This design comes from an exercise in tuning for small area and a short achievable clock period on the open sky130 flow, not from production work.
Function was checked by simulation only, so behaviour that the tests miss may differ from the original.
Not every run is shown, and edits may drop behaviour that the tests do not exercise.
No activity file was given, so power comes from the tool's default toggle rates.

run_1/final_all.png
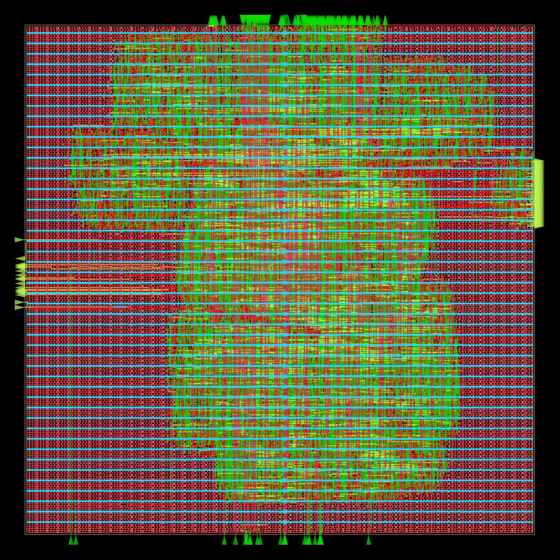
run_1/met4.png
The bar under the picture is 200 µm long.
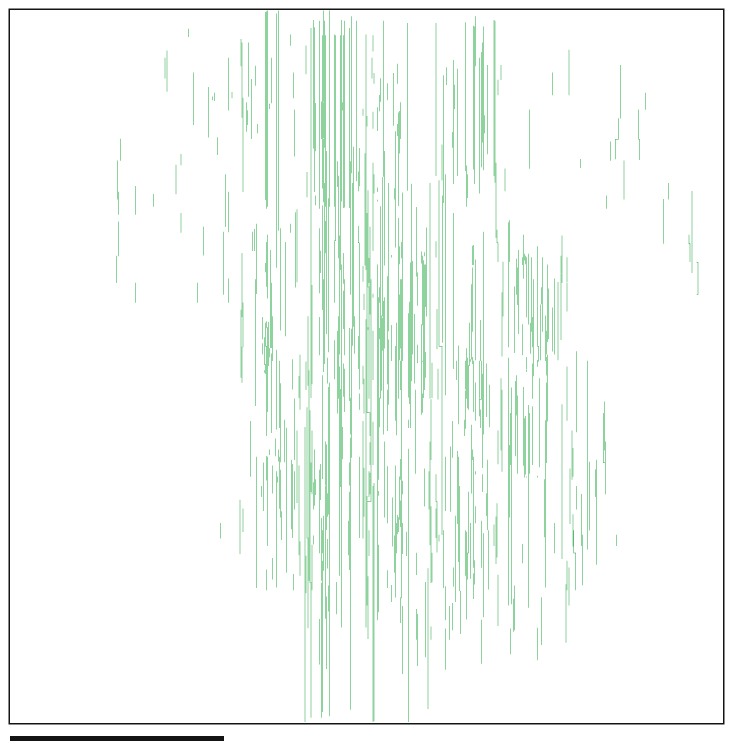
run_1/met3.png
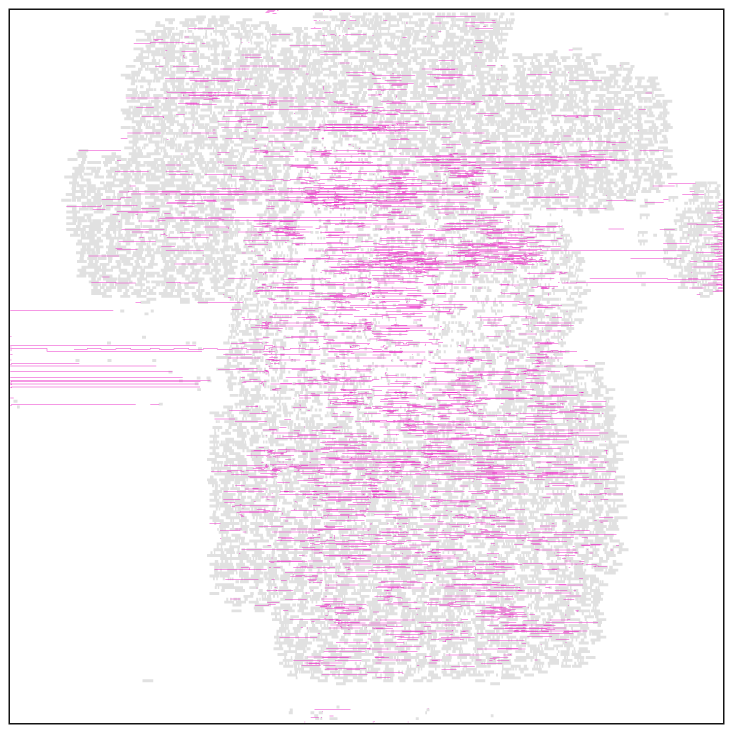
**flow/run.sh**
```bash
#!/bin/bash
# synth_recipe.tcl (not shown) runs the flow's synth.tcl, then flattens the netlist and writes it again
# the make line also repeats each setting of config.mk as NAME=value (left out here)
make -C /OpenROAD-flow-scripts/flow DESIGN_CONFIG=/design/flow/config.mk WORK_HOME=/design/flow/orfs CLKGATE_MAP_FILE= SYNTH_SCRIPT=/design/flow/synth_recipe.tcl finish
```
**flow/config.mk**
```make
export PLATFORM = sky130hd
export DESIGN_NAME = single_cycle
export DESIGN_NICKNAME = single_cycle
export VERILOG_FILES = /design/flow/design.v
export SDC_FILE = /design/flow/constraint.sdc
export NUM_CORES = 4
export LEC_CHECK = 0
export CAP_MARGIN = 30
export CORE_MARGIN = 2
export CORE_UTILIZATION = 30
export SLEW_MARGIN = 40
```
**flow/constraint.sdc**
```tcl
create_clock -name core_clock -period 33.0 [get_ports {i_clk}]
set_input_delay 6.6000 -clock core_clock [delete_from_list [all_inputs] [get_ports {i_clk}]]
set_output_delay 6.6000 -clock core_clock [all_outputs]
set_load 0.01 [all_outputs]
```
**flow/design.v**
```verilog
module single_cycle (
    input  logic        i_clk,
    input  logic        i_reset,
    input  logic [31:0] i_io_sw,
    input  logic [31:0] i_inst,
    output logic [31:0] o_io_ledr,
    output logic [31:0] o_io_ledg,
    output logic [31:0] o_io_lcd,
    output logic [6:0]  o_io_hex0,
    output logic [6:0]  o_io_hex1,
    output logic [6:0]  o_io_hex2,
    output logic [6:0]  o_io_hex3,
    output logic [6:0]  o_io_hex4,
    output logic [6:0]  o_io_hex5,
    output logic [6:0]  o_io_hex6,
    output logic [6:0]  o_io_hex7,
    output logic [31:0] o_pc_debug,
    output logic        o_insn_vld
);
  logic [6:0] opc;
  logic [2:0] f3;
  logic [4:0] rd_a, rs1_a, rs2_a;
  assign opc   = i_inst[6:0];
  assign f3    = i_inst[14:12];
  assign rd_a  = i_inst[11:7];
  assign rs1_a = i_inst[19:15];
  assign rs2_a = i_inst[24:20];
  logic op_r, op_i, op_ld, op_st, op_br, op_jal, op_jalr, op_lui, op_aui;
  assign op_r    = (opc == 7'b0110011);
  assign op_i    = (opc == 7'b0010011);
  assign op_ld   = (opc == 7'b0000011);
  assign op_st   = (opc == 7'b0100011);
  assign op_br   = (opc == 7'b1100011);
  assign op_jal  = (opc == 7'b1101111);
  assign op_jalr = (opc == 7'b1100111);
  assign op_lui  = (opc == 7'b0110111);
  assign op_aui  = (opc == 7'b0010111);
  assign o_insn_vld = op_r | op_i | op_ld | op_st | op_br | op_jal | op_lui | op_aui;
  logic        i31;
  logic        sx_i;        
  logic [31:0] imm_i, imm_ld, imm_s, imm_b, imm_j, imm_u;
  assign i31    = i_inst[31];
  assign sx_i   = ~f3[0] | (f3[2] & f3[1]);
  assign imm_i  = {{20{i31 & sx_i}}, i_inst[31:20]};
  assign imm_ld = {20'b0, i_inst[31:20]};
  assign imm_s  = {{20{i31}}, i_inst[31:25], i_inst[11:7]};
  assign imm_b  = {{20{i31}}, i_inst[7], i_inst[30:25], i_inst[11:8], 1'b0};
  assign imm_j  = {{12{i31}}, i_inst[19:12], i_inst[20], i_inst[30:21], 1'b0};
  assign imm_u  = {i_inst[31:12], 12'b0};
  logic [31:0] rs1, rs2, wb;
  logic        rd_we;
  regfile u_rf (
    .i_clk(i_clk), .i_reset(i_reset),
    .i_rs1_addr(rs1_a), .i_rs2_addr(rs2_a),
    .i_rd_addr(rd_a), .i_rd_data(wb), .i_rd_wren(rd_we),
    .o_rs1_data(rs1), .o_rs2_data(rs2)
  );
  logic [31:0] opb;
  logic        sub;
  logic [32:0] sum33;
  logic [31:0] sum;
  logic        lt_u, lt_s, eq;
  assign opb   = op_i ? imm_i : rs2;
  assign sub   = op_br | ((op_r | op_i) & ~f3[2] & f3[1])
               | (op_r & (f3 == 3'b000) & i_inst[30] & ~i_inst[25]);
  assign sum33 = {1'b0, rs1} + {1'b0, opb ^ {32{sub}}} + {32'b0, sub};
  assign sum   = sum33[31:0];
  assign lt_u  = ~sum33[32];
  assign lt_s  = (rs1[31] ^ opb[31]) ? rs1[31] : sum[31];
  assign eq    = (rs1 == rs2);
  logic        shl;
  logic [31:0] sh_in, sh_out, sh_rev;
  logic [4:0]  shamt;
  assign shl   = ~f3[2];
  assign shamt = opb[4:0];
  always_comb begin
    for (int k = 0; k < 32; k++) sh_rev[k] = rs1[31-k];
  end
  assign sh_in = shl ? sh_rev : rs1;
  logic [63:0] sh_wide;
  assign sh_wide = {{32{i_inst[30] & rs1[31] & ~shl}}, sh_in} >> shamt;
  assign sh_out  = sh_wide[31:0];
  logic [31:0] sll_res;
  always_comb begin
    for (int k = 0; k < 32; k++) sll_res[k] = sh_out[31-k];
  end
  logic [31:0] mul;
  multiply_extension u_mul (.a(rs1[15:0]), .b(rs2[15:0]), .p(mul));
  logic [31:0] alu;
  always_comb begin
    case (f3)
      3'b000: alu = (op_r & i_inst[25]) ? mul : sum;
      3'b001: alu = sll_res;
      3'b010: alu = {31'b0, lt_s};
      3'b011: alu = {31'b0, lt_u};
      3'b100: alu = rs1 ^ opb;
      3'b101: alu = sh_out;
      3'b110: alu = rs1 | opb;
      default: alu = rs1 & opb;
    endcase
  end
  logic [31:0] pc4, pc_imm, pc_next;
  logic        taken;
  assign pc4    = o_pc_debug + 32'd4;
  assign pc_imm = o_pc_debug + (op_jal ? imm_j : op_aui ? imm_u : imm_b);
  always_comb begin
    case (f3)
      3'b000: taken = eq;
      3'b001: taken = ~eq;
      3'b100: taken = lt_s;
      3'b101: taken = ~lt_s;
      3'b110: taken = lt_u;
      3'b111: taken = ~lt_u;
      default: taken = 1'b1;
    endcase
  end
  logic [31:0] addr, ld_val;
  assign addr = rs1 + (op_st ? imm_s : op_ld ? imm_ld : imm_i);
  assign pc_next = (op_jal | (op_br & taken)) ? pc_imm :
                   op_jalr                    ? addr   : pc4;
  always_ff @(posedge i_clk or negedge i_reset) begin
    if (~i_reset) o_pc_debug <= 32'b0;
    else          o_pc_debug <= pc_next;
  end
  lsu u_lsu (
    .i_clk(i_clk), .i_reset(i_reset),
    .i_addr(addr), .i_rs1(rs1), .i_imm(op_st ? imm_s : imm_ld), .i_rs2(rs2), .i_st(op_st), .i_func3(f3),
    .i_io_sw(i_io_sw), .o_ld_data(ld_val),
    .o_io_ledr(o_io_ledr), .o_io_ledg(o_io_ledg), .o_io_lcd(o_io_lcd),
    .o_io_hex0(o_io_hex0), .o_io_hex1(o_io_hex1), .o_io_hex2(o_io_hex2), .o_io_hex3(o_io_hex3),
    .o_io_hex4(o_io_hex4), .o_io_hex5(o_io_hex5), .o_io_hex6(o_io_hex6), .o_io_hex7(o_io_hex7)
  );
  assign rd_we = ~(op_st | op_br);
  always_comb begin
    if (op_ld)                 wb = ld_val;
    else if (op_jal | op_jalr) wb = pc4;
    else if (op_lui)           wb = imm_u;
    else if (op_aui)           wb = pc_imm;
    else if (op_r | op_i)      wb = alu;
    else                       wb = sum;
  end
endmodule
module regfile (
  input  logic        i_clk,
  input  logic        i_reset,
  input  logic [4:0]  i_rs1_addr,
  input  logic [4:0]  i_rs2_addr,
  input  logic [4:0]  i_rd_addr,
  input  logic [31:0] i_rd_data,
  input  logic        i_rd_wren,
  output logic [31:0] o_rs1_data,
  output logic [31:0] o_rs2_data
);
  logic [1023:0] regs;
  assign regs[31:0] = 32'b0;
  for (genvar i = 1; i < 32; i++) begin : g_reg
    logic [31:0] q;
    always_ff @(posedge i_clk or negedge i_reset) begin
      if (~i_reset)                              q <= 32'b0;
      else if (i_rd_wren && i_rd_addr == 5'(i))  q <= i_rd_data;
    end
    assign regs[32*i +: 32] = q;
  end
  assign o_rs1_data = regs[32*i_rs1_addr +: 32];
  assign o_rs2_data = regs[32*i_rs2_addr +: 32];
endmodule
module multiply_extension (
  input  wire [15:0] a,
  input  wire [15:0] b,
  output wire [31:0] p
);
  wire pp_0_0 = a[0] & b[0];
  wire pp_0_1 = a[0] & b[1];
  wire pp_0_2 = a[0] & b[2];
  wire pp_0_3 = a[0] & b[3];
  wire pp_0_4 = a[0] & b[4];
  wire pp_0_5 = a[0] & b[5];
  wire pp_0_6 = a[0] & b[6];
  wire pp_0_7 = a[0] & b[7];
  wire pp_0_8 = a[0] & b[8];
  wire pp_0_9 = a[0] & b[9];
  wire pp_0_10 = a[0] & b[10];
  wire pp_0_11 = a[0] & b[11];
  wire pp_0_12 = a[0] & b[12];
  wire pp_0_13 = a[0] & b[13];
  wire pp_0_14 = a[0] & b[14];
  wire pp_0_15 = ~(a[0] & b[15]);
  wire pp_1_0 = a[1] & b[0];
  wire pp_1_1 = a[1] & b[1];
  wire pp_1_2 = a[1] & b[2];
  wire pp_1_3 = a[1] & b[3];
  wire pp_1_4 = a[1] & b[4];
  wire pp_1_5 = a[1] & b[5];
  wire pp_1_6 = a[1] & b[6];
  wire pp_1_7 = a[1] & b[7];
  wire pp_1_8 = a[1] & b[8];
  wire pp_1_9 = a[1] & b[9];
  wire pp_1_10 = a[1] & b[10];
  wire pp_1_11 = a[1] & b[11];
  wire pp_1_12 = a[1] & b[12];
  wire pp_1_13 = a[1] & b[13];
  wire pp_1_14 = a[1] & b[14];
  wire pp_1_15 = ~(a[1] & b[15]);
  wire pp_2_0 = a[2] & b[0];
  wire pp_2_1 = a[2] & b[1];
  wire pp_2_2 = a[2] & b[2];
  wire pp_2_3 = a[2] & b[3];
  wire pp_2_4 = a[2] & b[4];
  wire pp_2_5 = a[2] & b[5];
  wire pp_2_6 = a[2] & b[6];
  wire pp_2_7 = a[2] & b[7];
  wire pp_2_8 = a[2] & b[8];
  wire pp_2_9 = a[2] & b[9];
  wire pp_2_10 = a[2] & b[10];
  wire pp_2_11 = a[2] & b[11];
  wire pp_2_12 = a[2] & b[12];
  wire pp_2_13 = a[2] & b[13];
  wire pp_2_14 = a[2] & b[14];
  wire pp_2_15 = ~(a[2] & b[15]);
  wire pp_3_0 = a[3] & b[0];
  wire pp_3_1 = a[3] & b[1];
  wire pp_3_2 = a[3] & b[2];
  wire pp_3_3 = a[3] & b[3];
  wire pp_3_4 = a[3] & b[4];
  wire pp_3_5 = a[3] & b[5];
  wire pp_3_6 = a[3] & b[6];
  wire pp_3_7 = a[3] & b[7];
  wire pp_3_8 = a[3] & b[8];
  wire pp_3_9 = a[3] & b[9];
  wire pp_3_10 = a[3] & b[10];
  wire pp_3_11 = a[3] & b[11];
  wire pp_3_12 = a[3] & b[12];
  wire pp_3_13 = a[3] & b[13];
  wire pp_3_14 = a[3] & b[14];
  wire pp_3_15 = ~(a[3] & b[15]);
  wire pp_4_0 = a[4] & b[0];
  wire pp_4_1 = a[4] & b[1];
  wire pp_4_2 = a[4] & b[2];
  wire pp_4_3 = a[4] & b[3];
  wire pp_4_4 = a[4] & b[4];
  wire pp_4_5 = a[4] & b[5];
  wire pp_4_6 = a[4] & b[6];
  wire pp_4_7 = a[4] & b[7];
  wire pp_4_8 = a[4] & b[8];
  wire pp_4_9 = a[4] & b[9];
  wire pp_4_10 = a[4] & b[10];
  wire pp_4_11 = a[4] & b[11];
  wire pp_4_12 = a[4] & b[12];
  wire pp_4_13 = a[4] & b[13];
  wire pp_4_14 = a[4] & b[14];
  wire pp_4_15 = ~(a[4] & b[15]);
  wire pp_5_0 = a[5] & b[0];
  wire pp_5_1 = a[5] & b[1];
  wire pp_5_2 = a[5] & b[2];
  wire pp_5_3 = a[5] & b[3];
  wire pp_5_4 = a[5] & b[4];
  wire pp_5_5 = a[5] & b[5];
  wire pp_5_6 = a[5] & b[6];
  wire pp_5_7 = a[5] & b[7];
  wire pp_5_8 = a[5] & b[8];
  wire pp_5_9 = a[5] & b[9];
  wire pp_5_10 = a[5] & b[10];
  wire pp_5_11 = a[5] & b[11];
  wire pp_5_12 = a[5] & b[12];
  wire pp_5_13 = a[5] & b[13];
  wire pp_5_14 = a[5] & b[14];
  wire pp_5_15 = ~(a[5] & b[15]);
  wire pp_6_0 = a[6] & b[0];
  wire pp_6_1 = a[6] & b[1];
  wire pp_6_2 = a[6] & b[2];
  wire pp_6_3 = a[6] & b[3];
  wire pp_6_4 = a[6] & b[4];
  wire pp_6_5 = a[6] & b[5];
  wire pp_6_6 = a[6] & b[6];
  wire pp_6_7 = a[6] & b[7];
  wire pp_6_8 = a[6] & b[8];
  wire pp_6_9 = a[6] & b[9];
  wire pp_6_10 = a[6] & b[10];
  wire pp_6_11 = a[6] & b[11];
  wire pp_6_12 = a[6] & b[12];
  wire pp_6_13 = a[6] & b[13];
  wire pp_6_14 = a[6] & b[14];
  wire pp_6_15 = ~(a[6] & b[15]);
  wire pp_7_0 = a[7] & b[0];
  wire pp_7_1 = a[7] & b[1];
  wire pp_7_2 = a[7] & b[2];
  wire pp_7_3 = a[7] & b[3];
  wire pp_7_4 = a[7] & b[4];
  wire pp_7_5 = a[7] & b[5];
  wire pp_7_6 = a[7] & b[6];
  wire pp_7_7 = a[7] & b[7];
  wire pp_7_8 = a[7] & b[8];
  wire pp_7_9 = a[7] & b[9];
  wire pp_7_10 = a[7] & b[10];
  wire pp_7_11 = a[7] & b[11];
  wire pp_7_12 = a[7] & b[12];
  wire pp_7_13 = a[7] & b[13];
  wire pp_7_14 = a[7] & b[14];
  wire pp_7_15 = ~(a[7] & b[15]);
  wire pp_8_0 = a[8] & b[0];
  wire pp_8_1 = a[8] & b[1];
  wire pp_8_2 = a[8] & b[2];
  wire pp_8_3 = a[8] & b[3];
  wire pp_8_4 = a[8] & b[4];
  wire pp_8_5 = a[8] & b[5];
  wire pp_8_6 = a[8] & b[6];
  wire pp_8_7 = a[8] & b[7];
  wire pp_8_8 = a[8] & b[8];
  wire pp_8_9 = a[8] & b[9];
  wire pp_8_10 = a[8] & b[10];
  wire pp_8_11 = a[8] & b[11];
  wire pp_8_12 = a[8] & b[12];
  wire pp_8_13 = a[8] & b[13];
  wire pp_8_14 = a[8] & b[14];
  wire pp_8_15 = ~(a[8] & b[15]);
  wire pp_9_0 = a[9] & b[0];
  wire pp_9_1 = a[9] & b[1];
  wire pp_9_2 = a[9] & b[2];
  wire pp_9_3 = a[9] & b[3];
  wire pp_9_4 = a[9] & b[4];
  wire pp_9_5 = a[9] & b[5];
  wire pp_9_6 = a[9] & b[6];
  wire pp_9_7 = a[9] & b[7];
  wire pp_9_8 = a[9] & b[8];
  wire pp_9_9 = a[9] & b[9];
  wire pp_9_10 = a[9] & b[10];
  wire pp_9_11 = a[9] & b[11];
  wire pp_9_12 = a[9] & b[12];
  wire pp_9_13 = a[9] & b[13];
  wire pp_9_14 = a[9] & b[14];
  wire pp_9_15 = ~(a[9] & b[15]);
  wire pp_10_0 = a[10] & b[0];
  wire pp_10_1 = a[10] & b[1];
  wire pp_10_2 = a[10] & b[2];
  wire pp_10_3 = a[10] & b[3];
  wire pp_10_4 = a[10] & b[4];
  wire pp_10_5 = a[10] & b[5];
  wire pp_10_6 = a[10] & b[6];
  wire pp_10_7 = a[10] & b[7];
  wire pp_10_8 = a[10] & b[8];
  wire pp_10_9 = a[10] & b[9];
  wire pp_10_10 = a[10] & b[10];
  wire pp_10_11 = a[10] & b[11];
  wire pp_10_12 = a[10] & b[12];
  wire pp_10_13 = a[10] & b[13];
  wire pp_10_14 = a[10] & b[14];
  wire pp_10_15 = ~(a[10] & b[15]);
  wire pp_11_0 = a[11] & b[0];
  wire pp_11_1 = a[11] & b[1];
  wire pp_11_2 = a[11] & b[2];
  wire pp_11_3 = a[11] & b[3];
  wire pp_11_4 = a[11] & b[4];
  wire pp_11_5 = a[11] & b[5];
  wire pp_11_6 = a[11] & b[6];
  wire pp_11_7 = a[11] & b[7];
  wire pp_11_8 = a[11] & b[8];
  wire pp_11_9 = a[11] & b[9];
  wire pp_11_10 = a[11] & b[10];
  wire pp_11_11 = a[11] & b[11];
  wire pp_11_12 = a[11] & b[12];
  wire pp_11_13 = a[11] & b[13];
  wire pp_11_14 = a[11] & b[14];
  wire pp_11_15 = ~(a[11] & b[15]);
  wire pp_12_0 = a[12] & b[0];
  wire pp_12_1 = a[12] & b[1];
  wire pp_12_2 = a[12] & b[2];
  wire pp_12_3 = a[12] & b[3];
  wire pp_12_4 = a[12] & b[4];
  wire pp_12_5 = a[12] & b[5];
  wire pp_12_6 = a[12] & b[6];
  wire pp_12_7 = a[12] & b[7];
  wire pp_12_8 = a[12] & b[8];
  wire pp_12_9 = a[12] & b[9];
  wire pp_12_10 = a[12] & b[10];
  wire pp_12_11 = a[12] & b[11];
  wire pp_12_12 = a[12] & b[12];
  wire pp_12_13 = a[12] & b[13];
  wire pp_12_14 = a[12] & b[14];
  wire pp_12_15 = ~(a[12] & b[15]);
  wire pp_13_0 = a[13] & b[0];
  wire pp_13_1 = a[13] & b[1];
  wire pp_13_2 = a[13] & b[2];
  wire pp_13_3 = a[13] & b[3];
  wire pp_13_4 = a[13] & b[4];
  wire pp_13_5 = a[13] & b[5];
  wire pp_13_6 = a[13] & b[6];
  wire pp_13_7 = a[13] & b[7];
  wire pp_13_8 = a[13] & b[8];
  wire pp_13_9 = a[13] & b[9];
  wire pp_13_10 = a[13] & b[10];
  wire pp_13_11 = a[13] & b[11];
  wire pp_13_12 = a[13] & b[12];
  wire pp_13_13 = a[13] & b[13];
  wire pp_13_14 = a[13] & b[14];
  wire pp_13_15 = ~(a[13] & b[15]);
  wire pp_14_0 = a[14] & b[0];
  wire pp_14_1 = a[14] & b[1];
  wire pp_14_2 = a[14] & b[2];
  wire pp_14_3 = a[14] & b[3];
  wire pp_14_4 = a[14] & b[4];
  wire pp_14_5 = a[14] & b[5];
  wire pp_14_6 = a[14] & b[6];
  wire pp_14_7 = a[14] & b[7];
  wire pp_14_8 = a[14] & b[8];
  wire pp_14_9 = a[14] & b[9];
  wire pp_14_10 = a[14] & b[10];
  wire pp_14_11 = a[14] & b[11];
  wire pp_14_12 = a[14] & b[12];
  wire pp_14_13 = a[14] & b[13];
  wire pp_14_14 = a[14] & b[14];
  wire pp_14_15 = ~(a[14] & b[15]);
  wire pp_15_0 = ~(a[15] & b[0]);
  wire pp_15_1 = ~(a[15] & b[1]);
  wire pp_15_2 = ~(a[15] & b[2]);
  wire pp_15_3 = ~(a[15] & b[3]);
  wire pp_15_4 = ~(a[15] & b[4]);
  wire pp_15_5 = ~(a[15] & b[5]);
  wire pp_15_6 = ~(a[15] & b[6]);
  wire pp_15_7 = ~(a[15] & b[7]);
  wire pp_15_8 = ~(a[15] & b[8]);
  wire pp_15_9 = ~(a[15] & b[9]);
  wire pp_15_10 = ~(a[15] & b[10]);
  wire pp_15_11 = ~(a[15] & b[11]);
  wire pp_15_12 = ~(a[15] & b[12]);
  wire pp_15_13 = ~(a[15] & b[13]);
  wire pp_15_14 = ~(a[15] & b[14]);
  wire pp_15_15 = a[15] & b[15];
  wire s1 = pp_0_13 ^ pp_1_12;
  wire c2 = pp_0_13 & pp_1_12;
  wire s3 = pp_0_14 ^ pp_1_13 ^ pp_2_12;
  wire c4 = (pp_0_14 & pp_1_13) | (pp_0_14 & pp_2_12) | (pp_1_13 & pp_2_12);
  wire s5 = pp_3_11 ^ pp_4_10;
  wire c6 = pp_3_11 & pp_4_10;
  wire s7 = pp_0_15 ^ pp_1_14 ^ pp_2_13;
  wire c8 = (pp_0_15 & pp_1_14) | (pp_0_15 & pp_2_13) | (pp_1_14 & pp_2_13);
  wire s9 = pp_3_12 ^ pp_4_11 ^ pp_5_10;
  wire c10 = (pp_3_12 & pp_4_11) | (pp_3_12 & pp_5_10) | (pp_4_11 & pp_5_10);
  wire s11 = pp_6_9 ^ pp_7_8;
  wire c12 = pp_6_9 & pp_7_8;
  wire s13 = pp_1_15 ^ pp_2_14 ^ pp_3_13;
  wire c14 = (pp_1_15 & pp_2_14) | (pp_1_15 & pp_3_13) | (pp_2_14 & pp_3_13);
  wire s15 = pp_4_12 ^ pp_5_11 ^ pp_6_10;
  wire c16 = (pp_4_12 & pp_5_11) | (pp_4_12 & pp_6_10) | (pp_5_11 & pp_6_10);
  wire s17 = pp_7_9 ^ pp_8_8 ^ pp_9_7;
  wire c18 = (pp_7_9 & pp_8_8) | (pp_7_9 & pp_9_7) | (pp_8_8 & pp_9_7);
  wire s19 = pp_2_15 ^ pp_3_14 ^ pp_4_13;
  wire c20 = (pp_2_15 & pp_3_14) | (pp_2_15 & pp_4_13) | (pp_3_14 & pp_4_13);
  wire s21 = pp_5_12 ^ pp_6_11 ^ pp_7_10;
  wire c22 = (pp_5_12 & pp_6_11) | (pp_5_12 & pp_7_10) | (pp_6_11 & pp_7_10);
  wire s23 = pp_3_15 ^ pp_4_14 ^ pp_5_13;
  wire c24 = (pp_3_15 & pp_4_14) | (pp_3_15 & pp_5_13) | (pp_4_14 & pp_5_13);
  wire s25 = pp_0_9 ^ pp_1_8;
  wire c26 = pp_0_9 & pp_1_8;
  wire s27 = pp_0_10 ^ pp_1_9 ^ pp_2_8;
  wire c28 = (pp_0_10 & pp_1_9) | (pp_0_10 & pp_2_8) | (pp_1_9 & pp_2_8);
  wire s29 = pp_3_7 ^ pp_4_6;
  wire c30 = pp_3_7 & pp_4_6;
  wire s31 = pp_0_11 ^ pp_1_10 ^ pp_2_9;
  wire c32 = (pp_0_11 & pp_1_10) | (pp_0_11 & pp_2_9) | (pp_1_10 & pp_2_9);
  wire s33 = pp_3_8 ^ pp_4_7 ^ pp_5_6;
  wire c34 = (pp_3_8 & pp_4_7) | (pp_3_8 & pp_5_6) | (pp_4_7 & pp_5_6);
  wire s35 = pp_6_5 ^ pp_7_4;
  wire c36 = pp_6_5 & pp_7_4;
  wire s37 = pp_0_12 ^ pp_1_11 ^ pp_2_10;
  wire c38 = (pp_0_12 & pp_1_11) | (pp_0_12 & pp_2_10) | (pp_1_11 & pp_2_10);
  wire s39 = pp_3_9 ^ pp_4_8 ^ pp_5_7;
  wire c40 = (pp_3_9 & pp_4_8) | (pp_3_9 & pp_5_7) | (pp_4_8 & pp_5_7);
  wire s41 = pp_6_6 ^ pp_7_5 ^ pp_8_4;
  wire c42 = (pp_6_6 & pp_7_5) | (pp_6_6 & pp_8_4) | (pp_7_5 & pp_8_4);
  wire s43 = pp_9_3 ^ pp_10_2;
  wire c44 = pp_9_3 & pp_10_2;
  wire s45 = pp_2_11 ^ pp_3_10 ^ pp_4_9;
  wire c46 = (pp_2_11 & pp_3_10) | (pp_2_11 & pp_4_9) | (pp_3_10 & pp_4_9);
  wire s47 = pp_5_8 ^ pp_6_7 ^ pp_7_6;
  wire c48 = (pp_5_8 & pp_6_7) | (pp_5_8 & pp_7_6) | (pp_6_7 & pp_7_6);
  wire s49 = pp_8_5 ^ pp_9_4 ^ pp_10_3;
  wire c50 = (pp_8_5 & pp_9_4) | (pp_8_5 & pp_10_3) | (pp_9_4 & pp_10_3);
  wire s51 = pp_11_2 ^ pp_12_1 ^ pp_13_0;
  wire c52 = (pp_11_2 & pp_12_1) | (pp_11_2 & pp_13_0) | (pp_12_1 & pp_13_0);
  wire s53 = pp_5_9 ^ pp_6_8 ^ pp_7_7;
  wire c54 = (pp_5_9 & pp_6_8) | (pp_5_9 & pp_7_7) | (pp_6_8 & pp_7_7);
  wire s55 = pp_8_6 ^ pp_9_5 ^ pp_10_4;
  wire c56 = (pp_8_6 & pp_9_5) | (pp_8_6 & pp_10_4) | (pp_9_5 & pp_10_4);
  wire s57 = pp_11_3 ^ pp_12_2 ^ pp_13_1;
  wire c58 = (pp_11_3 & pp_12_2) | (pp_11_3 & pp_13_1) | (pp_12_2 & pp_13_1);
  wire s59 = pp_14_0 ^ s3 ^ s5;
  wire c60 = (pp_14_0 & s3) | (pp_14_0 & s5) | (s3 & s5);
  wire s61 = pp_8_7 ^ pp_9_6 ^ pp_10_5;
  wire c62 = (pp_8_7 & pp_9_6) | (pp_8_7 & pp_10_5) | (pp_9_6 & pp_10_5);
  wire s63 = pp_11_4 ^ pp_12_3 ^ pp_13_2;
  wire c64 = (pp_11_4 & pp_12_3) | (pp_11_4 & pp_13_2) | (pp_12_3 & pp_13_2);
  wire s65 = pp_14_1 ^ pp_15_0 ^ s7;
  wire c66 = (pp_14_1 & pp_15_0) | (pp_14_1 & s7) | (pp_15_0 & s7);
  wire s67 = s9 ^ s11 ^ c4;
  wire c68 = (s9 & s11) | (s9 & c4) | (s11 & c4);
  wire s69 = pp_10_6 ^ pp_11_5 ^ pp_12_4;
  wire c70 = (pp_10_6 & pp_11_5) | (pp_10_6 & pp_12_4) | (pp_11_5 & pp_12_4);
  wire s71 = pp_13_3 ^ pp_14_2 ^ pp_15_1;
  wire c72 = (pp_13_3 & pp_14_2) | (pp_13_3 & pp_15_1) | (pp_14_2 & pp_15_1);
  wire s73 = 1'b1 ^ s13 ^ s15;
  wire c74 = (1'b1 & s13) | (1'b1 & s15) | (s13 & s15);
  wire s75 = s17 ^ c8 ^ c10;
  wire c76 = (s17 & c8) | (s17 & c10) | (c8 & c10);
  wire s77 = pp_8_9 ^ pp_9_8 ^ pp_10_7;
  wire c78 = (pp_8_9 & pp_9_8) | (pp_8_9 & pp_10_7) | (pp_9_8 & pp_10_7);
  wire s79 = pp_11_6 ^ pp_12_5 ^ pp_13_4;
  wire c80 = (pp_11_6 & pp_12_5) | (pp_11_6 & pp_13_4) | (pp_12_5 & pp_13_4);
  wire s81 = pp_14_3 ^ pp_15_2 ^ s19;
  wire c82 = (pp_14_3 & pp_15_2) | (pp_14_3 & s19) | (pp_15_2 & s19);
  wire s83 = s21 ^ c14 ^ c16;
  wire c84 = (s21 & c14) | (s21 & c16) | (c14 & c16);
  wire s85 = pp_6_12 ^ pp_7_11 ^ pp_8_10;
  wire c86 = (pp_6_12 & pp_7_11) | (pp_6_12 & pp_8_10) | (pp_7_11 & pp_8_10);
  wire s87 = pp_9_9 ^ pp_10_8 ^ pp_11_7;
  wire c88 = (pp_9_9 & pp_10_8) | (pp_9_9 & pp_11_7) | (pp_10_8 & pp_11_7);
  wire s89 = pp_12_6 ^ pp_13_5 ^ pp_14_4;
  wire c90 = (pp_12_6 & pp_13_5) | (pp_12_6 & pp_14_4) | (pp_13_5 & pp_14_4);
  wire s91 = pp_15_3 ^ s23 ^ c20;
  wire c92 = (pp_15_3 & s23) | (pp_15_3 & c20) | (s23 & c20);
  wire s93 = pp_4_15 ^ pp_5_14 ^ pp_6_13;
  wire c94 = (pp_4_15 & pp_5_14) | (pp_4_15 & pp_6_13) | (pp_5_14 & pp_6_13);
  wire s95 = pp_7_12 ^ pp_8_11 ^ pp_9_10;
  wire c96 = (pp_7_12 & pp_8_11) | (pp_7_12 & pp_9_10) | (pp_8_11 & pp_9_10);
  wire s97 = pp_10_9 ^ pp_11_8 ^ pp_12_7;
  wire c98 = (pp_10_9 & pp_11_8) | (pp_10_9 & pp_12_7) | (pp_11_8 & pp_12_7);
  wire s99 = pp_13_6 ^ pp_14_5 ^ pp_15_4;
  wire c100 = (pp_13_6 & pp_14_5) | (pp_13_6 & pp_15_4) | (pp_14_5 & pp_15_4);
  wire s101 = pp_5_15 ^ pp_6_14 ^ pp_7_13;
  wire c102 = (pp_5_15 & pp_6_14) | (pp_5_15 & pp_7_13) | (pp_6_14 & pp_7_13);
  wire s103 = pp_8_12 ^ pp_9_11 ^ pp_10_10;
  wire c104 = (pp_8_12 & pp_9_11) | (pp_8_12 & pp_10_10) | (pp_9_11 & pp_10_10);
  wire s105 = pp_11_9 ^ pp_12_8 ^ pp_13_7;
  wire c106 = (pp_11_9 & pp_12_8) | (pp_11_9 & pp_13_7) | (pp_12_8 & pp_13_7);
  wire s107 = pp_6_15 ^ pp_7_14 ^ pp_8_13;
  wire c108 = (pp_6_15 & pp_7_14) | (pp_6_15 & pp_8_13) | (pp_7_14 & pp_8_13);
  wire s109 = pp_9_12 ^ pp_10_11 ^ pp_11_10;
  wire c110 = (pp_9_12 & pp_10_11) | (pp_9_12 & pp_11_10) | (pp_10_11 & pp_11_10);
  wire s111 = pp_7_15 ^ pp_8_14 ^ pp_9_13;
  wire c112 = (pp_7_15 & pp_8_14) | (pp_7_15 & pp_9_13) | (pp_8_14 & pp_9_13);
  wire s113 = pp_0_6 ^ pp_1_5;
  wire c114 = pp_0_6 & pp_1_5;
  wire s115 = pp_0_7 ^ pp_1_6 ^ pp_2_5;
  wire c116 = (pp_0_7 & pp_1_6) | (pp_0_7 & pp_2_5) | (pp_1_6 & pp_2_5);
  wire s117 = pp_3_4 ^ pp_4_3;
  wire c118 = pp_3_4 & pp_4_3;
  wire s119 = pp_0_8 ^ pp_1_7 ^ pp_2_6;
  wire c120 = (pp_0_8 & pp_1_7) | (pp_0_8 & pp_2_6) | (pp_1_7 & pp_2_6);
  wire s121 = pp_3_5 ^ pp_4_4 ^ pp_5_3;
  wire c122 = (pp_3_5 & pp_4_4) | (pp_3_5 & pp_5_3) | (pp_4_4 & pp_5_3);
  wire s123 = pp_6_2 ^ pp_7_1;
  wire c124 = pp_6_2 & pp_7_1;
  wire s125 = pp_2_7 ^ pp_3_6 ^ pp_4_5;
  wire c126 = (pp_2_7 & pp_3_6) | (pp_2_7 & pp_4_5) | (pp_3_6 & pp_4_5);
  wire s127 = pp_5_4 ^ pp_6_3 ^ pp_7_2;
  wire c128 = (pp_5_4 & pp_6_3) | (pp_5_4 & pp_7_2) | (pp_6_3 & pp_7_2);
  wire s129 = pp_8_1 ^ pp_9_0 ^ s25;
  wire c130 = (pp_8_1 & pp_9_0) | (pp_8_1 & s25) | (pp_9_0 & s25);
  wire s131 = pp_5_5 ^ pp_6_4 ^ pp_7_3;
  wire c132 = (pp_5_5 & pp_6_4) | (pp_5_5 & pp_7_3) | (pp_6_4 & pp_7_3);
  wire s133 = pp_8_2 ^ pp_9_1 ^ pp_10_0;
  wire c134 = (pp_8_2 & pp_9_1) | (pp_8_2 & pp_10_0) | (pp_9_1 & pp_10_0);
  wire s135 = s27 ^ s29 ^ c26;
  wire c136 = (s27 & s29) | (s27 & c26) | (s29 & c26);
  wire s137 = pp_8_3 ^ pp_9_2 ^ pp_10_1;
  wire c138 = (pp_8_3 & pp_9_2) | (pp_8_3 & pp_10_1) | (pp_9_2 & pp_10_1);
  wire s139 = pp_11_0 ^ s31 ^ s33;
  wire c140 = (pp_11_0 & s31) | (pp_11_0 & s33) | (s31 & s33);
  wire s141 = s35 ^ c28 ^ c30;
  wire c142 = (s35 & c28) | (s35 & c30) | (c28 & c30);
  wire s143 = pp_11_1 ^ pp_12_0 ^ s37;
  wire c144 = (pp_11_1 & pp_12_0) | (pp_11_1 & s37) | (pp_12_0 & s37);
  wire s145 = s39 ^ s41 ^ s43;
  wire c146 = (s39 & s41) | (s39 & s43) | (s41 & s43);
  wire s147 = c32 ^ c34 ^ c36;
  wire c148 = (c32 & c34) | (c32 & c36) | (c34 & c36);
  wire s149 = s1 ^ s45 ^ s47;
  wire c150 = (s1 & s45) | (s1 & s47) | (s45 & s47);
  wire s151 = s49 ^ s51 ^ c38;
  wire c152 = (s49 & s51) | (s49 & c38) | (s51 & c38);
  wire s153 = c40 ^ c42 ^ c44;
  wire c154 = (c40 & c42) | (c40 & c44) | (c42 & c44);
  wire s155 = c2 ^ s53 ^ s55;
  wire c156 = (c2 & s53) | (c2 & s55) | (s53 & s55);
  wire s157 = s57 ^ s59 ^ c46;
  wire c158 = (s57 & s59) | (s57 & c46) | (s59 & c46);
  wire s159 = c48 ^ c50 ^ c52;
  wire c160 = (c48 & c50) | (c48 & c52) | (c50 & c52);
  wire s161 = c6 ^ s61 ^ s63;
  wire c162 = (c6 & s61) | (c6 & s63) | (s61 & s63);
  wire s163 = s65 ^ s67 ^ c54;
  wire c164 = (s65 & s67) | (s65 & c54) | (s67 & c54);
  wire s165 = c56 ^ c58 ^ c60;
  wire c166 = (c56 & c58) | (c56 & c60) | (c58 & c60);
  wire s167 = c12 ^ s69 ^ s71;
  wire c168 = (c12 & s69) | (c12 & s71) | (s69 & s71);
  wire s169 = s73 ^ s75 ^ c62;
  wire c170 = (s73 & s75) | (s73 & c62) | (s75 & c62);
  wire s171 = c64 ^ c66 ^ c68;
  wire c172 = (c64 & c66) | (c64 & c68) | (c66 & c68);
  wire s173 = c18 ^ s77 ^ s79;
  wire c174 = (c18 & s77) | (c18 & s79) | (s77 & s79);
  wire s175 = s81 ^ s83 ^ c70;
  wire c176 = (s81 & s83) | (s81 & c70) | (s83 & c70);
  wire s177 = c72 ^ c74 ^ c76;
  wire c178 = (c72 & c74) | (c72 & c76) | (c74 & c76);
  wire s179 = c22 ^ s85 ^ s87;
  wire c180 = (c22 & s85) | (c22 & s87) | (s85 & s87);
  wire s181 = s89 ^ s91 ^ c78;
  wire c182 = (s89 & s91) | (s89 & c78) | (s91 & c78);
  wire s183 = c80 ^ c82 ^ c84;
  wire c184 = (c80 & c82) | (c80 & c84) | (c82 & c84);
  wire s185 = c24 ^ s93 ^ s95;
  wire c186 = (c24 & s93) | (c24 & s95) | (s93 & s95);
  wire s187 = s97 ^ s99 ^ c86;
  wire c188 = (s97 & s99) | (s97 & c86) | (s99 & c86);
  wire s189 = c88 ^ c90 ^ c92;
  wire c190 = (c88 & c90) | (c88 & c92) | (c90 & c92);
  wire s191 = pp_14_6 ^ pp_15_5 ^ s101;
  wire c192 = (pp_14_6 & pp_15_5) | (pp_14_6 & s101) | (pp_15_5 & s101);
  wire s193 = s103 ^ s105 ^ c94;
  wire c194 = (s103 & s105) | (s103 & c94) | (s105 & c94);
  wire s195 = c96 ^ c98 ^ c100;
  wire c196 = (c96 & c98) | (c96 & c100) | (c98 & c100);
  wire s197 = pp_12_9 ^ pp_13_8 ^ pp_14_7;
  wire c198 = (pp_12_9 & pp_13_8) | (pp_12_9 & pp_14_7) | (pp_13_8 & pp_14_7);
  wire s199 = pp_15_6 ^ s107 ^ s109;
  wire c200 = (pp_15_6 & s107) | (pp_15_6 & s109) | (s107 & s109);
  wire s201 = c102 ^ c104 ^ c106;
  wire c202 = (c102 & c104) | (c102 & c106) | (c104 & c106);
  wire s203 = pp_10_12 ^ pp_11_11 ^ pp_12_10;
  wire c204 = (pp_10_12 & pp_11_11) | (pp_10_12 & pp_12_10) | (pp_11_11 & pp_12_10);
  wire s205 = pp_13_9 ^ pp_14_8 ^ pp_15_7;
  wire c206 = (pp_13_9 & pp_14_8) | (pp_13_9 & pp_15_7) | (pp_14_8 & pp_15_7);
  wire s207 = s111 ^ c108 ^ c110;
  wire c208 = (s111 & c108) | (s111 & c110) | (c108 & c110);
  wire s209 = pp_8_15 ^ pp_9_14 ^ pp_10_13;
  wire c210 = (pp_8_15 & pp_9_14) | (pp_8_15 & pp_10_13) | (pp_9_14 & pp_10_13);
  wire s211 = pp_11_12 ^ pp_12_11 ^ pp_13_10;
  wire c212 = (pp_11_12 & pp_12_11) | (pp_11_12 & pp_13_10) | (pp_12_11 & pp_13_10);
  wire s213 = pp_14_9 ^ pp_15_8 ^ c112;
  wire c214 = (pp_14_9 & pp_15_8) | (pp_14_9 & c112) | (pp_15_8 & c112);
  wire s215 = pp_9_15 ^ pp_10_14 ^ pp_11_13;
  wire c216 = (pp_9_15 & pp_10_14) | (pp_9_15 & pp_11_13) | (pp_10_14 & pp_11_13);
  wire s217 = pp_12_12 ^ pp_13_11 ^ pp_14_10;
  wire c218 = (pp_12_12 & pp_13_11) | (pp_12_12 & pp_14_10) | (pp_13_11 & pp_14_10);
  wire s219 = pp_10_15 ^ pp_11_14 ^ pp_12_13;
  wire c220 = (pp_10_15 & pp_11_14) | (pp_10_15 & pp_12_13) | (pp_11_14 & pp_12_13);
  wire s221 = pp_0_4 ^ pp_1_3;
  wire c222 = pp_0_4 & pp_1_3;
  wire s223 = pp_0_5 ^ pp_1_4 ^ pp_2_3;
  wire c224 = (pp_0_5 & pp_1_4) | (pp_0_5 & pp_2_3) | (pp_1_4 & pp_2_3);
  wire s225 = pp_3_2 ^ pp_4_1;
  wire c226 = pp_3_2 & pp_4_1;
  wire s227 = pp_2_4 ^ pp_3_3 ^ pp_4_2;
  wire c228 = (pp_2_4 & pp_3_3) | (pp_2_4 & pp_4_2) | (pp_3_3 & pp_4_2);
  wire s229 = pp_5_1 ^ pp_6_0 ^ s113;
  wire c230 = (pp_5_1 & pp_6_0) | (pp_5_1 & s113) | (pp_6_0 & s113);
  wire s231 = pp_5_2 ^ pp_6_1 ^ pp_7_0;
  wire c232 = (pp_5_2 & pp_6_1) | (pp_5_2 & pp_7_0) | (pp_6_1 & pp_7_0);
  wire s233 = s115 ^ s117 ^ c114;
  wire c234 = (s115 & s117) | (s115 & c114) | (s117 & c114);
  wire s235 = pp_8_0 ^ s119 ^ s121;
  wire c236 = (pp_8_0 & s119) | (pp_8_0 & s121) | (s119 & s121);
  wire s237 = s123 ^ c116 ^ c118;
  wire c238 = (s123 & c116) | (s123 & c118) | (c116 & c118);
  wire s239 = s125 ^ s127 ^ s129;
  wire c240 = (s125 & s127) | (s125 & s129) | (s127 & s129);
  wire s241 = c120 ^ c122 ^ c124;
  wire c242 = (c120 & c122) | (c120 & c124) | (c122 & c124);
  wire s243 = s131 ^ s133 ^ s135;
  wire c244 = (s131 & s133) | (s131 & s135) | (s133 & s135);
  wire s245 = c126 ^ c128 ^ c130;
  wire c246 = (c126 & c128) | (c126 & c130) | (c128 & c130);
  wire s247 = s137 ^ s139 ^ s141;
  wire c248 = (s137 & s139) | (s137 & s141) | (s139 & s141);
  wire s249 = c132 ^ c134 ^ c136;
  wire c250 = (c132 & c134) | (c132 & c136) | (c134 & c136);
  wire s251 = s143 ^ s145 ^ s147;
  wire c252 = (s143 & s145) | (s143 & s147) | (s145 & s147);
  wire s253 = c138 ^ c140 ^ c142;
  wire c254 = (c138 & c140) | (c138 & c142) | (c140 & c142);
  wire s255 = s149 ^ s151 ^ s153;
  wire c256 = (s149 & s151) | (s149 & s153) | (s151 & s153);
  wire s257 = c144 ^ c146 ^ c148;
  wire c258 = (c144 & c146) | (c144 & c148) | (c146 & c148);
  wire s259 = s155 ^ s157 ^ s159;
  wire c260 = (s155 & s157) | (s155 & s159) | (s157 & s159);
  wire s261 = c150 ^ c152 ^ c154;
  wire c262 = (c150 & c152) | (c150 & c154) | (c152 & c154);
  wire s263 = s161 ^ s163 ^ s165;
  wire c264 = (s161 & s163) | (s161 & s165) | (s163 & s165);
  wire s265 = c156 ^ c158 ^ c160;
  wire c266 = (c156 & c158) | (c156 & c160) | (c158 & c160);
  wire s267 = s167 ^ s169 ^ s171;
  wire c268 = (s167 & s169) | (s167 & s171) | (s169 & s171);
  wire s269 = c162 ^ c164 ^ c166;
  wire c270 = (c162 & c164) | (c162 & c166) | (c164 & c166);
  wire s271 = s173 ^ s175 ^ s177;
  wire c272 = (s173 & s175) | (s173 & s177) | (s175 & s177);
  wire s273 = c168 ^ c170 ^ c172;
  wire c274 = (c168 & c170) | (c168 & c172) | (c170 & c172);
  wire s275 = s179 ^ s181 ^ s183;
  wire c276 = (s179 & s181) | (s179 & s183) | (s181 & s183);
  wire s277 = c174 ^ c176 ^ c178;
  wire c278 = (c174 & c176) | (c174 & c178) | (c176 & c178);
  wire s279 = s185 ^ s187 ^ s189;
  wire c280 = (s185 & s187) | (s185 & s189) | (s187 & s189);
  wire s281 = c180 ^ c182 ^ c184;
  wire c282 = (c180 & c182) | (c180 & c184) | (c182 & c184);
  wire s283 = s191 ^ s193 ^ s195;
  wire c284 = (s191 & s193) | (s191 & s195) | (s193 & s195);
  wire s285 = c186 ^ c188 ^ c190;
  wire c286 = (c186 & c188) | (c186 & c190) | (c188 & c190);
  wire s287 = s197 ^ s199 ^ s201;
  wire c288 = (s197 & s199) | (s197 & s201) | (s199 & s201);
  wire s289 = c192 ^ c194 ^ c196;
  wire c290 = (c192 & c194) | (c192 & c196) | (c194 & c196);
  wire s291 = s203 ^ s205 ^ s207;
  wire c292 = (s203 & s205) | (s203 & s207) | (s205 & s207);
  wire s293 = c198 ^ c200 ^ c202;
  wire c294 = (c198 & c200) | (c198 & c202) | (c200 & c202);
  wire s295 = s209 ^ s211 ^ s213;
  wire c296 = (s209 & s211) | (s209 & s213) | (s211 & s213);
  wire s297 = c204 ^ c206 ^ c208;
  wire c298 = (c204 & c206) | (c204 & c208) | (c206 & c208);
  wire s299 = pp_15_9 ^ s215 ^ s217;
  wire c300 = (pp_15_9 & s215) | (pp_15_9 & s217) | (s215 & s217);
  wire s301 = c210 ^ c212 ^ c214;
  wire c302 = (c210 & c212) | (c210 & c214) | (c212 & c214);
  wire s303 = pp_13_12 ^ pp_14_11 ^ pp_15_10;
  wire c304 = (pp_13_12 & pp_14_11) | (pp_13_12 & pp_15_10) | (pp_14_11 & pp_15_10);
  wire s305 = s219 ^ c216 ^ c218;
  wire c306 = (s219 & c216) | (s219 & c218) | (c216 & c218);
  wire s307 = pp_11_15 ^ pp_12_14 ^ pp_13_13;
  wire c308 = (pp_11_15 & pp_12_14) | (pp_11_15 & pp_13_13) | (pp_12_14 & pp_13_13);
  wire s309 = pp_14_12 ^ pp_15_11 ^ c220;
  wire c310 = (pp_14_12 & pp_15_11) | (pp_14_12 & c220) | (pp_15_11 & c220);
  wire s311 = pp_12_15 ^ pp_13_14 ^ pp_14_13;
  wire c312 = (pp_12_15 & pp_13_14) | (pp_12_15 & pp_14_13) | (pp_13_14 & pp_14_13);
  wire s313 = pp_0_3 ^ pp_1_2;
  wire c314 = pp_0_3 & pp_1_2;
  wire s315 = pp_2_2 ^ pp_3_1 ^ pp_4_0;
  wire c316 = (pp_2_2 & pp_3_1) | (pp_2_2 & pp_4_0) | (pp_3_1 & pp_4_0);
  wire s317 = pp_5_0 ^ s223 ^ s225;
  wire c318 = (pp_5_0 & s223) | (pp_5_0 & s225) | (s223 & s225);
  wire s319 = s227 ^ s229 ^ c224;
  wire c320 = (s227 & s229) | (s227 & c224) | (s229 & c224);
  wire s321 = s231 ^ s233 ^ c228;
  wire c322 = (s231 & s233) | (s231 & c228) | (s233 & c228);
  wire s323 = s235 ^ s237 ^ c232;
  wire c324 = (s235 & s237) | (s235 & c232) | (s237 & c232);
  wire s325 = s239 ^ s241 ^ c236;
  wire c326 = (s239 & s241) | (s239 & c236) | (s241 & c236);
  wire s327 = s243 ^ s245 ^ c240;
  wire c328 = (s243 & s245) | (s243 & c240) | (s245 & c240);
  wire s329 = s247 ^ s249 ^ c244;
  wire c330 = (s247 & s249) | (s247 & c244) | (s249 & c244);
  wire s331 = s251 ^ s253 ^ c248;
  wire c332 = (s251 & s253) | (s251 & c248) | (s253 & c248);
  wire s333 = s255 ^ s257 ^ c252;
  wire c334 = (s255 & s257) | (s255 & c252) | (s257 & c252);
  wire s335 = s259 ^ s261 ^ c256;
  wire c336 = (s259 & s261) | (s259 & c256) | (s261 & c256);
  wire s337 = s263 ^ s265 ^ c260;
  wire c338 = (s263 & s265) | (s263 & c260) | (s265 & c260);
  wire s339 = s267 ^ s269 ^ c264;
  wire c340 = (s267 & s269) | (s267 & c264) | (s269 & c264);
  wire s341 = s271 ^ s273 ^ c268;
  wire c342 = (s271 & s273) | (s271 & c268) | (s273 & c268);
  wire s343 = s275 ^ s277 ^ c272;
  wire c344 = (s275 & s277) | (s275 & c272) | (s277 & c272);
  wire s345 = s279 ^ s281 ^ c276;
  wire c346 = (s279 & s281) | (s279 & c276) | (s281 & c276);
  wire s347 = s283 ^ s285 ^ c280;
  wire c348 = (s283 & s285) | (s283 & c280) | (s285 & c280);
  wire s349 = s287 ^ s289 ^ c284;
  wire c350 = (s287 & s289) | (s287 & c284) | (s289 & c284);
  wire s351 = s291 ^ s293 ^ c288;
  wire c352 = (s291 & s293) | (s291 & c288) | (s293 & c288);
  wire s353 = s295 ^ s297 ^ c292;
  wire c354 = (s295 & s297) | (s295 & c292) | (s297 & c292);
  wire s355 = s299 ^ s301 ^ c296;
  wire c356 = (s299 & s301) | (s299 & c296) | (s301 & c296);
  wire s357 = s303 ^ s305 ^ c300;
  wire c358 = (s303 & s305) | (s303 & c300) | (s305 & c300);
  wire s359 = s307 ^ s309 ^ c304;
  wire c360 = (s307 & s309) | (s307 & c304) | (s309 & c304);
  wire s361 = pp_15_12 ^ s311 ^ c308;
  wire c362 = (pp_15_12 & s311) | (pp_15_12 & c308) | (s311 & c308);
  wire s363 = pp_13_15 ^ pp_14_14 ^ pp_15_13;
  wire c364 = (pp_13_15 & pp_14_14) | (pp_13_15 & pp_15_13) | (pp_14_14 & pp_15_13);
  wire s365 = pp_0_2 ^ pp_1_1;
  wire c366 = pp_0_2 & pp_1_1;
  wire s367 = pp_2_1 ^ pp_3_0 ^ s313;
  wire c368 = (pp_2_1 & pp_3_0) | (pp_2_1 & s313) | (pp_3_0 & s313);
  wire s369 = s221 ^ s315 ^ c314;
  wire c370 = (s221 & s315) | (s221 & c314) | (s315 & c314);
  wire s371 = c222 ^ s317 ^ c316;
  wire c372 = (c222 & s317) | (c222 & c316) | (s317 & c316);
  wire s373 = c226 ^ s319 ^ c318;
  wire c374 = (c226 & s319) | (c226 & c318) | (s319 & c318);
  wire s375 = c230 ^ s321 ^ c320;
  wire c376 = (c230 & s321) | (c230 & c320) | (s321 & c320);
  wire s377 = c234 ^ s323 ^ c322;
  wire c378 = (c234 & s323) | (c234 & c322) | (s323 & c322);
  wire s379 = c238 ^ s325 ^ c324;
  wire c380 = (c238 & s325) | (c238 & c324) | (s325 & c324);
  wire s381 = c242 ^ s327 ^ c326;
  wire c382 = (c242 & s327) | (c242 & c326) | (s327 & c326);
  wire s383 = c246 ^ s329 ^ c328;
  wire c384 = (c246 & s329) | (c246 & c328) | (s329 & c328);
  wire s385 = c250 ^ s331 ^ c330;
  wire c386 = (c250 & s331) | (c250 & c330) | (s331 & c330);
  wire s387 = c254 ^ s333 ^ c332;
  wire c388 = (c254 & s333) | (c254 & c332) | (s333 & c332);
  wire s389 = c258 ^ s335 ^ c334;
  wire c390 = (c258 & s335) | (c258 & c334) | (s335 & c334);
  wire s391 = c262 ^ s337 ^ c336;
  wire c392 = (c262 & s337) | (c262 & c336) | (s337 & c336);
  wire s393 = c266 ^ s339 ^ c338;
  wire c394 = (c266 & s339) | (c266 & c338) | (s339 & c338);
  wire s395 = c270 ^ s341 ^ c340;
  wire c396 = (c270 & s341) | (c270 & c340) | (s341 & c340);
  wire s397 = c274 ^ s343 ^ c342;
  wire c398 = (c274 & s343) | (c274 & c342) | (s343 & c342);
  wire s399 = c278 ^ s345 ^ c344;
  wire c400 = (c278 & s345) | (c278 & c344) | (s345 & c344);
  wire s401 = c282 ^ s347 ^ c346;
  wire c402 = (c282 & s347) | (c282 & c346) | (s347 & c346);
  wire s403 = c286 ^ s349 ^ c348;
  wire c404 = (c286 & s349) | (c286 & c348) | (s349 & c348);
  wire s405 = c290 ^ s351 ^ c350;
  wire c406 = (c290 & s351) | (c290 & c350) | (s351 & c350);
  wire s407 = c294 ^ s353 ^ c352;
  wire c408 = (c294 & s353) | (c294 & c352) | (s353 & c352);
  wire s409 = c298 ^ s355 ^ c354;
  wire c410 = (c298 & s355) | (c298 & c354) | (s355 & c354);
  wire s411 = c302 ^ s357 ^ c356;
  wire c412 = (c302 & s357) | (c302 & c356) | (s357 & c356);
  wire s413 = c306 ^ s359 ^ c358;
  wire c414 = (c306 & s359) | (c306 & c358) | (s359 & c358);
  wire s415 = c310 ^ s361 ^ c360;
  wire c416 = (c310 & s361) | (c310 & c360) | (s361 & c360);
  wire s417 = c312 ^ s363 ^ c362;
  wire c418 = (c312 & s363) | (c312 & c362) | (s363 & c362);
  wire s419 = pp_14_15 ^ pp_15_14 ^ c364;
  wire c420 = (pp_14_15 & pp_15_14) | (pp_14_15 & c364) | (pp_15_14 & c364);
  wire [31:0] row0 = {1'b1, pp_15_15, s419, s417, s415, s413, s411, s409, s407, s405, s403, s401, s399, s397, s395, s393, s391, s389, s387, s385, s383, s381, s379, s377, s375, s373, s371, s369, s367, pp_2_0, pp_0_1, pp_0_0};
  wire [31:0] row1 = {1'b0, c420, c418, c416, c414, c412, c410, c408, c406, c404, c402, c400, c398, c396, c394, c392, c390, c388, c386, c384, c382, c380, c378, c376, c374, c372, c370, c368, c366, s365, pp_1_0, 1'b0};
  assign p = row0 + row1;
endmodule
module lsu (
  input  logic        i_clk,
  input  logic        i_reset,
  input  logic [31:0] i_addr,     
  input  logic [31:0] i_rs1,
  input  logic [31:0] i_imm,
  input  logic [31:0] i_rs2,
  input  logic        i_st,
  input  logic [2:0]  i_func3,
  input  logic [31:0] i_io_sw,
  output logic [31:0] o_ld_data,
  output logic [31:0] o_io_ledr,
  output logic [31:0] o_io_ledg,
  output logic [31:0] o_io_lcd,
  output logic [6:0]  o_io_hex0,
  output logic [6:0]  o_io_hex1,
  output logic [6:0]  o_io_hex2,
  output logic [6:0]  o_io_hex3,
  output logic [6:0]  o_io_hex4,
  output logic [6:0]  o_io_hex5,
  output logic [6:0]  o_io_hex6,
  output logic [6:0]  o_io_hex7
);
  logic [1:0] off;
  logic [4:0] w, w1;
  logic [6:0] a4;
  assign off = i_addr[1:0];
  assign w   = i_addr[6:2];
  assign a4  = i_rs1[6:0] + i_imm[6:0] + 7'd4;    
  assign w1  = a4[6:2];
  logic is_b, is_h, is_w;
  assign is_b = (i_func3 == 3'b000) | (i_func3 == 3'b100);
  assign is_h = (i_func3 == 3'b001) | (i_func3 == 3'b101);
  assign is_w = (i_func3 == 3'b010);
  logic [31:0] d;
  assign d = is_b ? {24'b0, i_rs2[7:0]} : is_h ? {16'b0, i_rs2[15:0]} : i_rs2;
  logic        st_dmem;
  logic [3:0]  lane_we;
  logic [4:0]  idx [4];
  logic [7:0]  lane_wd [4];
  logic [7:0]  lane_rd [4];
  assign st_dmem = i_st & ~i_addr[28];
  always_comb begin
    for (int j = 0; j < 4; j++) begin
      idx[j]     = (j < off) ? w1 : w;
      lane_we[j] = st_dmem & ((is_b & (off == j)) |
                              (is_h & (off != 2'd1) & ((off == j) | (off == 2'(j - 1)))) |
                              (is_w & (off != 2'd1)));
    end
    for (int j = 0; j < 4; j++) lane_wd[j] = d[8*(2'(j - off)) +: 8];
  end
  memory u_mem (
    .i_clk(i_clk), .i_reset(i_reset),
    .i_idx0(idx[0]), .i_idx1(idx[1]), .i_idx2(idx[2]), .i_idx3(idx[3]),
    .i_we(lane_we),
    .i_wd0(lane_wd[0]), .i_wd1(lane_wd[1]), .i_wd2(lane_wd[2]), .i_wd3(lane_wd[3]),
    .o_rd0(lane_rd[0]), .o_rd1(lane_rd[1]), .o_rd2(lane_rd[2]), .o_rd3(lane_rd[3])
  );
  logic [7:0]  bt [4];
  logic [31:0] mval;
  always_comb begin
    for (int k = 0; k < 4; k++) bt[k] = lane_rd[2'(off + k)];
    case (i_func3)
      3'b000:  mval = {{24{bt[0][7]}}, bt[0]};
      3'b001:  mval = {{16{bt[1][7]}}, bt[1], bt[0]};
      3'b010:  mval = {bt[3], bt[2], bt[1], bt[0]};
      3'b100:  mval = {24'b0, bt[0]};
      3'b101:  mval = {16'b0, bt[1], bt[0]};
      default: mval = 32'b0;
    endcase
  end
  assign o_ld_data = ~i_addr[28] ? mval :
                     (i_addr[16] & ~i_addr[13]) ? i_io_sw : 32'b0;
  logic       st_io;
  logic [3:0] bm;
  assign st_io = i_st & i_addr[28] & ~i_addr[16];
  always_comb begin
    bm = 4'b0000;
    if (is_b) bm = 4'b0001 << off;
    else if (is_h) case (off)
      2'd0: bm = 4'b0011;
      2'd1: bm = 4'b0110;
      2'd2: bm = 4'b1100;
      default: bm = 4'b1000;
    endcase
    else if (is_w) case (off)
      2'd0: bm = 4'b1111;
      2'd1: bm = 4'b1110;
      2'd2: bm = 4'b1100;
      default: bm = 4'b1000;
    endcase
  end
  logic [27:0] hex_new;
  always_comb begin
    case (bm)
      4'b0001: hex_new = {21'b0, d[6:0]};
      4'b0010: hex_new = {14'b0, d[6:0], 7'b0};
      4'b0100: hex_new = {7'b0, d[6:0], 14'b0};
      4'b1000: hex_new = {d[6:0], 21'b0};
      4'b0011: hex_new = {14'b0, d[14:8], d[6:0]};
      4'b1100: hex_new = {d[14:8], d[6:0], 14'b0};
      4'b1111: hex_new = {d[30:24], d[22:16], d[14:8], d[6:0]};
      default: hex_new = {28{1'b1}};
    endcase
  end
  logic [3:0] hex_we;
  always_comb begin
    case (bm)
      4'b0001: hex_we = 4'b0001;
      4'b0010: hex_we = 4'b0010;
      4'b0100: hex_we = 4'b0100;
      4'b1000: hex_we = 4'b1000;
      default: hex_we = 4'b1111;
    endcase
  end
  logic we_ledr, we_ledg, we_h03, we_h47, we_lcd;
  assign we_ledr = st_io & (i_addr[14:12] == 3'b000);
  assign we_ledg = st_io & (i_addr[14:12] == 3'b001);
  assign we_h03  = st_io & (i_addr[14:12] == 3'b010);
  assign we_h47  = st_io & (i_addr[14:12] == 3'b011);
  assign we_lcd  = st_io & (i_addr[14:12] == 3'b100);
  always_ff @(posedge i_clk or negedge i_reset) begin
    if (~i_reset) begin
      o_io_ledr <= 32'b0;
      o_io_ledg <= 32'b0;
      o_io_lcd  <= 32'b0;
      o_io_hex0 <= 7'h7F; o_io_hex1 <= 7'h7F; o_io_hex2 <= 7'h7F; o_io_hex3 <= 7'h7F;
      o_io_hex4 <= 7'h7F; o_io_hex5 <= 7'h7F; o_io_hex6 <= 7'h7F; o_io_hex7 <= 7'h7F;
    end else begin
      if (we_ledr) o_io_ledr <= d;
      if (we_ledg) o_io_ledg <= d;
      if (we_lcd)  o_io_lcd  <= d;
      if (we_h03 & hex_we[0]) o_io_hex0 <= hex_new[6:0];
      if (we_h03 & hex_we[1]) o_io_hex1 <= hex_new[13:7];
      if (we_h03 & hex_we[2]) o_io_hex2 <= hex_new[20:14];
      if (we_h03 & hex_we[3]) o_io_hex3 <= hex_new[27:21];
      if (we_h47 & hex_we[0]) o_io_hex4 <= hex_new[6:0];
      if (we_h47 & hex_we[1]) o_io_hex5 <= hex_new[13:7];
      if (we_h47 & hex_we[2]) o_io_hex6 <= hex_new[20:14];
      if (we_h47 & hex_we[3]) o_io_hex7 <= hex_new[27:21];
    end
  end
endmodule
module memory (
  input  logic       i_clk,
  input  logic       i_reset,
  input  logic [4:0] i_idx0, i_idx1, i_idx2, i_idx3,
  input  logic [3:0] i_we,
  input  logic [7:0] i_wd0, i_wd1, i_wd2, i_wd3,
  output logic [7:0] o_rd0, o_rd1, o_rd2, o_rd3
);
  logic [4:0] idx [4];
  logic [7:0] wd  [4];
  assign idx[0] = i_idx0; assign idx[1] = i_idx1; assign idx[2] = i_idx2; assign idx[3] = i_idx3;
  assign wd[0]  = i_wd0;  assign wd[1]  = i_wd1;  assign wd[2]  = i_wd2;  assign wd[3]  = i_wd3;
  logic [255:0] lane [4];    
  for (genvar j = 0; j < 4; j++) begin : g_lane
    for (genvar i = 0; i < 32; i++) begin : g_word
      logic [7:0] q;
      always_ff @(posedge i_clk or negedge i_reset) begin
        if (~i_reset)                        q <= 8'b0;
        else if (i_we[j] && idx[j] == 5'(i)) q <= wd[j];
      end
      assign lane[j][8*i +: 8] = q;
    end
  end
  assign o_rd0 = lane[0][8*i_idx0 +: 8];
  assign o_rd1 = lane[1][8*i_idx1 +: 8];
  assign o_rd2 = lane[2][8*i_idx2 +: 8];
  assign o_rd3 = lane[3][8*i_idx3 +: 8];
endmodule
```
==> flow_metrics.env, run 1 <==
export IMPL_cts_root_buffer_cell="clkbuf_16"
export IMPL_internal_power_mw=8.293
export IMPL_place_inst=18100
export IMPL_non_clock_inverter_count=348
export IMPL_clk_pin_slew_worst_paths_ns=0.06
export IMPL_busiest_layer="met2"
export IMPL_vdd_ir_drop_worst_uv=379.5
export IMPL_clk_insertion_delay_late_ns=0.99
export IMPL_rrSetupSlack_ns=22.48
export IMPL_start_kind="input port"
export IMPL_postLayoutSetupSlackWorst_ns=15.68
export IMPL_met3RoutedLength_um=44230
export IMPL_postCtsHoldBufs=0
export IMPL_n_tap_cell=5757
export IMPL_grt_use_met3=0.04500
export IMPL_final_core_utilization=0.3438
export IMPL_synthDistinctLibCells=103
export IMPL_whs_ns=0.4764
export IMPL_largestRegisters="u_lsu.u_mem.g_lane.g_word.q (1024), u_rf.g.q (992)"
export IMPL_dominant_power_group="combinational logic"
export IMPL_clk_power_mw=2.96
export IMPL_multiInputGateArea_um2=72100
export IMPL_final_common_cell="dfrtp_1"
export IMPL_crit_path_category="input port to register"
export IMPL_slew_hr=0.3083
export IMPL_yosysWarnings=14
export IMPL_setup_tns_final_ns=0
export IMPL_groute_layer_met1_usage=0.3062
export IMPL_share_clk_of_total_power=0.178
export IMPL_status="no timing/DRC/antenna violations"
export IMPL_syn_area_per_cell_um2=10.34
export IMPL_pwr_group_combinational_mw=9.94
export IMPL_finalWirelength_um=523100
Back to the opening pictures, final_all.png:
final std cell area, no fill: 150,300 µm²
row cnt: 243
Vert. Die Dim: 666.0 µm

Back to the opening pictures, met4.png:
longest straight run = 345 µm
share of all routed wire = 6.8%
main direction = vertical

Back to the opening pictures, met3.png:
main direction = horizontal
nets with wire on the layer = 1,235
longest straight run = 203 µm
share of all routed wire = 8.5%
wire length on this layer = 44.2 mm

--- run 2: outline of the changes from run 1 ---
flow/design.v: 1022 -> 768 lines; modules unchanged: 0
  single_cycle: edited, 142 -> 145 lines
  regfile: edited, 24 -> 33 lines
  multiply_extension: edited, 685 -> 393 lines
  lsu: edited, 143 -> 162 lines
  memory: edited, 28 -> 35 lines
==> module memory as of run 2 <==
module memory (
  input  logic       i_clk,
  input  logic       i_reset,
  input  logic [31:0] i_sel0, i_sel1, i_sel2, i_sel3,    
  input  logic [3:0] i_we,
  input  logic [7:0] i_wd0, i_wd1, i_wd2, i_wd3,
  output logic [7:0] o_rd0, o_rd1, o_rd2, o_rd3
);
  logic [31:0] sel [4];
  logic [7:0] wd  [4];
  assign sel[0] = i_sel0; assign sel[1] = i_sel1; assign sel[2] = i_sel2; assign sel[3] = i_sel3;
  assign wd[0]  = i_wd0;  assign wd[1]  = i_wd1;  assign wd[2]  = i_wd2;  assign wd[3]  = i_wd3;
  logic [255:0] lane [4];    
  for (genvar j = 0; j < 4; j++) begin : g_lane
    for (genvar i = 0; i < 32; i++) begin : g_word
      logic [7:0] q;
      always_ff @(posedge i_clk or negedge i_reset) begin
        if (~i_reset)                        q <= 8'b0;
        else if (i_we[j] && sel[j][i])       q <= wd[j];
      end
      assign lane[j][8*i +: 8] = q;
    end
  end
  logic [7:0]  rd  [4];
  always_comb begin
    for (int j = 0; j < 4; j++) begin
      rd[j]  = 8'b0;
      for (int i = 0; i < 32; i++) rd[j] = rd[j] | ({8{sel[j][i]}} & lane[j][8*i +: 8]);
    end
  end
  assign o_rd0 = rd[0];
  assign o_rd1 = rd[1];
  assign o_rd2 = rd[2];
  assign o_rd3 = rd[3];
endmodule
==> module lsu as of run 2 <==
module lsu (
  input  logic        i_clk,
  input  logic        i_reset,
  input  logic [31:0] i_addr,     
  input  logic [31:0] i_rs1,
  input  logic [31:0] i_imm,
  input  logic [31:0] i_rs2,
  input  logic        i_st,
  input  logic [2:0]  i_func3,
  input  logic [31:0] i_io_sw,
  output logic [31:0] o_ld_data,
  output logic [31:0] o_io_ledr,
  output logic [31:0] o_io_ledg,
  output logic [31:0] o_io_lcd,
  output logic [6:0]  o_io_hex0,
  output logic [6:0]  o_io_hex1,
  output logic [6:0]  o_io_hex2,
  output logic [6:0]  o_io_hex3,
  output logic [6:0]  o_io_hex4,
  output logic [6:0]  o_io_hex5,
  output logic [6:0]  o_io_hex6,
  output logic [6:0]  o_io_hex7
);
  logic [1:0] off;
  logic [1:0] a2;
  logic       cin;
  logic [4:0] wa, wb, wp, wg;
  assign a2  = i_rs1[1:0] + i_imm[1:0];
  assign off = a2;
  assign cin = (i_rs1[1] & i_imm[1]) | ((i_rs1[1] ^ i_imm[1]) & i_rs1[0] & i_imm[0]);
  assign wa  = i_rs1[6:2];
  assign wb  = i_imm[6:2];
  assign wp  = wa ^ wb;
  assign wg  = wa & wb;
  logic is_b, is_h, is_w;
  assign is_b = (i_func3 == 3'b000) | (i_func3 == 3'b100);
  assign is_h = (i_func3 == 3'b001) | (i_func3 == 3'b101);
  assign is_w = (i_func3 == 3'b010);
  logic [31:0] d;
  assign d = is_b ? {24'b0, i_rs2[7:0]} : is_h ? {16'b0, i_rs2[15:0]} : i_rs2;
  logic        st_dmem;
  logic [3:0]  lane_we;
  logic [31:0] oh_w;       
  logic [31:0] sel [4];
  logic [7:0]  lane_wd [4];
  logic [7:0]  lane_rd [4];
  assign st_dmem = i_st & ~i_addr[28];
  always_comb begin
    for (int k = 0; k < 32; k++) begin
      logic ok;
      ok = 1'b1;
      for (int i = 0; i < 5; i++) begin
        logic kb, cexp;
        kb = k[i];
        if (i == 0) cexp = cin;
        else        cexp = wg[i-1] | (wp[i-1] & ~k[i-1]);
        ok = ok & ~(wp[i] ^ kb ^ cexp);
      end
      oh_w[k] = ok;
    end
  end
  always_comb begin
    for (int j = 0; j < 4; j++) begin
      sel[j]     = (j < off) ? {oh_w[30:0], oh_w[31]} : oh_w;
      lane_we[j] = st_dmem & ((is_b & (off == j)) |
                              (is_h & (off != 2'd1) & ((off == j) | (off == 2'(j - 1)))) |
                              (is_w & (off != 2'd1)));
    end
    for (int j = 0; j < 4; j++) lane_wd[j] = d[8*(2'(j - off)) +: 8];
  end
  memory u_mem (
    .i_clk(i_clk), .i_reset(i_reset),
    .i_sel0(sel[0]), .i_sel1(sel[1]), .i_sel2(sel[2]), .i_sel3(sel[3]),
    .i_we(lane_we),
    .i_wd0(lane_wd[0]), .i_wd1(lane_wd[1]), .i_wd2(lane_wd[2]), .i_wd3(lane_wd[3]),
    .o_rd0(lane_rd[0]), .o_rd1(lane_rd[1]), .o_rd2(lane_rd[2]), .o_rd3(lane_rd[3])
  );
  logic [7:0]  bt [4];
  logic [31:0] mval;
  always_comb begin
    for (int k = 0; k < 4; k++) bt[k] = lane_rd[2'(off + k)];
    case (i_func3)
      3'b000:  mval = {{24{bt[0][7]}}, bt[0]};
      3'b001:  mval = {{16{bt[1][7]}}, bt[1], bt[0]};
      3'b010:  mval = {bt[3], bt[2], bt[1], bt[0]};
      3'b100:  mval = {24'b0, bt[0]};
      3'b101:  mval = {16'b0, bt[1], bt[0]};
      default: mval = 32'b0;
    endcase
  end
  assign o_ld_data = ~i_addr[28] ? mval :
                     (i_addr[16] & ~i_addr[13]) ? i_io_sw : 32'b0;
  logic       st_io;
  logic [3:0] bm;
  assign st_io = i_st & i_addr[28] & ~i_addr[16];
  always_comb begin
    bm = 4'b0000;
    if (is_b) bm = 4'b0001 << off;
    else if (is_h) case (off)
      2'd0: bm = 4'b0011;
      2'd1: bm = 4'b0110;
      2'd2: bm = 4'b1100;
      default: bm = 4'b1000;
    endcase
    else if (is_w) case (off)
      2'd0: bm = 4'b1111;
      2'd1: bm = 4'b1110;
      2'd2: bm = 4'b1100;
      default: bm = 4'b1000;
    endcase
  end
  logic [27:0] hex_new;
  always_comb begin
    case (bm)
      4'b0001: hex_new = {21'b0, d[6:0]};
      4'b0010: hex_new = {14'b0, d[6:0], 7'b0};
      4'b0100: hex_new = {7'b0, d[6:0], 14'b0};
      4'b1000: hex_new = {d[6:0], 21'b0};
      4'b0011: hex_new = {14'b0, d[14:8], d[6:0]};
      4'b1100: hex_new = {d[14:8], d[6:0], 14'b0};
      4'b1111: hex_new = {d[30:24], d[22:16], d[14:8], d[6:0]};
      default: hex_new = {28{1'b1}};
    endcase
  end
  logic [3:0] hex_we;
  always_comb begin
    case (bm)
      4'b0001: hex_we = 4'b0001;
      4'b0010: hex_we = 4'b0010;
      4'b0100: hex_we = 4'b0100;
      4'b1000: hex_we = 4'b1000;
      default: hex_we = 4'b1111;
    endcase
  end
  logic we_ledr, we_ledg, we_h03, we_h47, we_lcd;
  assign we_ledr = st_io & (i_addr[14:12] == 3'b000);
  assign we_ledg = st_io & (i_addr[14:12] == 3'b001);
  assign we_h03  = st_io & (i_addr[14:12] == 3'b010);
  assign we_h47  = st_io & (i_addr[14:12] == 3'b011);
  assign we_lcd  = st_io & (i_addr[14:12] == 3'b100);
  always_ff @(posedge i_clk or negedge i_reset) begin
    if (~i_reset) begin
      o_io_ledr <= 32'b0;
      o_io_ledg <= 32'b0;
      o_io_lcd  <= 32'b0;
      o_io_hex0 <= 7'h7F; o_io_hex1 <= 7'h7F; o_io_hex2 <= 7'h7F; o_io_hex3 <= 7'h7F;
      o_io_hex4 <= 7'h7F; o_io_hex5 <= 7'h7F; o_io_hex6 <= 7'h7F; o_io_hex7 <= 7'h7F;
    end else begin
      if (we_ledr) o_io_ledr <= d;
      if (we_ledg) o_io_ledg <= d;
      if (we_lcd)  o_io_lcd  <= d;
      if (we_h03 & hex_we[0]) o_io_hex0 <= hex_new[6:0];
      if (we_h03 & hex_we[1]) o_io_hex1 <= hex_new[13:7];
      if (we_h03 & hex_we[2]) o_io_hex2 <= hex_new[20:14];
      if (we_h03 & hex_we[3]) o_io_hex3 <= hex_new[27:21];
      if (we_h47 & hex_we[0]) o_io_hex4 <= hex_new[6:0];
      if (we_h47 & hex_we[1]) o_io_hex5 <= hex_new[13:7];
      if (we_h47 & hex_we[2]) o_io_hex6 <= hex_new[20:14];
      if (we_h47 & hex_we[3]) o_io_hex7 <= hex_new[27:21];
    end
  end
endmodule
==> module single_cycle as of run 2 <==
module single_cycle (
    input  logic        i_clk,
    input  logic        i_reset,
    input  logic [31:0] i_io_sw,
    input  logic [31:0] i_inst,
    output logic [31:0] o_io_ledr,
    output logic [31:0] o_io_ledg,
    output logic [31:0] o_io_lcd,
    output logic [6:0]  o_io_hex0,
    output logic [6:0]  o_io_hex1,
    output logic [6:0]  o_io_hex2,
    output logic [6:0]  o_io_hex3,
    output logic [6:0]  o_io_hex4,
    output logic [6:0]  o_io_hex5,
    output logic [6:0]  o_io_hex6,
    output logic [6:0]  o_io_hex7,
    output logic [31:0] o_pc_debug,
    output logic        o_insn_vld
);
  logic [6:0] opc;
  logic [2:0] f3;
  logic [4:0] rd_a, rs1_a, rs2_a;
  assign opc   = i_inst[6:0];
  assign f3    = i_inst[14:12];
  assign rd_a  = i_inst[11:7];
  assign rs1_a = i_inst[19:15];
  assign rs2_a = i_inst[24:20];
  logic op_r, op_i, op_ld, op_st, op_br, op_jal, op_jalr, op_lui, op_aui;
  assign op_r    = (opc == 7'b0110011);
  assign op_i    = (opc == 7'b0010011);
  assign op_ld   = (opc == 7'b0000011);
  assign op_st   = (opc == 7'b0100011);
  assign op_br   = (opc == 7'b1100011);
  assign op_jal  = (opc == 7'b1101111);
  assign op_jalr = (opc == 7'b1100111);
  assign op_lui  = (opc == 7'b0110111);
  assign op_aui  = (opc == 7'b0010111);
  assign o_insn_vld = op_r | op_i | op_ld | op_st | op_br | op_jal | op_lui | op_aui;
  logic        i31;
  logic        sx_i;        
  logic [31:0] imm_i, imm_ld, imm_s, imm_b, imm_j, imm_u;
  assign i31    = i_inst[31];
  assign sx_i   = ~f3[0] | (f3[2] & f3[1]);
  assign imm_i  = {{20{i31 & sx_i}}, i_inst[31:20]};
  assign imm_ld = {20'b0, i_inst[31:20]};
  assign imm_s  = {{20{i31}}, i_inst[31:25], i_inst[11:7]};
  assign imm_b  = {{20{i31}}, i_inst[7], i_inst[30:25], i_inst[11:8], 1'b0};
  assign imm_j  = {{12{i31}}, i_inst[19:12], i_inst[20], i_inst[30:21], 1'b0};
  assign imm_u  = {i_inst[31:12], 12'b0};
  logic [31:0] rs1, rs2, wb;
  logic        rd_we;
  regfile u_rf (
    .i_clk(i_clk), .i_reset(i_reset),
    .i_rs1_addr(rs1_a), .i_rs2_addr(rs2_a),
    .i_rd_addr(rd_a), .i_rd_data(wb), .i_rd_wren(rd_we),
    .o_rs1_data(rs1), .o_rs2_data(rs2)
  );
  logic [31:0] opb;
  logic        sub;
  logic [32:0] sum33;
  logic [31:0] sum;
  logic        lt_u, lt_s, eq;
  logic        use_imm;
  logic [31:0] imm_x;
  assign use_imm = op_i | op_ld | op_st | op_jalr;
  assign imm_x   = op_st ? imm_s : op_ld ? imm_ld : imm_i;
  assign opb     = use_imm ? imm_x : rs2;
  assign sub   = op_br | ((op_r | op_i) & ~f3[2] & f3[1])
               | (op_r & (f3 == 3'b000) & i_inst[30] & ~i_inst[25]);
  assign sum33 = {1'b0, rs1} + {1'b0, opb ^ {32{sub}}} + {32'b0, sub};
  assign sum   = sum33[31:0];
  assign lt_u  = ~sum33[32];
  assign lt_s  = (rs1[31] ^ opb[31]) ? rs1[31] : sum[31];
  assign eq    = (rs1 == rs2);
  logic        shl;
  logic [31:0] sh_in, sh_out, sh_rev;
  logic [4:0]  shamt;
  assign shl   = ~f3[2];
  assign shamt = opb[4:0];
  always_comb begin
    for (int k = 0; k < 32; k++) sh_rev[k] = rs1[31-k];
  end
  assign sh_in = shl ? sh_rev : rs1;
  logic [63:0] sh_wide;
  assign sh_wide = {{32{i_inst[30] & rs1[31] & ~shl}}, sh_in} >> shamt;
  assign sh_out  = sh_wide[31:0];
  logic [31:0] sll_res;
  always_comb begin
    for (int k = 0; k < 32; k++) sll_res[k] = sh_out[31-k];
  end
  logic [31:0] mul;
  multiply_extension u_mul (.a(rs1[15:0]), .b(rs2[15:0]), .p(mul));
  logic is_ri, s_mul, s_sum;
  assign is_ri = op_r | op_i;
  assign s_mul = op_r & (f3 == 3'b000) & i_inst[25];
  assign s_sum = (is_ri & (f3 == 3'b000) & ~s_mul) |
                 ~(is_ri | op_ld | op_jal | op_jalr | op_lui | op_aui);
  logic [31:0] pc4, pc_imm, pc_next;
  logic        taken;
  assign pc4    = o_pc_debug + 32'd4;
  assign pc_imm = o_pc_debug + (op_jal ? imm_j : op_aui ? imm_u : imm_b);
  always_comb begin
    case (f3)
      3'b000: taken = eq;
      3'b001: taken = ~eq;
      3'b100: taken = lt_s;
      3'b101: taken = ~lt_s;
      3'b110: taken = lt_u;
      3'b111: taken = ~lt_u;
      default: taken = 1'b1;
    endcase
  end
  logic [31:0] addr, ld_val;
  assign addr = sum;    
  assign pc_next = (op_jal | (op_br & taken)) ? pc_imm :
                   op_jalr                    ? addr   : pc4;
  always_ff @(posedge i_clk or negedge i_reset) begin
    if (~i_reset) o_pc_debug <= 32'b0;
    else          o_pc_debug <= pc_next;
  end
  lsu u_lsu (
    .i_clk(i_clk), .i_reset(i_reset),
    .i_addr(addr), .i_rs1(rs1), .i_imm(imm_x), .i_rs2(rs2), .i_st(op_st), .i_func3(f3),
    .i_io_sw(i_io_sw), .o_ld_data(ld_val),
    .o_io_ledr(o_io_ledr), .o_io_ledg(o_io_ledg), .o_io_lcd(o_io_lcd),
    .o_io_hex0(o_io_hex0), .o_io_hex1(o_io_hex1), .o_io_hex2(o_io_hex2), .o_io_hex3(o_io_hex3),
    .o_io_hex4(o_io_hex4), .o_io_hex5(o_io_hex5), .o_io_hex6(o_io_hex6), .o_io_hex7(o_io_hex7)
  );
  assign rd_we = ~(op_st | op_br);
  always_comb begin
    wb = ({32{op_ld}}                       & ld_val)
       | ({32{op_jal | op_jalr}}            & pc4)
       | ({32{op_lui}}                      & imm_u)
       | ({32{op_aui}}                      & pc_imm)
       | ({32{s_mul}}                       & mul)
       | ({32{s_sum}}                       & sum)
       | ({32{is_ri & (f3 == 3'b001)}}      & sll_res)
       | ({32{is_ri & (f3 == 3'b010)}}      & {31'b0, lt_s})
       | ({32{is_ri & (f3 == 3'b011)}}      & {31'b0, lt_u})
       | ({32{is_ri & (f3 == 3'b100)}}      & (rs1 ^ opb))
       | ({32{is_ri & (f3 == 3'b101)}}      & sh_out)
       | ({32{is_ri & (f3 == 3'b110)}}      & (rs1 | opb))
       | ({32{is_ri & (f3 == 3'b111)}}      & (rs1 & opb));
  end
endmodule
==> flow/flow/run.sh (new file) <==
#!/bin/bash
# The standard layout (standard.sh) with these differences:
#  - synthesis leaves full adders to ABC (ADDER_MAP_FILE empty), so ABC sees the multiplier's
#    carry-save tree as logic and maps the whole path for delay; registers are unchanged;
#  - every input and output port still gets its own buffer, but a buf_1 instead of a delay cell
#    (repair upsizes the ones on critical paths);
#  - CTS with clkbuf_16 leaves of at most 20 sinks, without dummy loads;
#  - repair_timing aims for more setup slack than the 33 ns clock needs (19 ns up to CTS,
#    18.7 ns after global routing), so critical paths get sized and buffered.
# The clock period and the SDC are the design's.
set -euo pipefail
CTS="-sink_clustering_enable -repair_clock_nets -dont_use_dummy_load -buf_list sky130_fd_sc_hd__clkbuf_16 -sink_clustering_size 20 -sink_clustering_max_diameter 60"
PORTS="-inputs -outputs -buffer_cell sky130_fd_sc_hd__buf_1"
bash standard.sh ADDER_MAP_FILE= "BUFFER_PORTS_ARGS=$PORTS" "CTS_ARGS=$CTS" SETUP_SLACK_MARGIN=19 cts > standard_flow_cts.log 2>&1
bash standard.sh ADDER_MAP_FILE= "BUFFER_PORTS_ARGS=$PORTS" "CTS_ARGS=$CTS" SETUP_SLACK_MARGIN=18.7 finish > standard_flow_finish.log 2>&1
==> flow/standard.sh (new file) <==
#!/bin/bash
# synth_recipe.tcl (not shown) runs the flow's synth.tcl, then flattens the netlist and writes it again
# the make line also repeats each setting of config.mk as NAME=value (left out here)
make -C /OpenROAD-flow-scripts/flow DESIGN_CONFIG=/design/flow/config.mk WORK_HOME=/design/flow/orfs CLKGATE_MAP_FILE= SYNTH_SCRIPT=/design/flow/synth_recipe.tcl "${@:-finish}"
--- a/flow/config.mk
+++ b/flow/config.mk
@@ -6,6 +6,10 @@
 export NUM_CORES = 4
 export LEC_CHECK = 0
-export CAP_MARGIN = 30
+export CAP_MARGIN = 20
 export CORE_MARGIN = 2
-export CORE_UTILIZATION = 30
-export SLEW_MARGIN = 40
+export CORE_UTILIZATION = 40
+export CTS_BUF_LIST = sky130_fd_sc_hd__clkbuf_16
+export CTS_CLUSTER_DIAMETER = 60
+export CTS_CLUSTER_SIZE = 20
+export SLEW_MARGIN = 20
+export TNS_END_PERCENT = 0
removed: flow/run.sh
run_2/met3.png
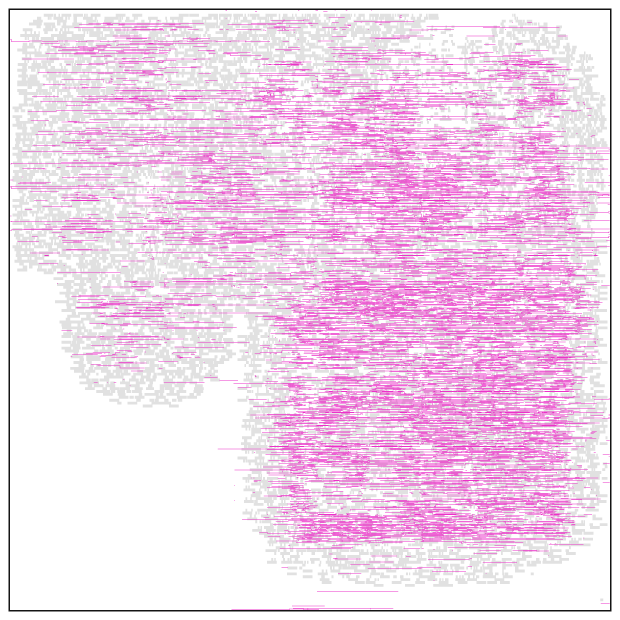
main direction = horizontal
nets with wire on the layer = 2,221
longest straight run = 285 µm

run_2/met1.png
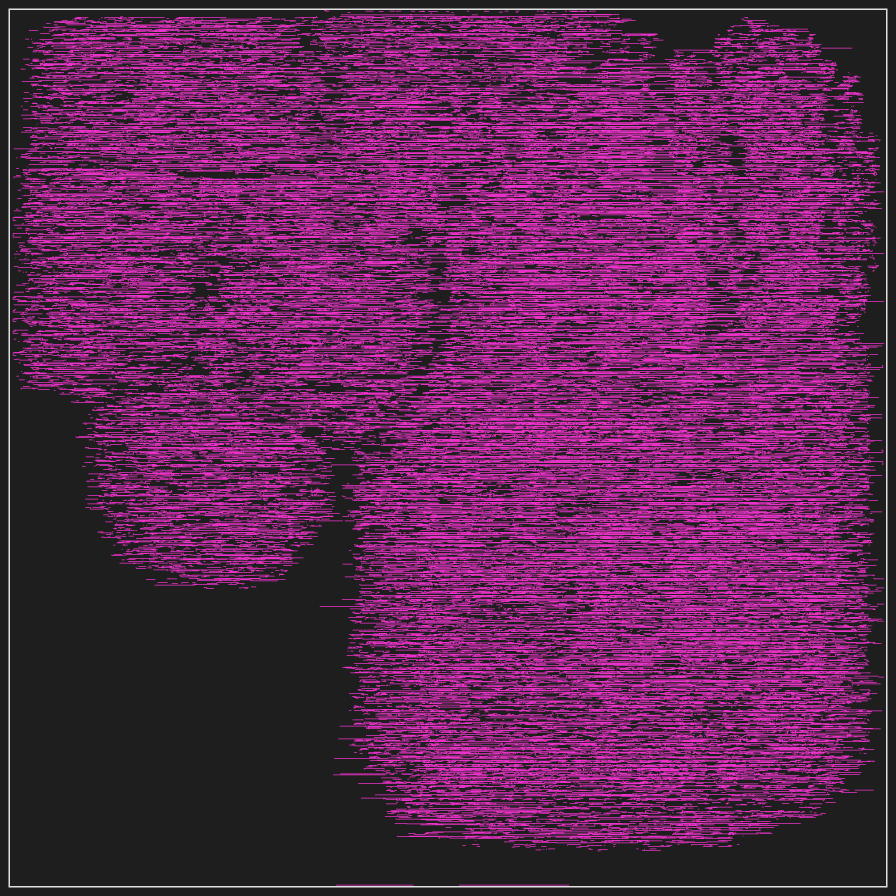
share of all routed wire = 36%
wire length on this layer = 242 mm
longest straight run = 120 µm

==> run 2 against run 1 <==
Routed wire length is 27% higher. Non-clock buffer count is 297 higher. Maximum frequency is 19% higher. Clock skew is 0.080 ns higher. Via count is 16% higher. Sequential cell count stayed put. Sequential power is 2% higher. Cell count is 5.2% lower. Synthesized cell count is 6.0% higher. Critical path type unchanged. Largest power group unchanged.
==> flow_metrics.env, run 2 <==
export IMPL_status="no timing/DRC/antenna violations"
export IMPL_cts_root_buffer_cell="clkbuf_16"
export IMPL_largestRegisters="u_lsu.u_mem.g_lane.g_word.q (1024), u_rf.g.q (992)"
export IMPL_final_cell_area_um2=140800
export IMPL_syn_area_per_cell_um2=9.304
export IMPL_whs_ns=0.4788
export IMPL_rows=205
export IMPL_place_inst=17190
export IMPL_grt_use_met3=0.1661
export IMPL_clk_pin_slew_worst_paths_ns=0.08
export IMPL_vdd_ir_drop_worst_uv=369.2
export IMPL_clk_power_mw=2.06
export IMPL_finalWirelength_um=664400
export IMPL_internal_power_mw=6.754
export IMPL_n_tap_cell=4140
export IMPL_start_kind="input port"
export IMPL_final_core_utilization=0.4516
export IMPL_busiest_layer="met2"
export IMPL_postCtsHoldBufs=0
export IMPL_dominant_power_group="combinational logic"
export IMPL_slew_hr=0.1065
export IMPL_setup_tns_final_ns=0
export IMPL_die_h_um=563.9
export IMPL_postLayoutSetupSlackWorst_ns=18.43
export IMPL_yosysWarnings=15
export IMPL_crit_path_category="input port to register"
run_2/met4.png
The bar under the picture is 200 µm long.
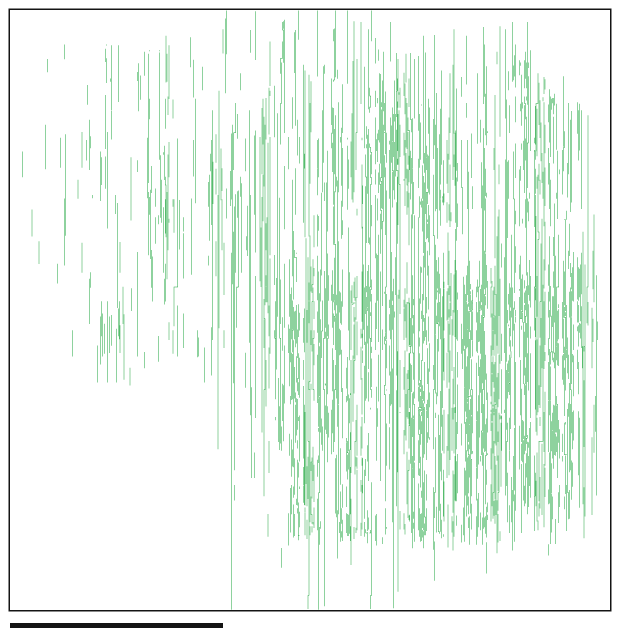
nets with wire on the layer = 767
longest straight run = 335 µm

==> run 3, diff against run 2 <==
--- a/flow/flow/run.sh
+++ b/flow/flow/run.sh
@@ -7,5 +7,5 @@
 #  - CTS with clkbuf_16 leaves of at most 20 sinks, without dummy loads;
 #  - repair_timing aims for more setup slack than the 33 ns clock needs (19 ns up to CTS,
-#    18.7 ns after global routing), so critical paths get sized and buffered.
+#    19.1 ns after global routing), so critical paths get sized and buffered.
 # The clock period and the SDC are the design's.
 set -euo pipefail
@@ -13,3 +13,3 @@
 PORTS="-inputs -outputs -buffer_cell sky130_fd_sc_hd__buf_1"
 bash standard.sh ADDER_MAP_FILE= "BUFFER_PORTS_ARGS=$PORTS" "CTS_ARGS=$CTS" SETUP_SLACK_MARGIN=19 cts > standard_flow_cts.log 2>&1
-bash standard.sh ADDER_MAP_FILE= "BUFFER_PORTS_ARGS=$PORTS" "CTS_ARGS=$CTS" SETUP_SLACK_MARGIN=18.7 finish > standard_flow_finish.log 2>&1
+bash standard.sh ADDER_MAP_FILE= "BUFFER_PORTS_ARGS=$PORTS" "CTS_ARGS=$CTS" SETUP_SLACK_MARGIN=19.1 finish > standard_flow_finish.log 2>&1
run_3/met1.png
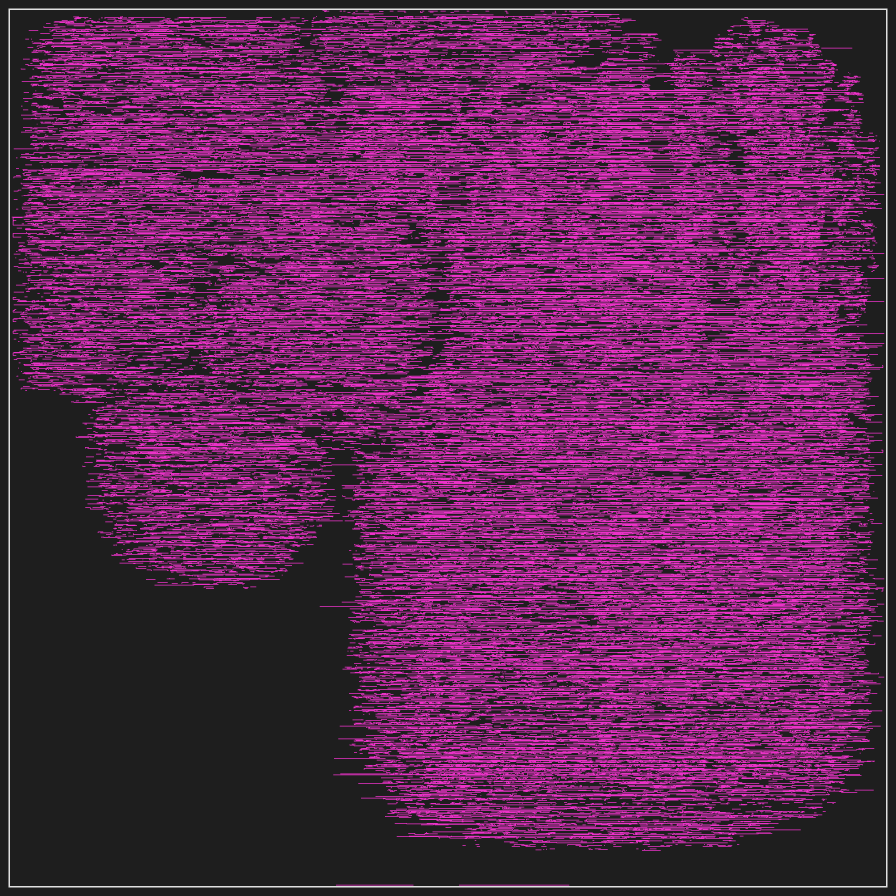
longest straight run = 133 µm
main direction = horizontal
nets with wire on the layer = 12,836
wire length on this layer = 241 mm

run_3/final_all.png
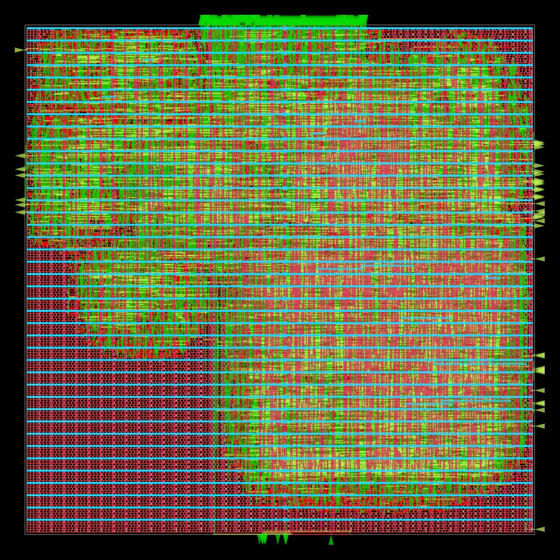
row cnt: 205
Non-Filler Instances: 17,640
final core utilization: 0.4541
die footprint: 318,000 µm²
Vert. Die Dim: 563.9 µm

==> run 3 against run 2 <==
Sequential share of layout area is 0.22 points lower. Cell count is 0.17% higher. Critical path depth is 2 higher. First-iteration DRC count is 0.73% higher. Non-clock buffer count is 40 higher. Register-to-register slack better by 0.06 ns. Setup slack better by 0.12 ns. Global-route usage stayed put. Still clean on timing, DRC and antenna. Sequential power hardly changed. Synthesized cell count stayed put. Largest power group unchanged. Largest cell class unchanged.
==> flow_metrics.env, run 3 <==
export IMPL_synth_adder_area_share=0.007932
export IMPL_non_clock_buffer_area_fraction_after_layout=0.05497
export IMPL_final_common_cell="nand2_1"
export IMPL_route_antenna_remaining_nets=0
export IMPL_rrSetupSlack_ns=24.70
export IMPL_n_tap_cell=4140
export IMPL_crit_path_category="input port to register"
export IMPL_final_cell_area_um2=141600
export IMPL_finalWeightedCongestion=1.079
export IMPL_whs_ns=0.4790
export IMPL_setup_tns_final_ns=0
export IMPL_slew_hr=0.1136
export IMPL_busiest_layer="met2"
export IMPL_status="no timing/DRC/antenna violations"
export IMPL_vdd_ir_drop_worst_uv=367.3
export IMPL_postCtsHoldBufs=0
export IMPL_clk_insertion_delay_late_ns=0.97
export IMPL_pwr_group_combinational_mw=8.55
export IMPL_sequentialPowerShare=0.264
export IMPL_synth_simple_gate_area_frac=0.1688
export IMPL_grt_use_met3=0.1661
export IMPL_min_delay_worst_endpoint="u_lsu.u_mem.g_lane[2].g_word[18].q[6]$_DFFE_PN0P_"
export IMPL_place_inst=17190
export IMPL_share_clk_of_total_power=0.143
export IMPL_cts_root_buffer_cell="clkbuf_16"
export IMPL_grt_max_degree=183
export IMPL_non_clock_inverter_count=94
export IMPL_min_from="u_lsu.u_mem.g_lane[2].g_word[18].q[6]$_DFFE_PN0P_"
export IMPL_groute_layer_met1_usage=0.5081
export IMPL_met3RoutedLength_um=99030
export IMPL_start_kind="input port"
export IMPL_synthesis_nets=13550
export IMPL_clk_pin_slew_worst_paths_ns=0.05
export IMPL_internal_power_mw=6.811
export IMPL_yosysWarnings=15
export IMPL_finalWirelength_um=666600
export IMPL_clk_power_mw=2.06
export IMPL_num_io_pins=251
export IMPL_postLayoutSetupSlackWorst_ns=18.55
export IMPL_largestRegisters="u_lsu.u_mem.g_lane.g_word.q (1024), u_rf.g.q (992)"
export IMPL_dominant_power_group="combinational logic"
export IMPL_multiInputGateArea_um2=68260
run_3/met4.png
The bar under the picture is 200 µm long.
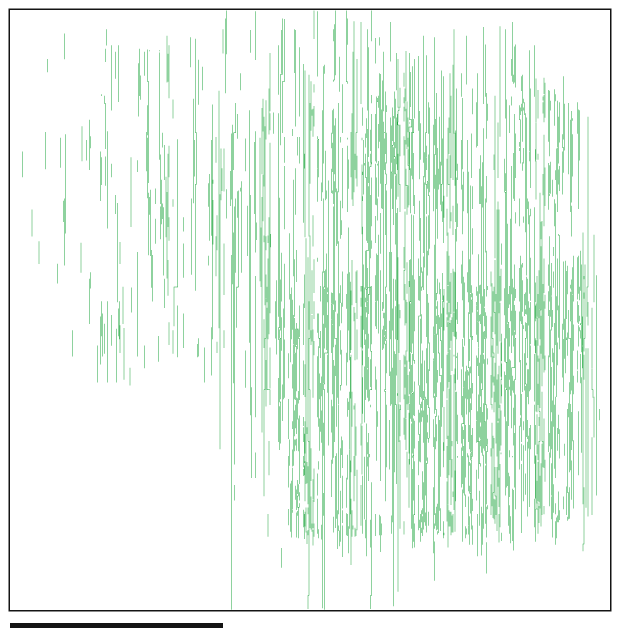
share of all routed wire = 9.3%
wire length on this layer = 62.2 mm
nets with wire on the layer = 770
longest straight run = 333 µm
main direction = vertical

==> run 4, diff against run 3 <==
--- a/flow/flow/run.sh
+++ b/flow/flow/run.sh
@@ -7,5 +7,5 @@
 #  - CTS with clkbuf_16 leaves of at most 20 sinks, without dummy loads;
 #  - repair_timing aims for more setup slack than the 33 ns clock needs (19 ns up to CTS,
-#    19.1 ns after global routing), so critical paths get sized and buffered.
+#    19.4 ns after global routing), so critical paths get sized and buffered.
 # The clock period and the SDC are the design's.
 set -euo pipefail
@@ -13,3 +13,3 @@
 PORTS="-inputs -outputs -buffer_cell sky130_fd_sc_hd__buf_1"
 bash standard.sh ADDER_MAP_FILE= "BUFFER_PORTS_ARGS=$PORTS" "CTS_ARGS=$CTS" SETUP_SLACK_MARGIN=19 cts > standard_flow_cts.log 2>&1
-bash standard.sh ADDER_MAP_FILE= "BUFFER_PORTS_ARGS=$PORTS" "CTS_ARGS=$CTS" SETUP_SLACK_MARGIN=19.1 finish > standard_flow_finish.log 2>&1
+bash standard.sh ADDER_MAP_FILE= "BUFFER_PORTS_ARGS=$PORTS" "CTS_ARGS=$CTS" SETUP_SLACK_MARGIN=19.4 finish > standard_flow_finish.log 2>&1
run_4/met3.png
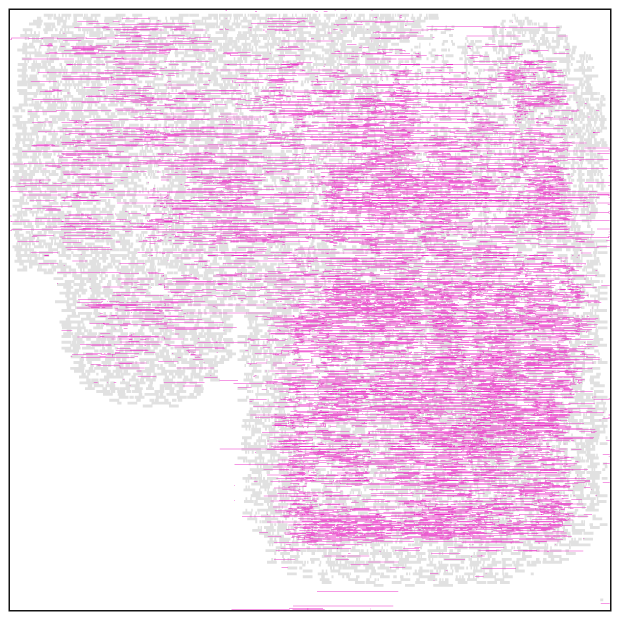
nets with wire on the layer = 2,229
main direction = horizontal
wire length on this layer = 99.0 mm

==> run 4 against run 3 <==
Critical endpoint unchanged. Largest cell class unchanged. Combinational power hardly changed. Setup slack unchanged. Global-route usage did not move. Critical path type unchanged. Power is the same. Still clean. Via count did not move. Sequential share of layout area stayed put. Count of clock-buffer cells in the layout did not move. Non-clock buffer count did not move.
==> flow_metrics.env, run 4 <==
export IMPL_postCtsHoldBufs=0
export IMPL_final_cell_area_um2=141600
export IMPL_min_delay_worst_endpoint="u_lsu.u_mem.g_lane[2].g_word[18].q[6]$_DFFE_PN0P_"
export IMPL_sequentialPowerShare=0.264
export IMPL_rrSetupSlack_ns=24.70
export IMPL_groute_layer_met1_usage=0.5081
export IMPL_slew_hr=0.1136
export IMPL_non_clock_inverter_count=94
export IMPL_grt_max_degree=183
export IMPL_final_cells=17640
export IMPL_die_h_um=563.9
export IMPL_finalWirelength_um=666600
export IMPL_start_kind="input port"
export IMPL_pwr_group_combinational_mw=8.55
export IMPL_met3RoutedLength_um=99030
export IMPL_place_inst=17190
export IMPL_crit_path_category="input port to register"
export IMPL_busiest_layer="met2"
export IMPL_whs_ns=0.4790
export IMPL_route_antenna_remaining_nets=0
export IMPL_synth_adder_area_share=0.007932
export IMPL_grt_use_met3=0.1661
export IMPL_status="no timing/DRC/antenna violations"
export IMPL_clk_insertion_delay_late_ns=0.97
export IMPL_internal_power_mw=6.811
export IMPL_setup_tns_final_ns=0
export IMPL_synthesis_nets=13550
export IMPL_fp_dieArea_um2=318000
export IMPL_clk_power_mw=2.06
export IMPL_synthDistinctLibCells=129
export IMPL_rows=205
export IMPL_share_clk_of_total_power=0.143
export IMPL_finalWeightedCongestion=1.079
export IMPL_final_core_utilization=0.4541
export IMPL_largestRegisters="u_lsu.u_mem.g_lane.g_word.q (1024), u_rf.g.q (992)"
export IMPL_synth_simple_gate_area_frac=0.1688
run_4/met2.png
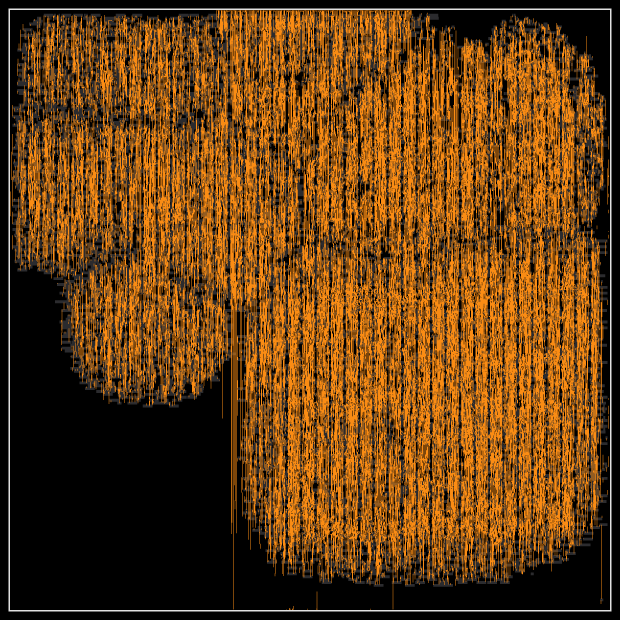
share of all routed wire = 40%
wire length on this layer = 264 mm
longest straight run = 285 µm

==> run 5, diff against run 4 <==
==> flow/flow/run.sh (replaced) <==
#!/bin/bash
# The standard layout (standard.sh) with these differences:
#  - synthesis leaves full adders to ABC (ADDER_MAP_FILE empty), so ABC sees the multiplier's
#    carry-save tree as logic and maps the whole path for delay; registers are unchanged;
#  - every input and output port still gets its own buffer, but a buf_1 instead of a delay cell
#    (repair upsizes the ones on critical paths);
#  - CTS with clkbuf_16 leaves of at most 25 sinks, without dummy loads;
#  - repair_timing aims for more setup slack than the 33 ns clock needs (19 ns up to CTS,
#    18.9 ns after global routing), so critical paths get sized and buffered.
# The clock period and the SDC are the design's.
set -euo pipefail
CTS="-sink_clustering_enable -repair_clock_nets -dont_use_dummy_load -buf_list sky130_fd_sc_hd__clkbuf_16 -sink_clustering_size 25 -sink_clustering_max_diameter 60"
PORTS="-inputs -outputs -buffer_cell sky130_fd_sc_hd__buf_1"
bash standard.sh ADDER_MAP_FILE= "BUFFER_PORTS_ARGS=$PORTS" "CTS_ARGS=$CTS" SETUP_SLACK_MARGIN=19 cts > standard_flow_cts.log 2>&1
bash standard.sh ADDER_MAP_FILE= "BUFFER_PORTS_ARGS=$PORTS" "CTS_ARGS=$CTS" SETUP_SLACK_MARGIN=18.9 finish > standard_flow_finish.log 2>&1
--- a/flow/config.mk
+++ b/flow/config.mk
@@ -11,5 +11,5 @@
 export CTS_BUF_LIST = sky130_fd_sc_hd__clkbuf_16
 export CTS_CLUSTER_DIAMETER = 60
-export CTS_CLUSTER_SIZE = 20
+export CTS_CLUSTER_SIZE = 25
 export SLEW_MARGIN = 20
 export TNS_END_PERCENT = 0
run_5/met3.png
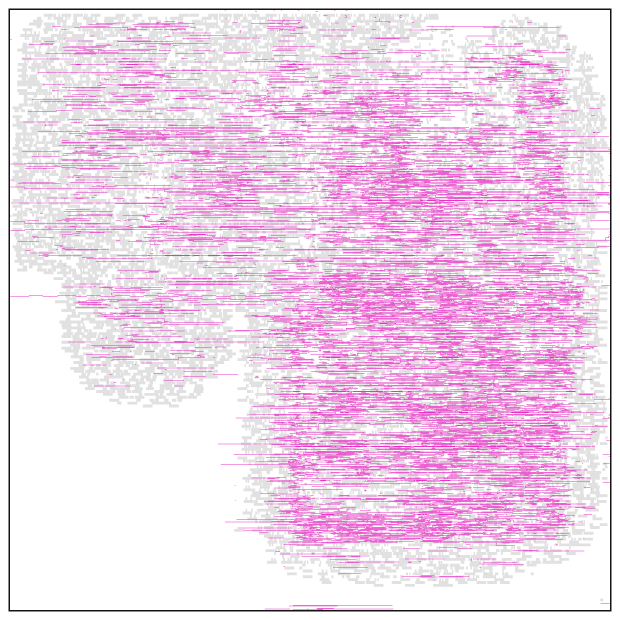
longest straight run = 231 µm
main direction = horizontal
share of all routed wire = 15%
wire length on this layer = 98.8 mm
nets with wire on the layer = 2,239

run_5/final_all.png
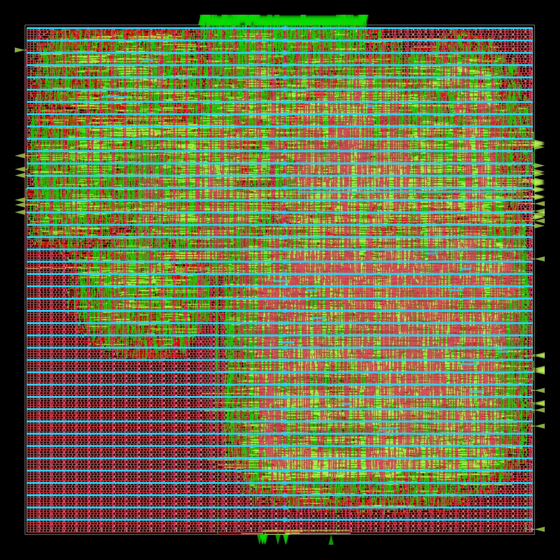
boundary pin count: 251
final std cell area, no fill: 141,500 µm²
aggregate routed wire length: 665,500 µm
die span in x: 563.9 µm
final core utilization: 0.4536

==> run 5 against run 4 <==
Sequential power about the same. Critical path depth down 1. Power down 0.20%. Clock power about the same. Maximum frequency down 0.64%. Utilization down 0.056 points. Critical path type unchanged. Largest power group unchanged. Highest routed layer unchanged.
==> flow_metrics.env, run 5 <==
export IMPL_rows=205
export IMPL_crit_path_category="input port to register"
export IMPL_share_clk_of_total_power=0.142
export IMPL_route_antenna_remaining_nets=0
export IMPL_place_inst=17190
export IMPL_pwr_group_combinational_mw=8.54
export IMPL_dominant_power_group="combinational logic"
export IMPL_finalWeightedCongestion=1.079
export IMPL_groute_layer_met1_usage=0.5052
export IMPL_synth_simple_gate_area_frac=0.1688
export IMPL_synthesis_nets=13550
export IMPL_yosysWarnings=15
export IMPL_status="no timing/DRC/antenna violations"
export IMPL_busiest_layer="met2"
export IMPL_non_clock_inverter_count=94
export IMPL_rrSetupSlack_ns=24.73
export IMPL_postLayoutSetupSlackWorst_ns=18.45
export IMPL_sequentialPowerShare=0.265
export IMPL_vdd_ir_drop_worst_uv=321.9
export IMPL_met3RoutedLength_um=98850
export IMPL_slew_hr=0.1163
export IMPL_start_kind="input port"
export IMPL_cts_root_buffer_cell="clkbuf_16"
export IMPL_min_delay_worst_endpoint="u_lsu.u_mem.g_lane[2].g_word[28].q[5]$_DFFE_PN0P_"
export IMPL_clk_insertion_delay_late_ns=0.99
export IMPL_synth_adder_area_share=0.007932
export IMPL_clk_pin_slew_worst_paths_ns=0.08
export IMPL_largestRegisters="u_lsu.u_mem.g_lane.g_word.q (1024), u_rf.g.q (992)"
export IMPL_fp_dieArea_um2=318000
export IMPL_grt_max_degree=183
export IMPL_multiInputGateArea_um2=68270
export IMPL_postCtsHoldBufs=0
run_5/met2.png
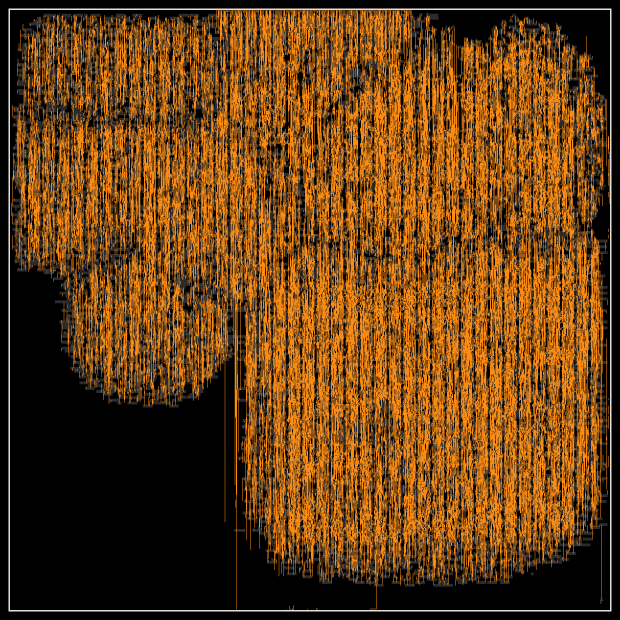
wire length on this layer = 264 mm
share of all routed wire = 40%
nets with wire on the layer = 10,926

==> run 6, diff against run 5 <==
==> flow/run.sh (new file) <==
#!/bin/bash
# synth_recipe.tcl (not shown) runs the flow's synth.tcl, then flattens the netlist and writes it again
# the make line also repeats each setting of config.mk as NAME=value (left out here)
make -C /OpenROAD-flow-scripts/flow DESIGN_CONFIG=/design/flow/config.mk WORK_HOME=/design/flow/orfs CLKGATE_MAP_FILE= SYNTH_SCRIPT=/design/flow/synth_recipe.tcl finish
--- a/flow/config.mk
+++ b/flow/config.mk
@@ -8,8 +8,9 @@
 export CAP_MARGIN = 20
 export CORE_MARGIN = 2
-export CORE_UTILIZATION = 40
+export CORE_UTILIZATION = 35
 export CTS_BUF_LIST = sky130_fd_sc_hd__clkbuf_16
 export CTS_CLUSTER_DIAMETER = 60
-export CTS_CLUSTER_SIZE = 25
+export CTS_CLUSTER_SIZE = 20
+export SETUP_SLACK_MARGIN = 5
 export SLEW_MARGIN = 20
 export TNS_END_PERCENT = 0
removed: flow/flow/run.sh
removed: flow/standard.sh
run_6/met2.png
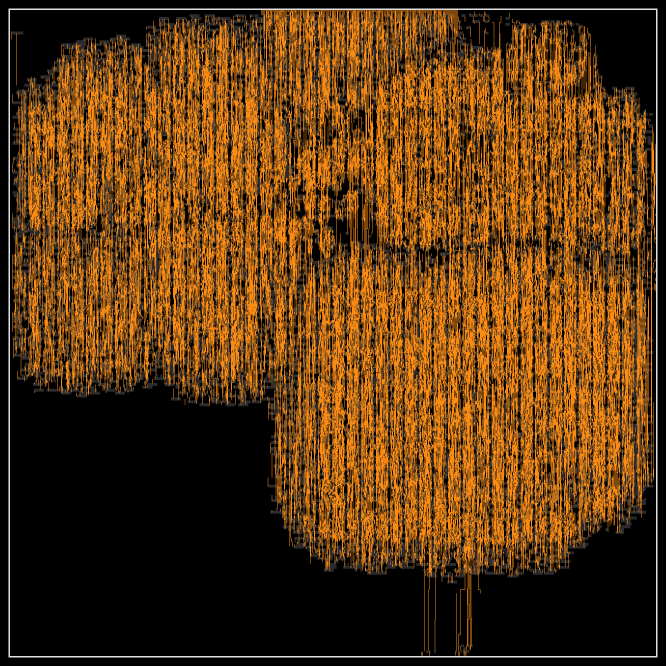
share of all routed wire = 40%
wire length on this layer = 274 mm
main direction = vertical

run_6/final_all.png
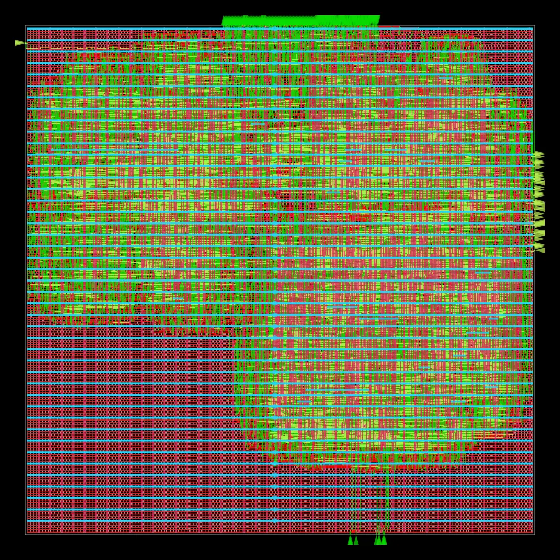
die footprint: 366,000 µm²
final core utilization: 0.3953
Non-Filler Instances: 18,480
die span in x: 605.0 µm
Vert. Die Dim: 605.0 µm

==> run 6 against run 5 <==
Design area increased by 0.38%. Still clean. Largest cell class unchanged. Critical path type unchanged. Utilization down 5.8 points. Largest power group unchanged. Area after synthesis is 0.81% higher. Clock skew fell by 0.096 ns. Via count up 2.0%. Die area up 15%. Non-clock buffer count shrank 120. First-iteration DRC count up 1.3%. Maximum frequency down 21%. Setup slack worse by 3.9 ns. Sequential cell count did not move.
==> flow_metrics.env, run 6 <==
export IMPL_clk_insertion_delay_late_ns=0.97
export IMPL_sequentialPowerShare=0.250
export IMPL_largestRegisters="u_lsu.u_mem.g_lane.g_word.q (1024), u_rf.g.q (992)"
export IMPL_status="no timing/DRC/antenna violations"
export IMPL_n_tap_cell=4773
export IMPL_synth_simple_gate_area_frac=0.1612
export IMPL_place_inst=18130
export IMPL_maxSlewViolCount=0
export IMPL_worst_r2r_startpoint="u_rf.g_reg[12].q[1]$_DFFE_PN0P_"
export IMPL_slew_hr=0.1276
export IMPL_busiest_layer="met2"
export IMPL_syn_area_per_cell_um2=9.167
export IMPL_detailedPlacementHpwl_um=450500
export IMPL_grt_pass1_wl_um=938200
export IMPL_non_clock_inverter_count=241
export IMPL_start_kind="input port"
export IMPL_synthesis_nets=14140
export IMPL_postLayoutSetupSlackWorst_ns=14.51
export IMPL_cts_resized_gates=0
export IMPL_final_cell_area_um2=142000
export IMPL_hold_path_class="register to register"
export IMPL_initial_antenna_violation_count=50
export IMPL_clk_pin_slew_worst_paths_ns=0.08
export IMPL_clk_power_mw=2.28
export IMPL_internal_power_mw=6.924
export IMPL_yosysWarnings=15
export IMPL_groute_layer_met1_usage=0.4498
export IMPL_met3RoutedLength_um=96480
export IMPL_min_delay_worst_endpoint="u_lsu.o_io_hex6[2]$_DFFE_PN1P_"
export IMPL_num_io_pins=251
export IMPL_setup_tns_final_ns=0
export IMPL_postCtsHoldBufs=0
export IMPL_dp_worst_setup_slack_ns=14.51
export IMPL_grt_use_met3=0.1380
export IMPL_rows=220
export IMPL_dominant_power_group="combinational logic"
export IMPL_synth_adder_area_share=0.03501
export IMPL_min_from="u_lsu.o_io_hex6[2]$_DFFE_PN1P_"
export IMPL_rrSetupSlack_ns=22.33
export IMPL_critical_path_required_ns=33.77
export IMPL_synthDistinctLibCells=113
export IMPL_final_common_cell="dfrtp_1"
export IMPL_vdd_ir_drop_worst_uv=150.0
export IMPL_route_antenna_remaining_nets=0
export IMPL_whs_ns=0.4822
export IMPL_cts_root_buffer_cell="clkbuf_16"
export IMPL_finalWirelength_um=682300
export IMPL_finalWeightedCongestion=1.053
export IMPL_share_clk_of_total_power=0.149
run_6/met1.png
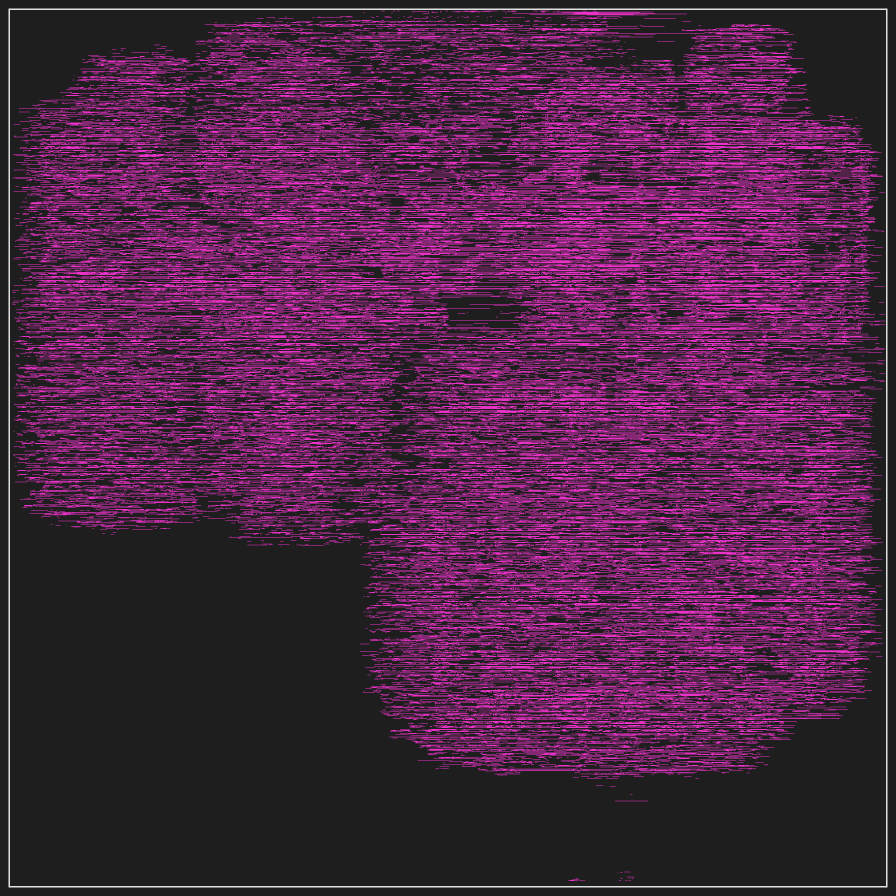
longest straight run = 154 µm
main direction = horizontal
wire length on this layer = 250 mm
nets with wire on the layer = 13,165

==> run 7, diff against run 6 <==
==> flow/flow/run.sh (new file) <==
#!/bin/bash
# The standard layout (standard.sh) with these differences:
#  - synthesis leaves full adders to ABC (ADDER_MAP_FILE empty), so ABC sees the multiplier's
#    carry-save tree as logic and maps the whole path for delay; registers are unchanged;
#  - every input and output port still gets its own buffer, but a buf_1 instead of a delay cell
#    (repair upsizes the ones on critical paths);
#  - CTS with clkbuf_16 leaves of at most 20 sinks, without dummy loads;
#  - repair_timing aims for more setup slack than the 33 ns clock needs (19.2 ns up to CTS,
#    19.3 ns after global routing), so critical paths get sized and buffered.
# The clock period and the SDC are the design's.
set -euo pipefail
CTS="-sink_clustering_enable -repair_clock_nets -dont_use_dummy_load -buf_list sky130_fd_sc_hd__clkbuf_16 -sink_clustering_size 20 -sink_clustering_max_diameter 60"
PORTS="-inputs -outputs -buffer_cell sky130_fd_sc_hd__buf_1"
bash standard.sh ADDER_MAP_FILE= "BUFFER_PORTS_ARGS=$PORTS" "CTS_ARGS=$CTS" SETUP_SLACK_MARGIN=19.2 cts > standard_flow_cts.log 2>&1
bash standard.sh ADDER_MAP_FILE= "BUFFER_PORTS_ARGS=$PORTS" "CTS_ARGS=$CTS" SETUP_SLACK_MARGIN=19.3 finish > standard_flow_finish.log 2>&1
==> flow/standard.sh (new file) <==
#!/bin/bash
# synth_recipe.tcl (not shown) runs the flow's synth.tcl, then flattens the netlist and writes it again
# the make line also repeats each setting of config.mk as NAME=value (left out here)
make -C /OpenROAD-flow-scripts/flow DESIGN_CONFIG=/design/flow/config.mk WORK_HOME=/design/flow/orfs CLKGATE_MAP_FILE= SYNTH_SCRIPT=/design/flow/synth_recipe.tcl "${@:-finish}"
--- a/flow/config.mk
+++ b/flow/config.mk
@@ -8,9 +8,8 @@
 export CAP_MARGIN = 20
 export CORE_MARGIN = 2
-export CORE_UTILIZATION = 35
+export CORE_UTILIZATION = 40
 export CTS_BUF_LIST = sky130_fd_sc_hd__clkbuf_16
 export CTS_CLUSTER_DIAMETER = 60
 export CTS_CLUSTER_SIZE = 20
-export SETUP_SLACK_MARGIN = 5
 export SLEW_MARGIN = 20
 export TNS_END_PERCENT = 0
removed: flow/run.sh
==> run 7 against run 6 <==
Still clean. Die area down 13%. Non-clock buffer count up 132. Clock skew up 0.063 ns. First-iteration DRC count about the same. Routed wire length down 2.3%. Synthesized cell count down 2.3%. Utilization up 5.9 points. Clock power down 9.6%. Critical endpoint is now u_rf.g_reg[21].q[21]$_DFFE_PN0P_. Highest routed layer unchanged.
==> flow_metrics.env, run 7 <==
export IMPL_hold_path_class="register to register"
export IMPL_synthesis_nets=13550
export IMPL_slew_hr=0.1136
export IMPL_finalWirelength_um=666600
export IMPL_worst_r2r_startpoint="u_rf.g_reg[28].q[0]$_DFFE_PN0P_"
export IMPL_dominant_power_group="combinational logic"
export IMPL_cts_resized_gates=341
export IMPL_fp_dieArea_um2=318000
export IMPL_status="no timing/DRC/antenna violations"
export IMPL_num_io_pins=251
export IMPL_postLayoutSetupSlackWorst_ns=18.55
export IMPL_groute_layer_met1_usage=0.5081
export IMPL_most_numerous_cell_in_the_yosys_netlist="nand2_1"
export IMPL_rrSetupSlack_ns=24.70
export IMPL_min_from="u_lsu.u_mem.g_lane[2].g_word[18].q[6]$_DFFE_PN0P_"
export IMPL_syn_area_per_cell_um2=9.304
export IMPL_synthDistinctLibCells=129
export IMPL_final_core_utilization=0.4541
export IMPL_met3RoutedLength_um=99030
export IMPL_min_delay_worst_endpoint="u_lsu.u_mem.g_lane[2].g_word[18].q[6]$_DFFE_PN0P_"
export IMPL_share_clk_of_total_power=0.143
export IMPL_sequentialPowerShare=0.264
export IMPL_route_antenna_remaining_nets=0
export IMPL_post_synth_xor_area_fraction=0.03609
export IMPL_multiInputGateArea_um2=68260
export IMPL_largestRegisters="u_lsu.u_mem.g_lane.g_word.q (1024), u_rf.g.q (992)"
export IMPL_crit_path_category="input port to register"
export IMPL_vdd_ir_drop_worst_uv=367.3
export IMPL_clk_power_mw=2.06
export IMPL_global_route_overflow_total=0
export IMPL_busiest_layer="met2"
export IMPL_dp_worst_setup_slack_ns=15.47
export IMPL_setup_tns_final_ns=0
export IMPL_detailedPlacementHpwl_um=430400
export IMPL_final_common_cell="nand2_1"
export IMPL_grt_use_met3=0.1661
export IMPL_final_cell_area_um2=141600
export IMPL_critical_path_most_common_cell="buf_4"
export IMPL_clk_insertion_delay_late_ns=0.97
export IMPL_place_inst=17190
export IMPL_grt_pass1_wl_um=910500
export IMPL_critical_path_required_ns=33.82
export IMPL_whs_ns=0.4790
export IMPL_die_x_um=563.9
export IMPL_non_clock_inverter_count=94
export IMPL_rows=205
export IMPL_initial_antenna_violation_count=60
export IMPL_finalWeightedCongestion=1.079
export IMPL_clk_pin_slew_worst_paths_ns=0.05
export IMPL_yosysWarnings=15
export IMPL_drt_first_iter_violations=22610
export IMPL_final_cells=17640
export IMPL_pwr_group_combinational_mw=8.55
export IMPL_start_kind="input port"

[what the ideal ports hide]
The results above use ideal ports. As a check the final layouts listed here were re-extracted and re-timed, cells and wires unchanged. Step 1 sets driving cells, clkbuf_16 on the clock port and buf_2 on the other inputs (assumed; they add their load-dependent delay and slew). Step 2 adds t to the input delays and takes it off the output delays; t is the mean of the earliest and latest rising clock arrival at the registers after step 1. Input paths then give back, and output paths get back, about the clock's delay inside the block. Three values: no drivers, after step 1, after step 2; two values: the first two.
| run | t (ns) | slack for setup (ns) | worst setup path after step 2 |
|---|---|---|---|
| run 1 | 1.047 | 15.676 / 15.710 / 14.663 | input to register |
| run 2 | 1.017 | 18.429 / 18.517 / 17.500 | input to register |
| run 3 | 1.012 | 18.546 / 18.611 / 17.622 | input to register |
| run 4 | 1.012 | 18.546 / 18.611 / 17.622 | input to register |
| run 5 | 0.996 | 18.453 / 18.522 / 17.526 | input to register |
| run 6 | 1.046 | 14.515 / 14.612 / 13.566 | input to register |
| run 7 | 1.012 | 18.546 / 18.611 / 17.622 | input to register |
After both steps setup and hold are still met in every run listed. The setup slack of run 1, which loses most, moves by +0.034 ns with the drivers and by -1.013 ns with both steps.
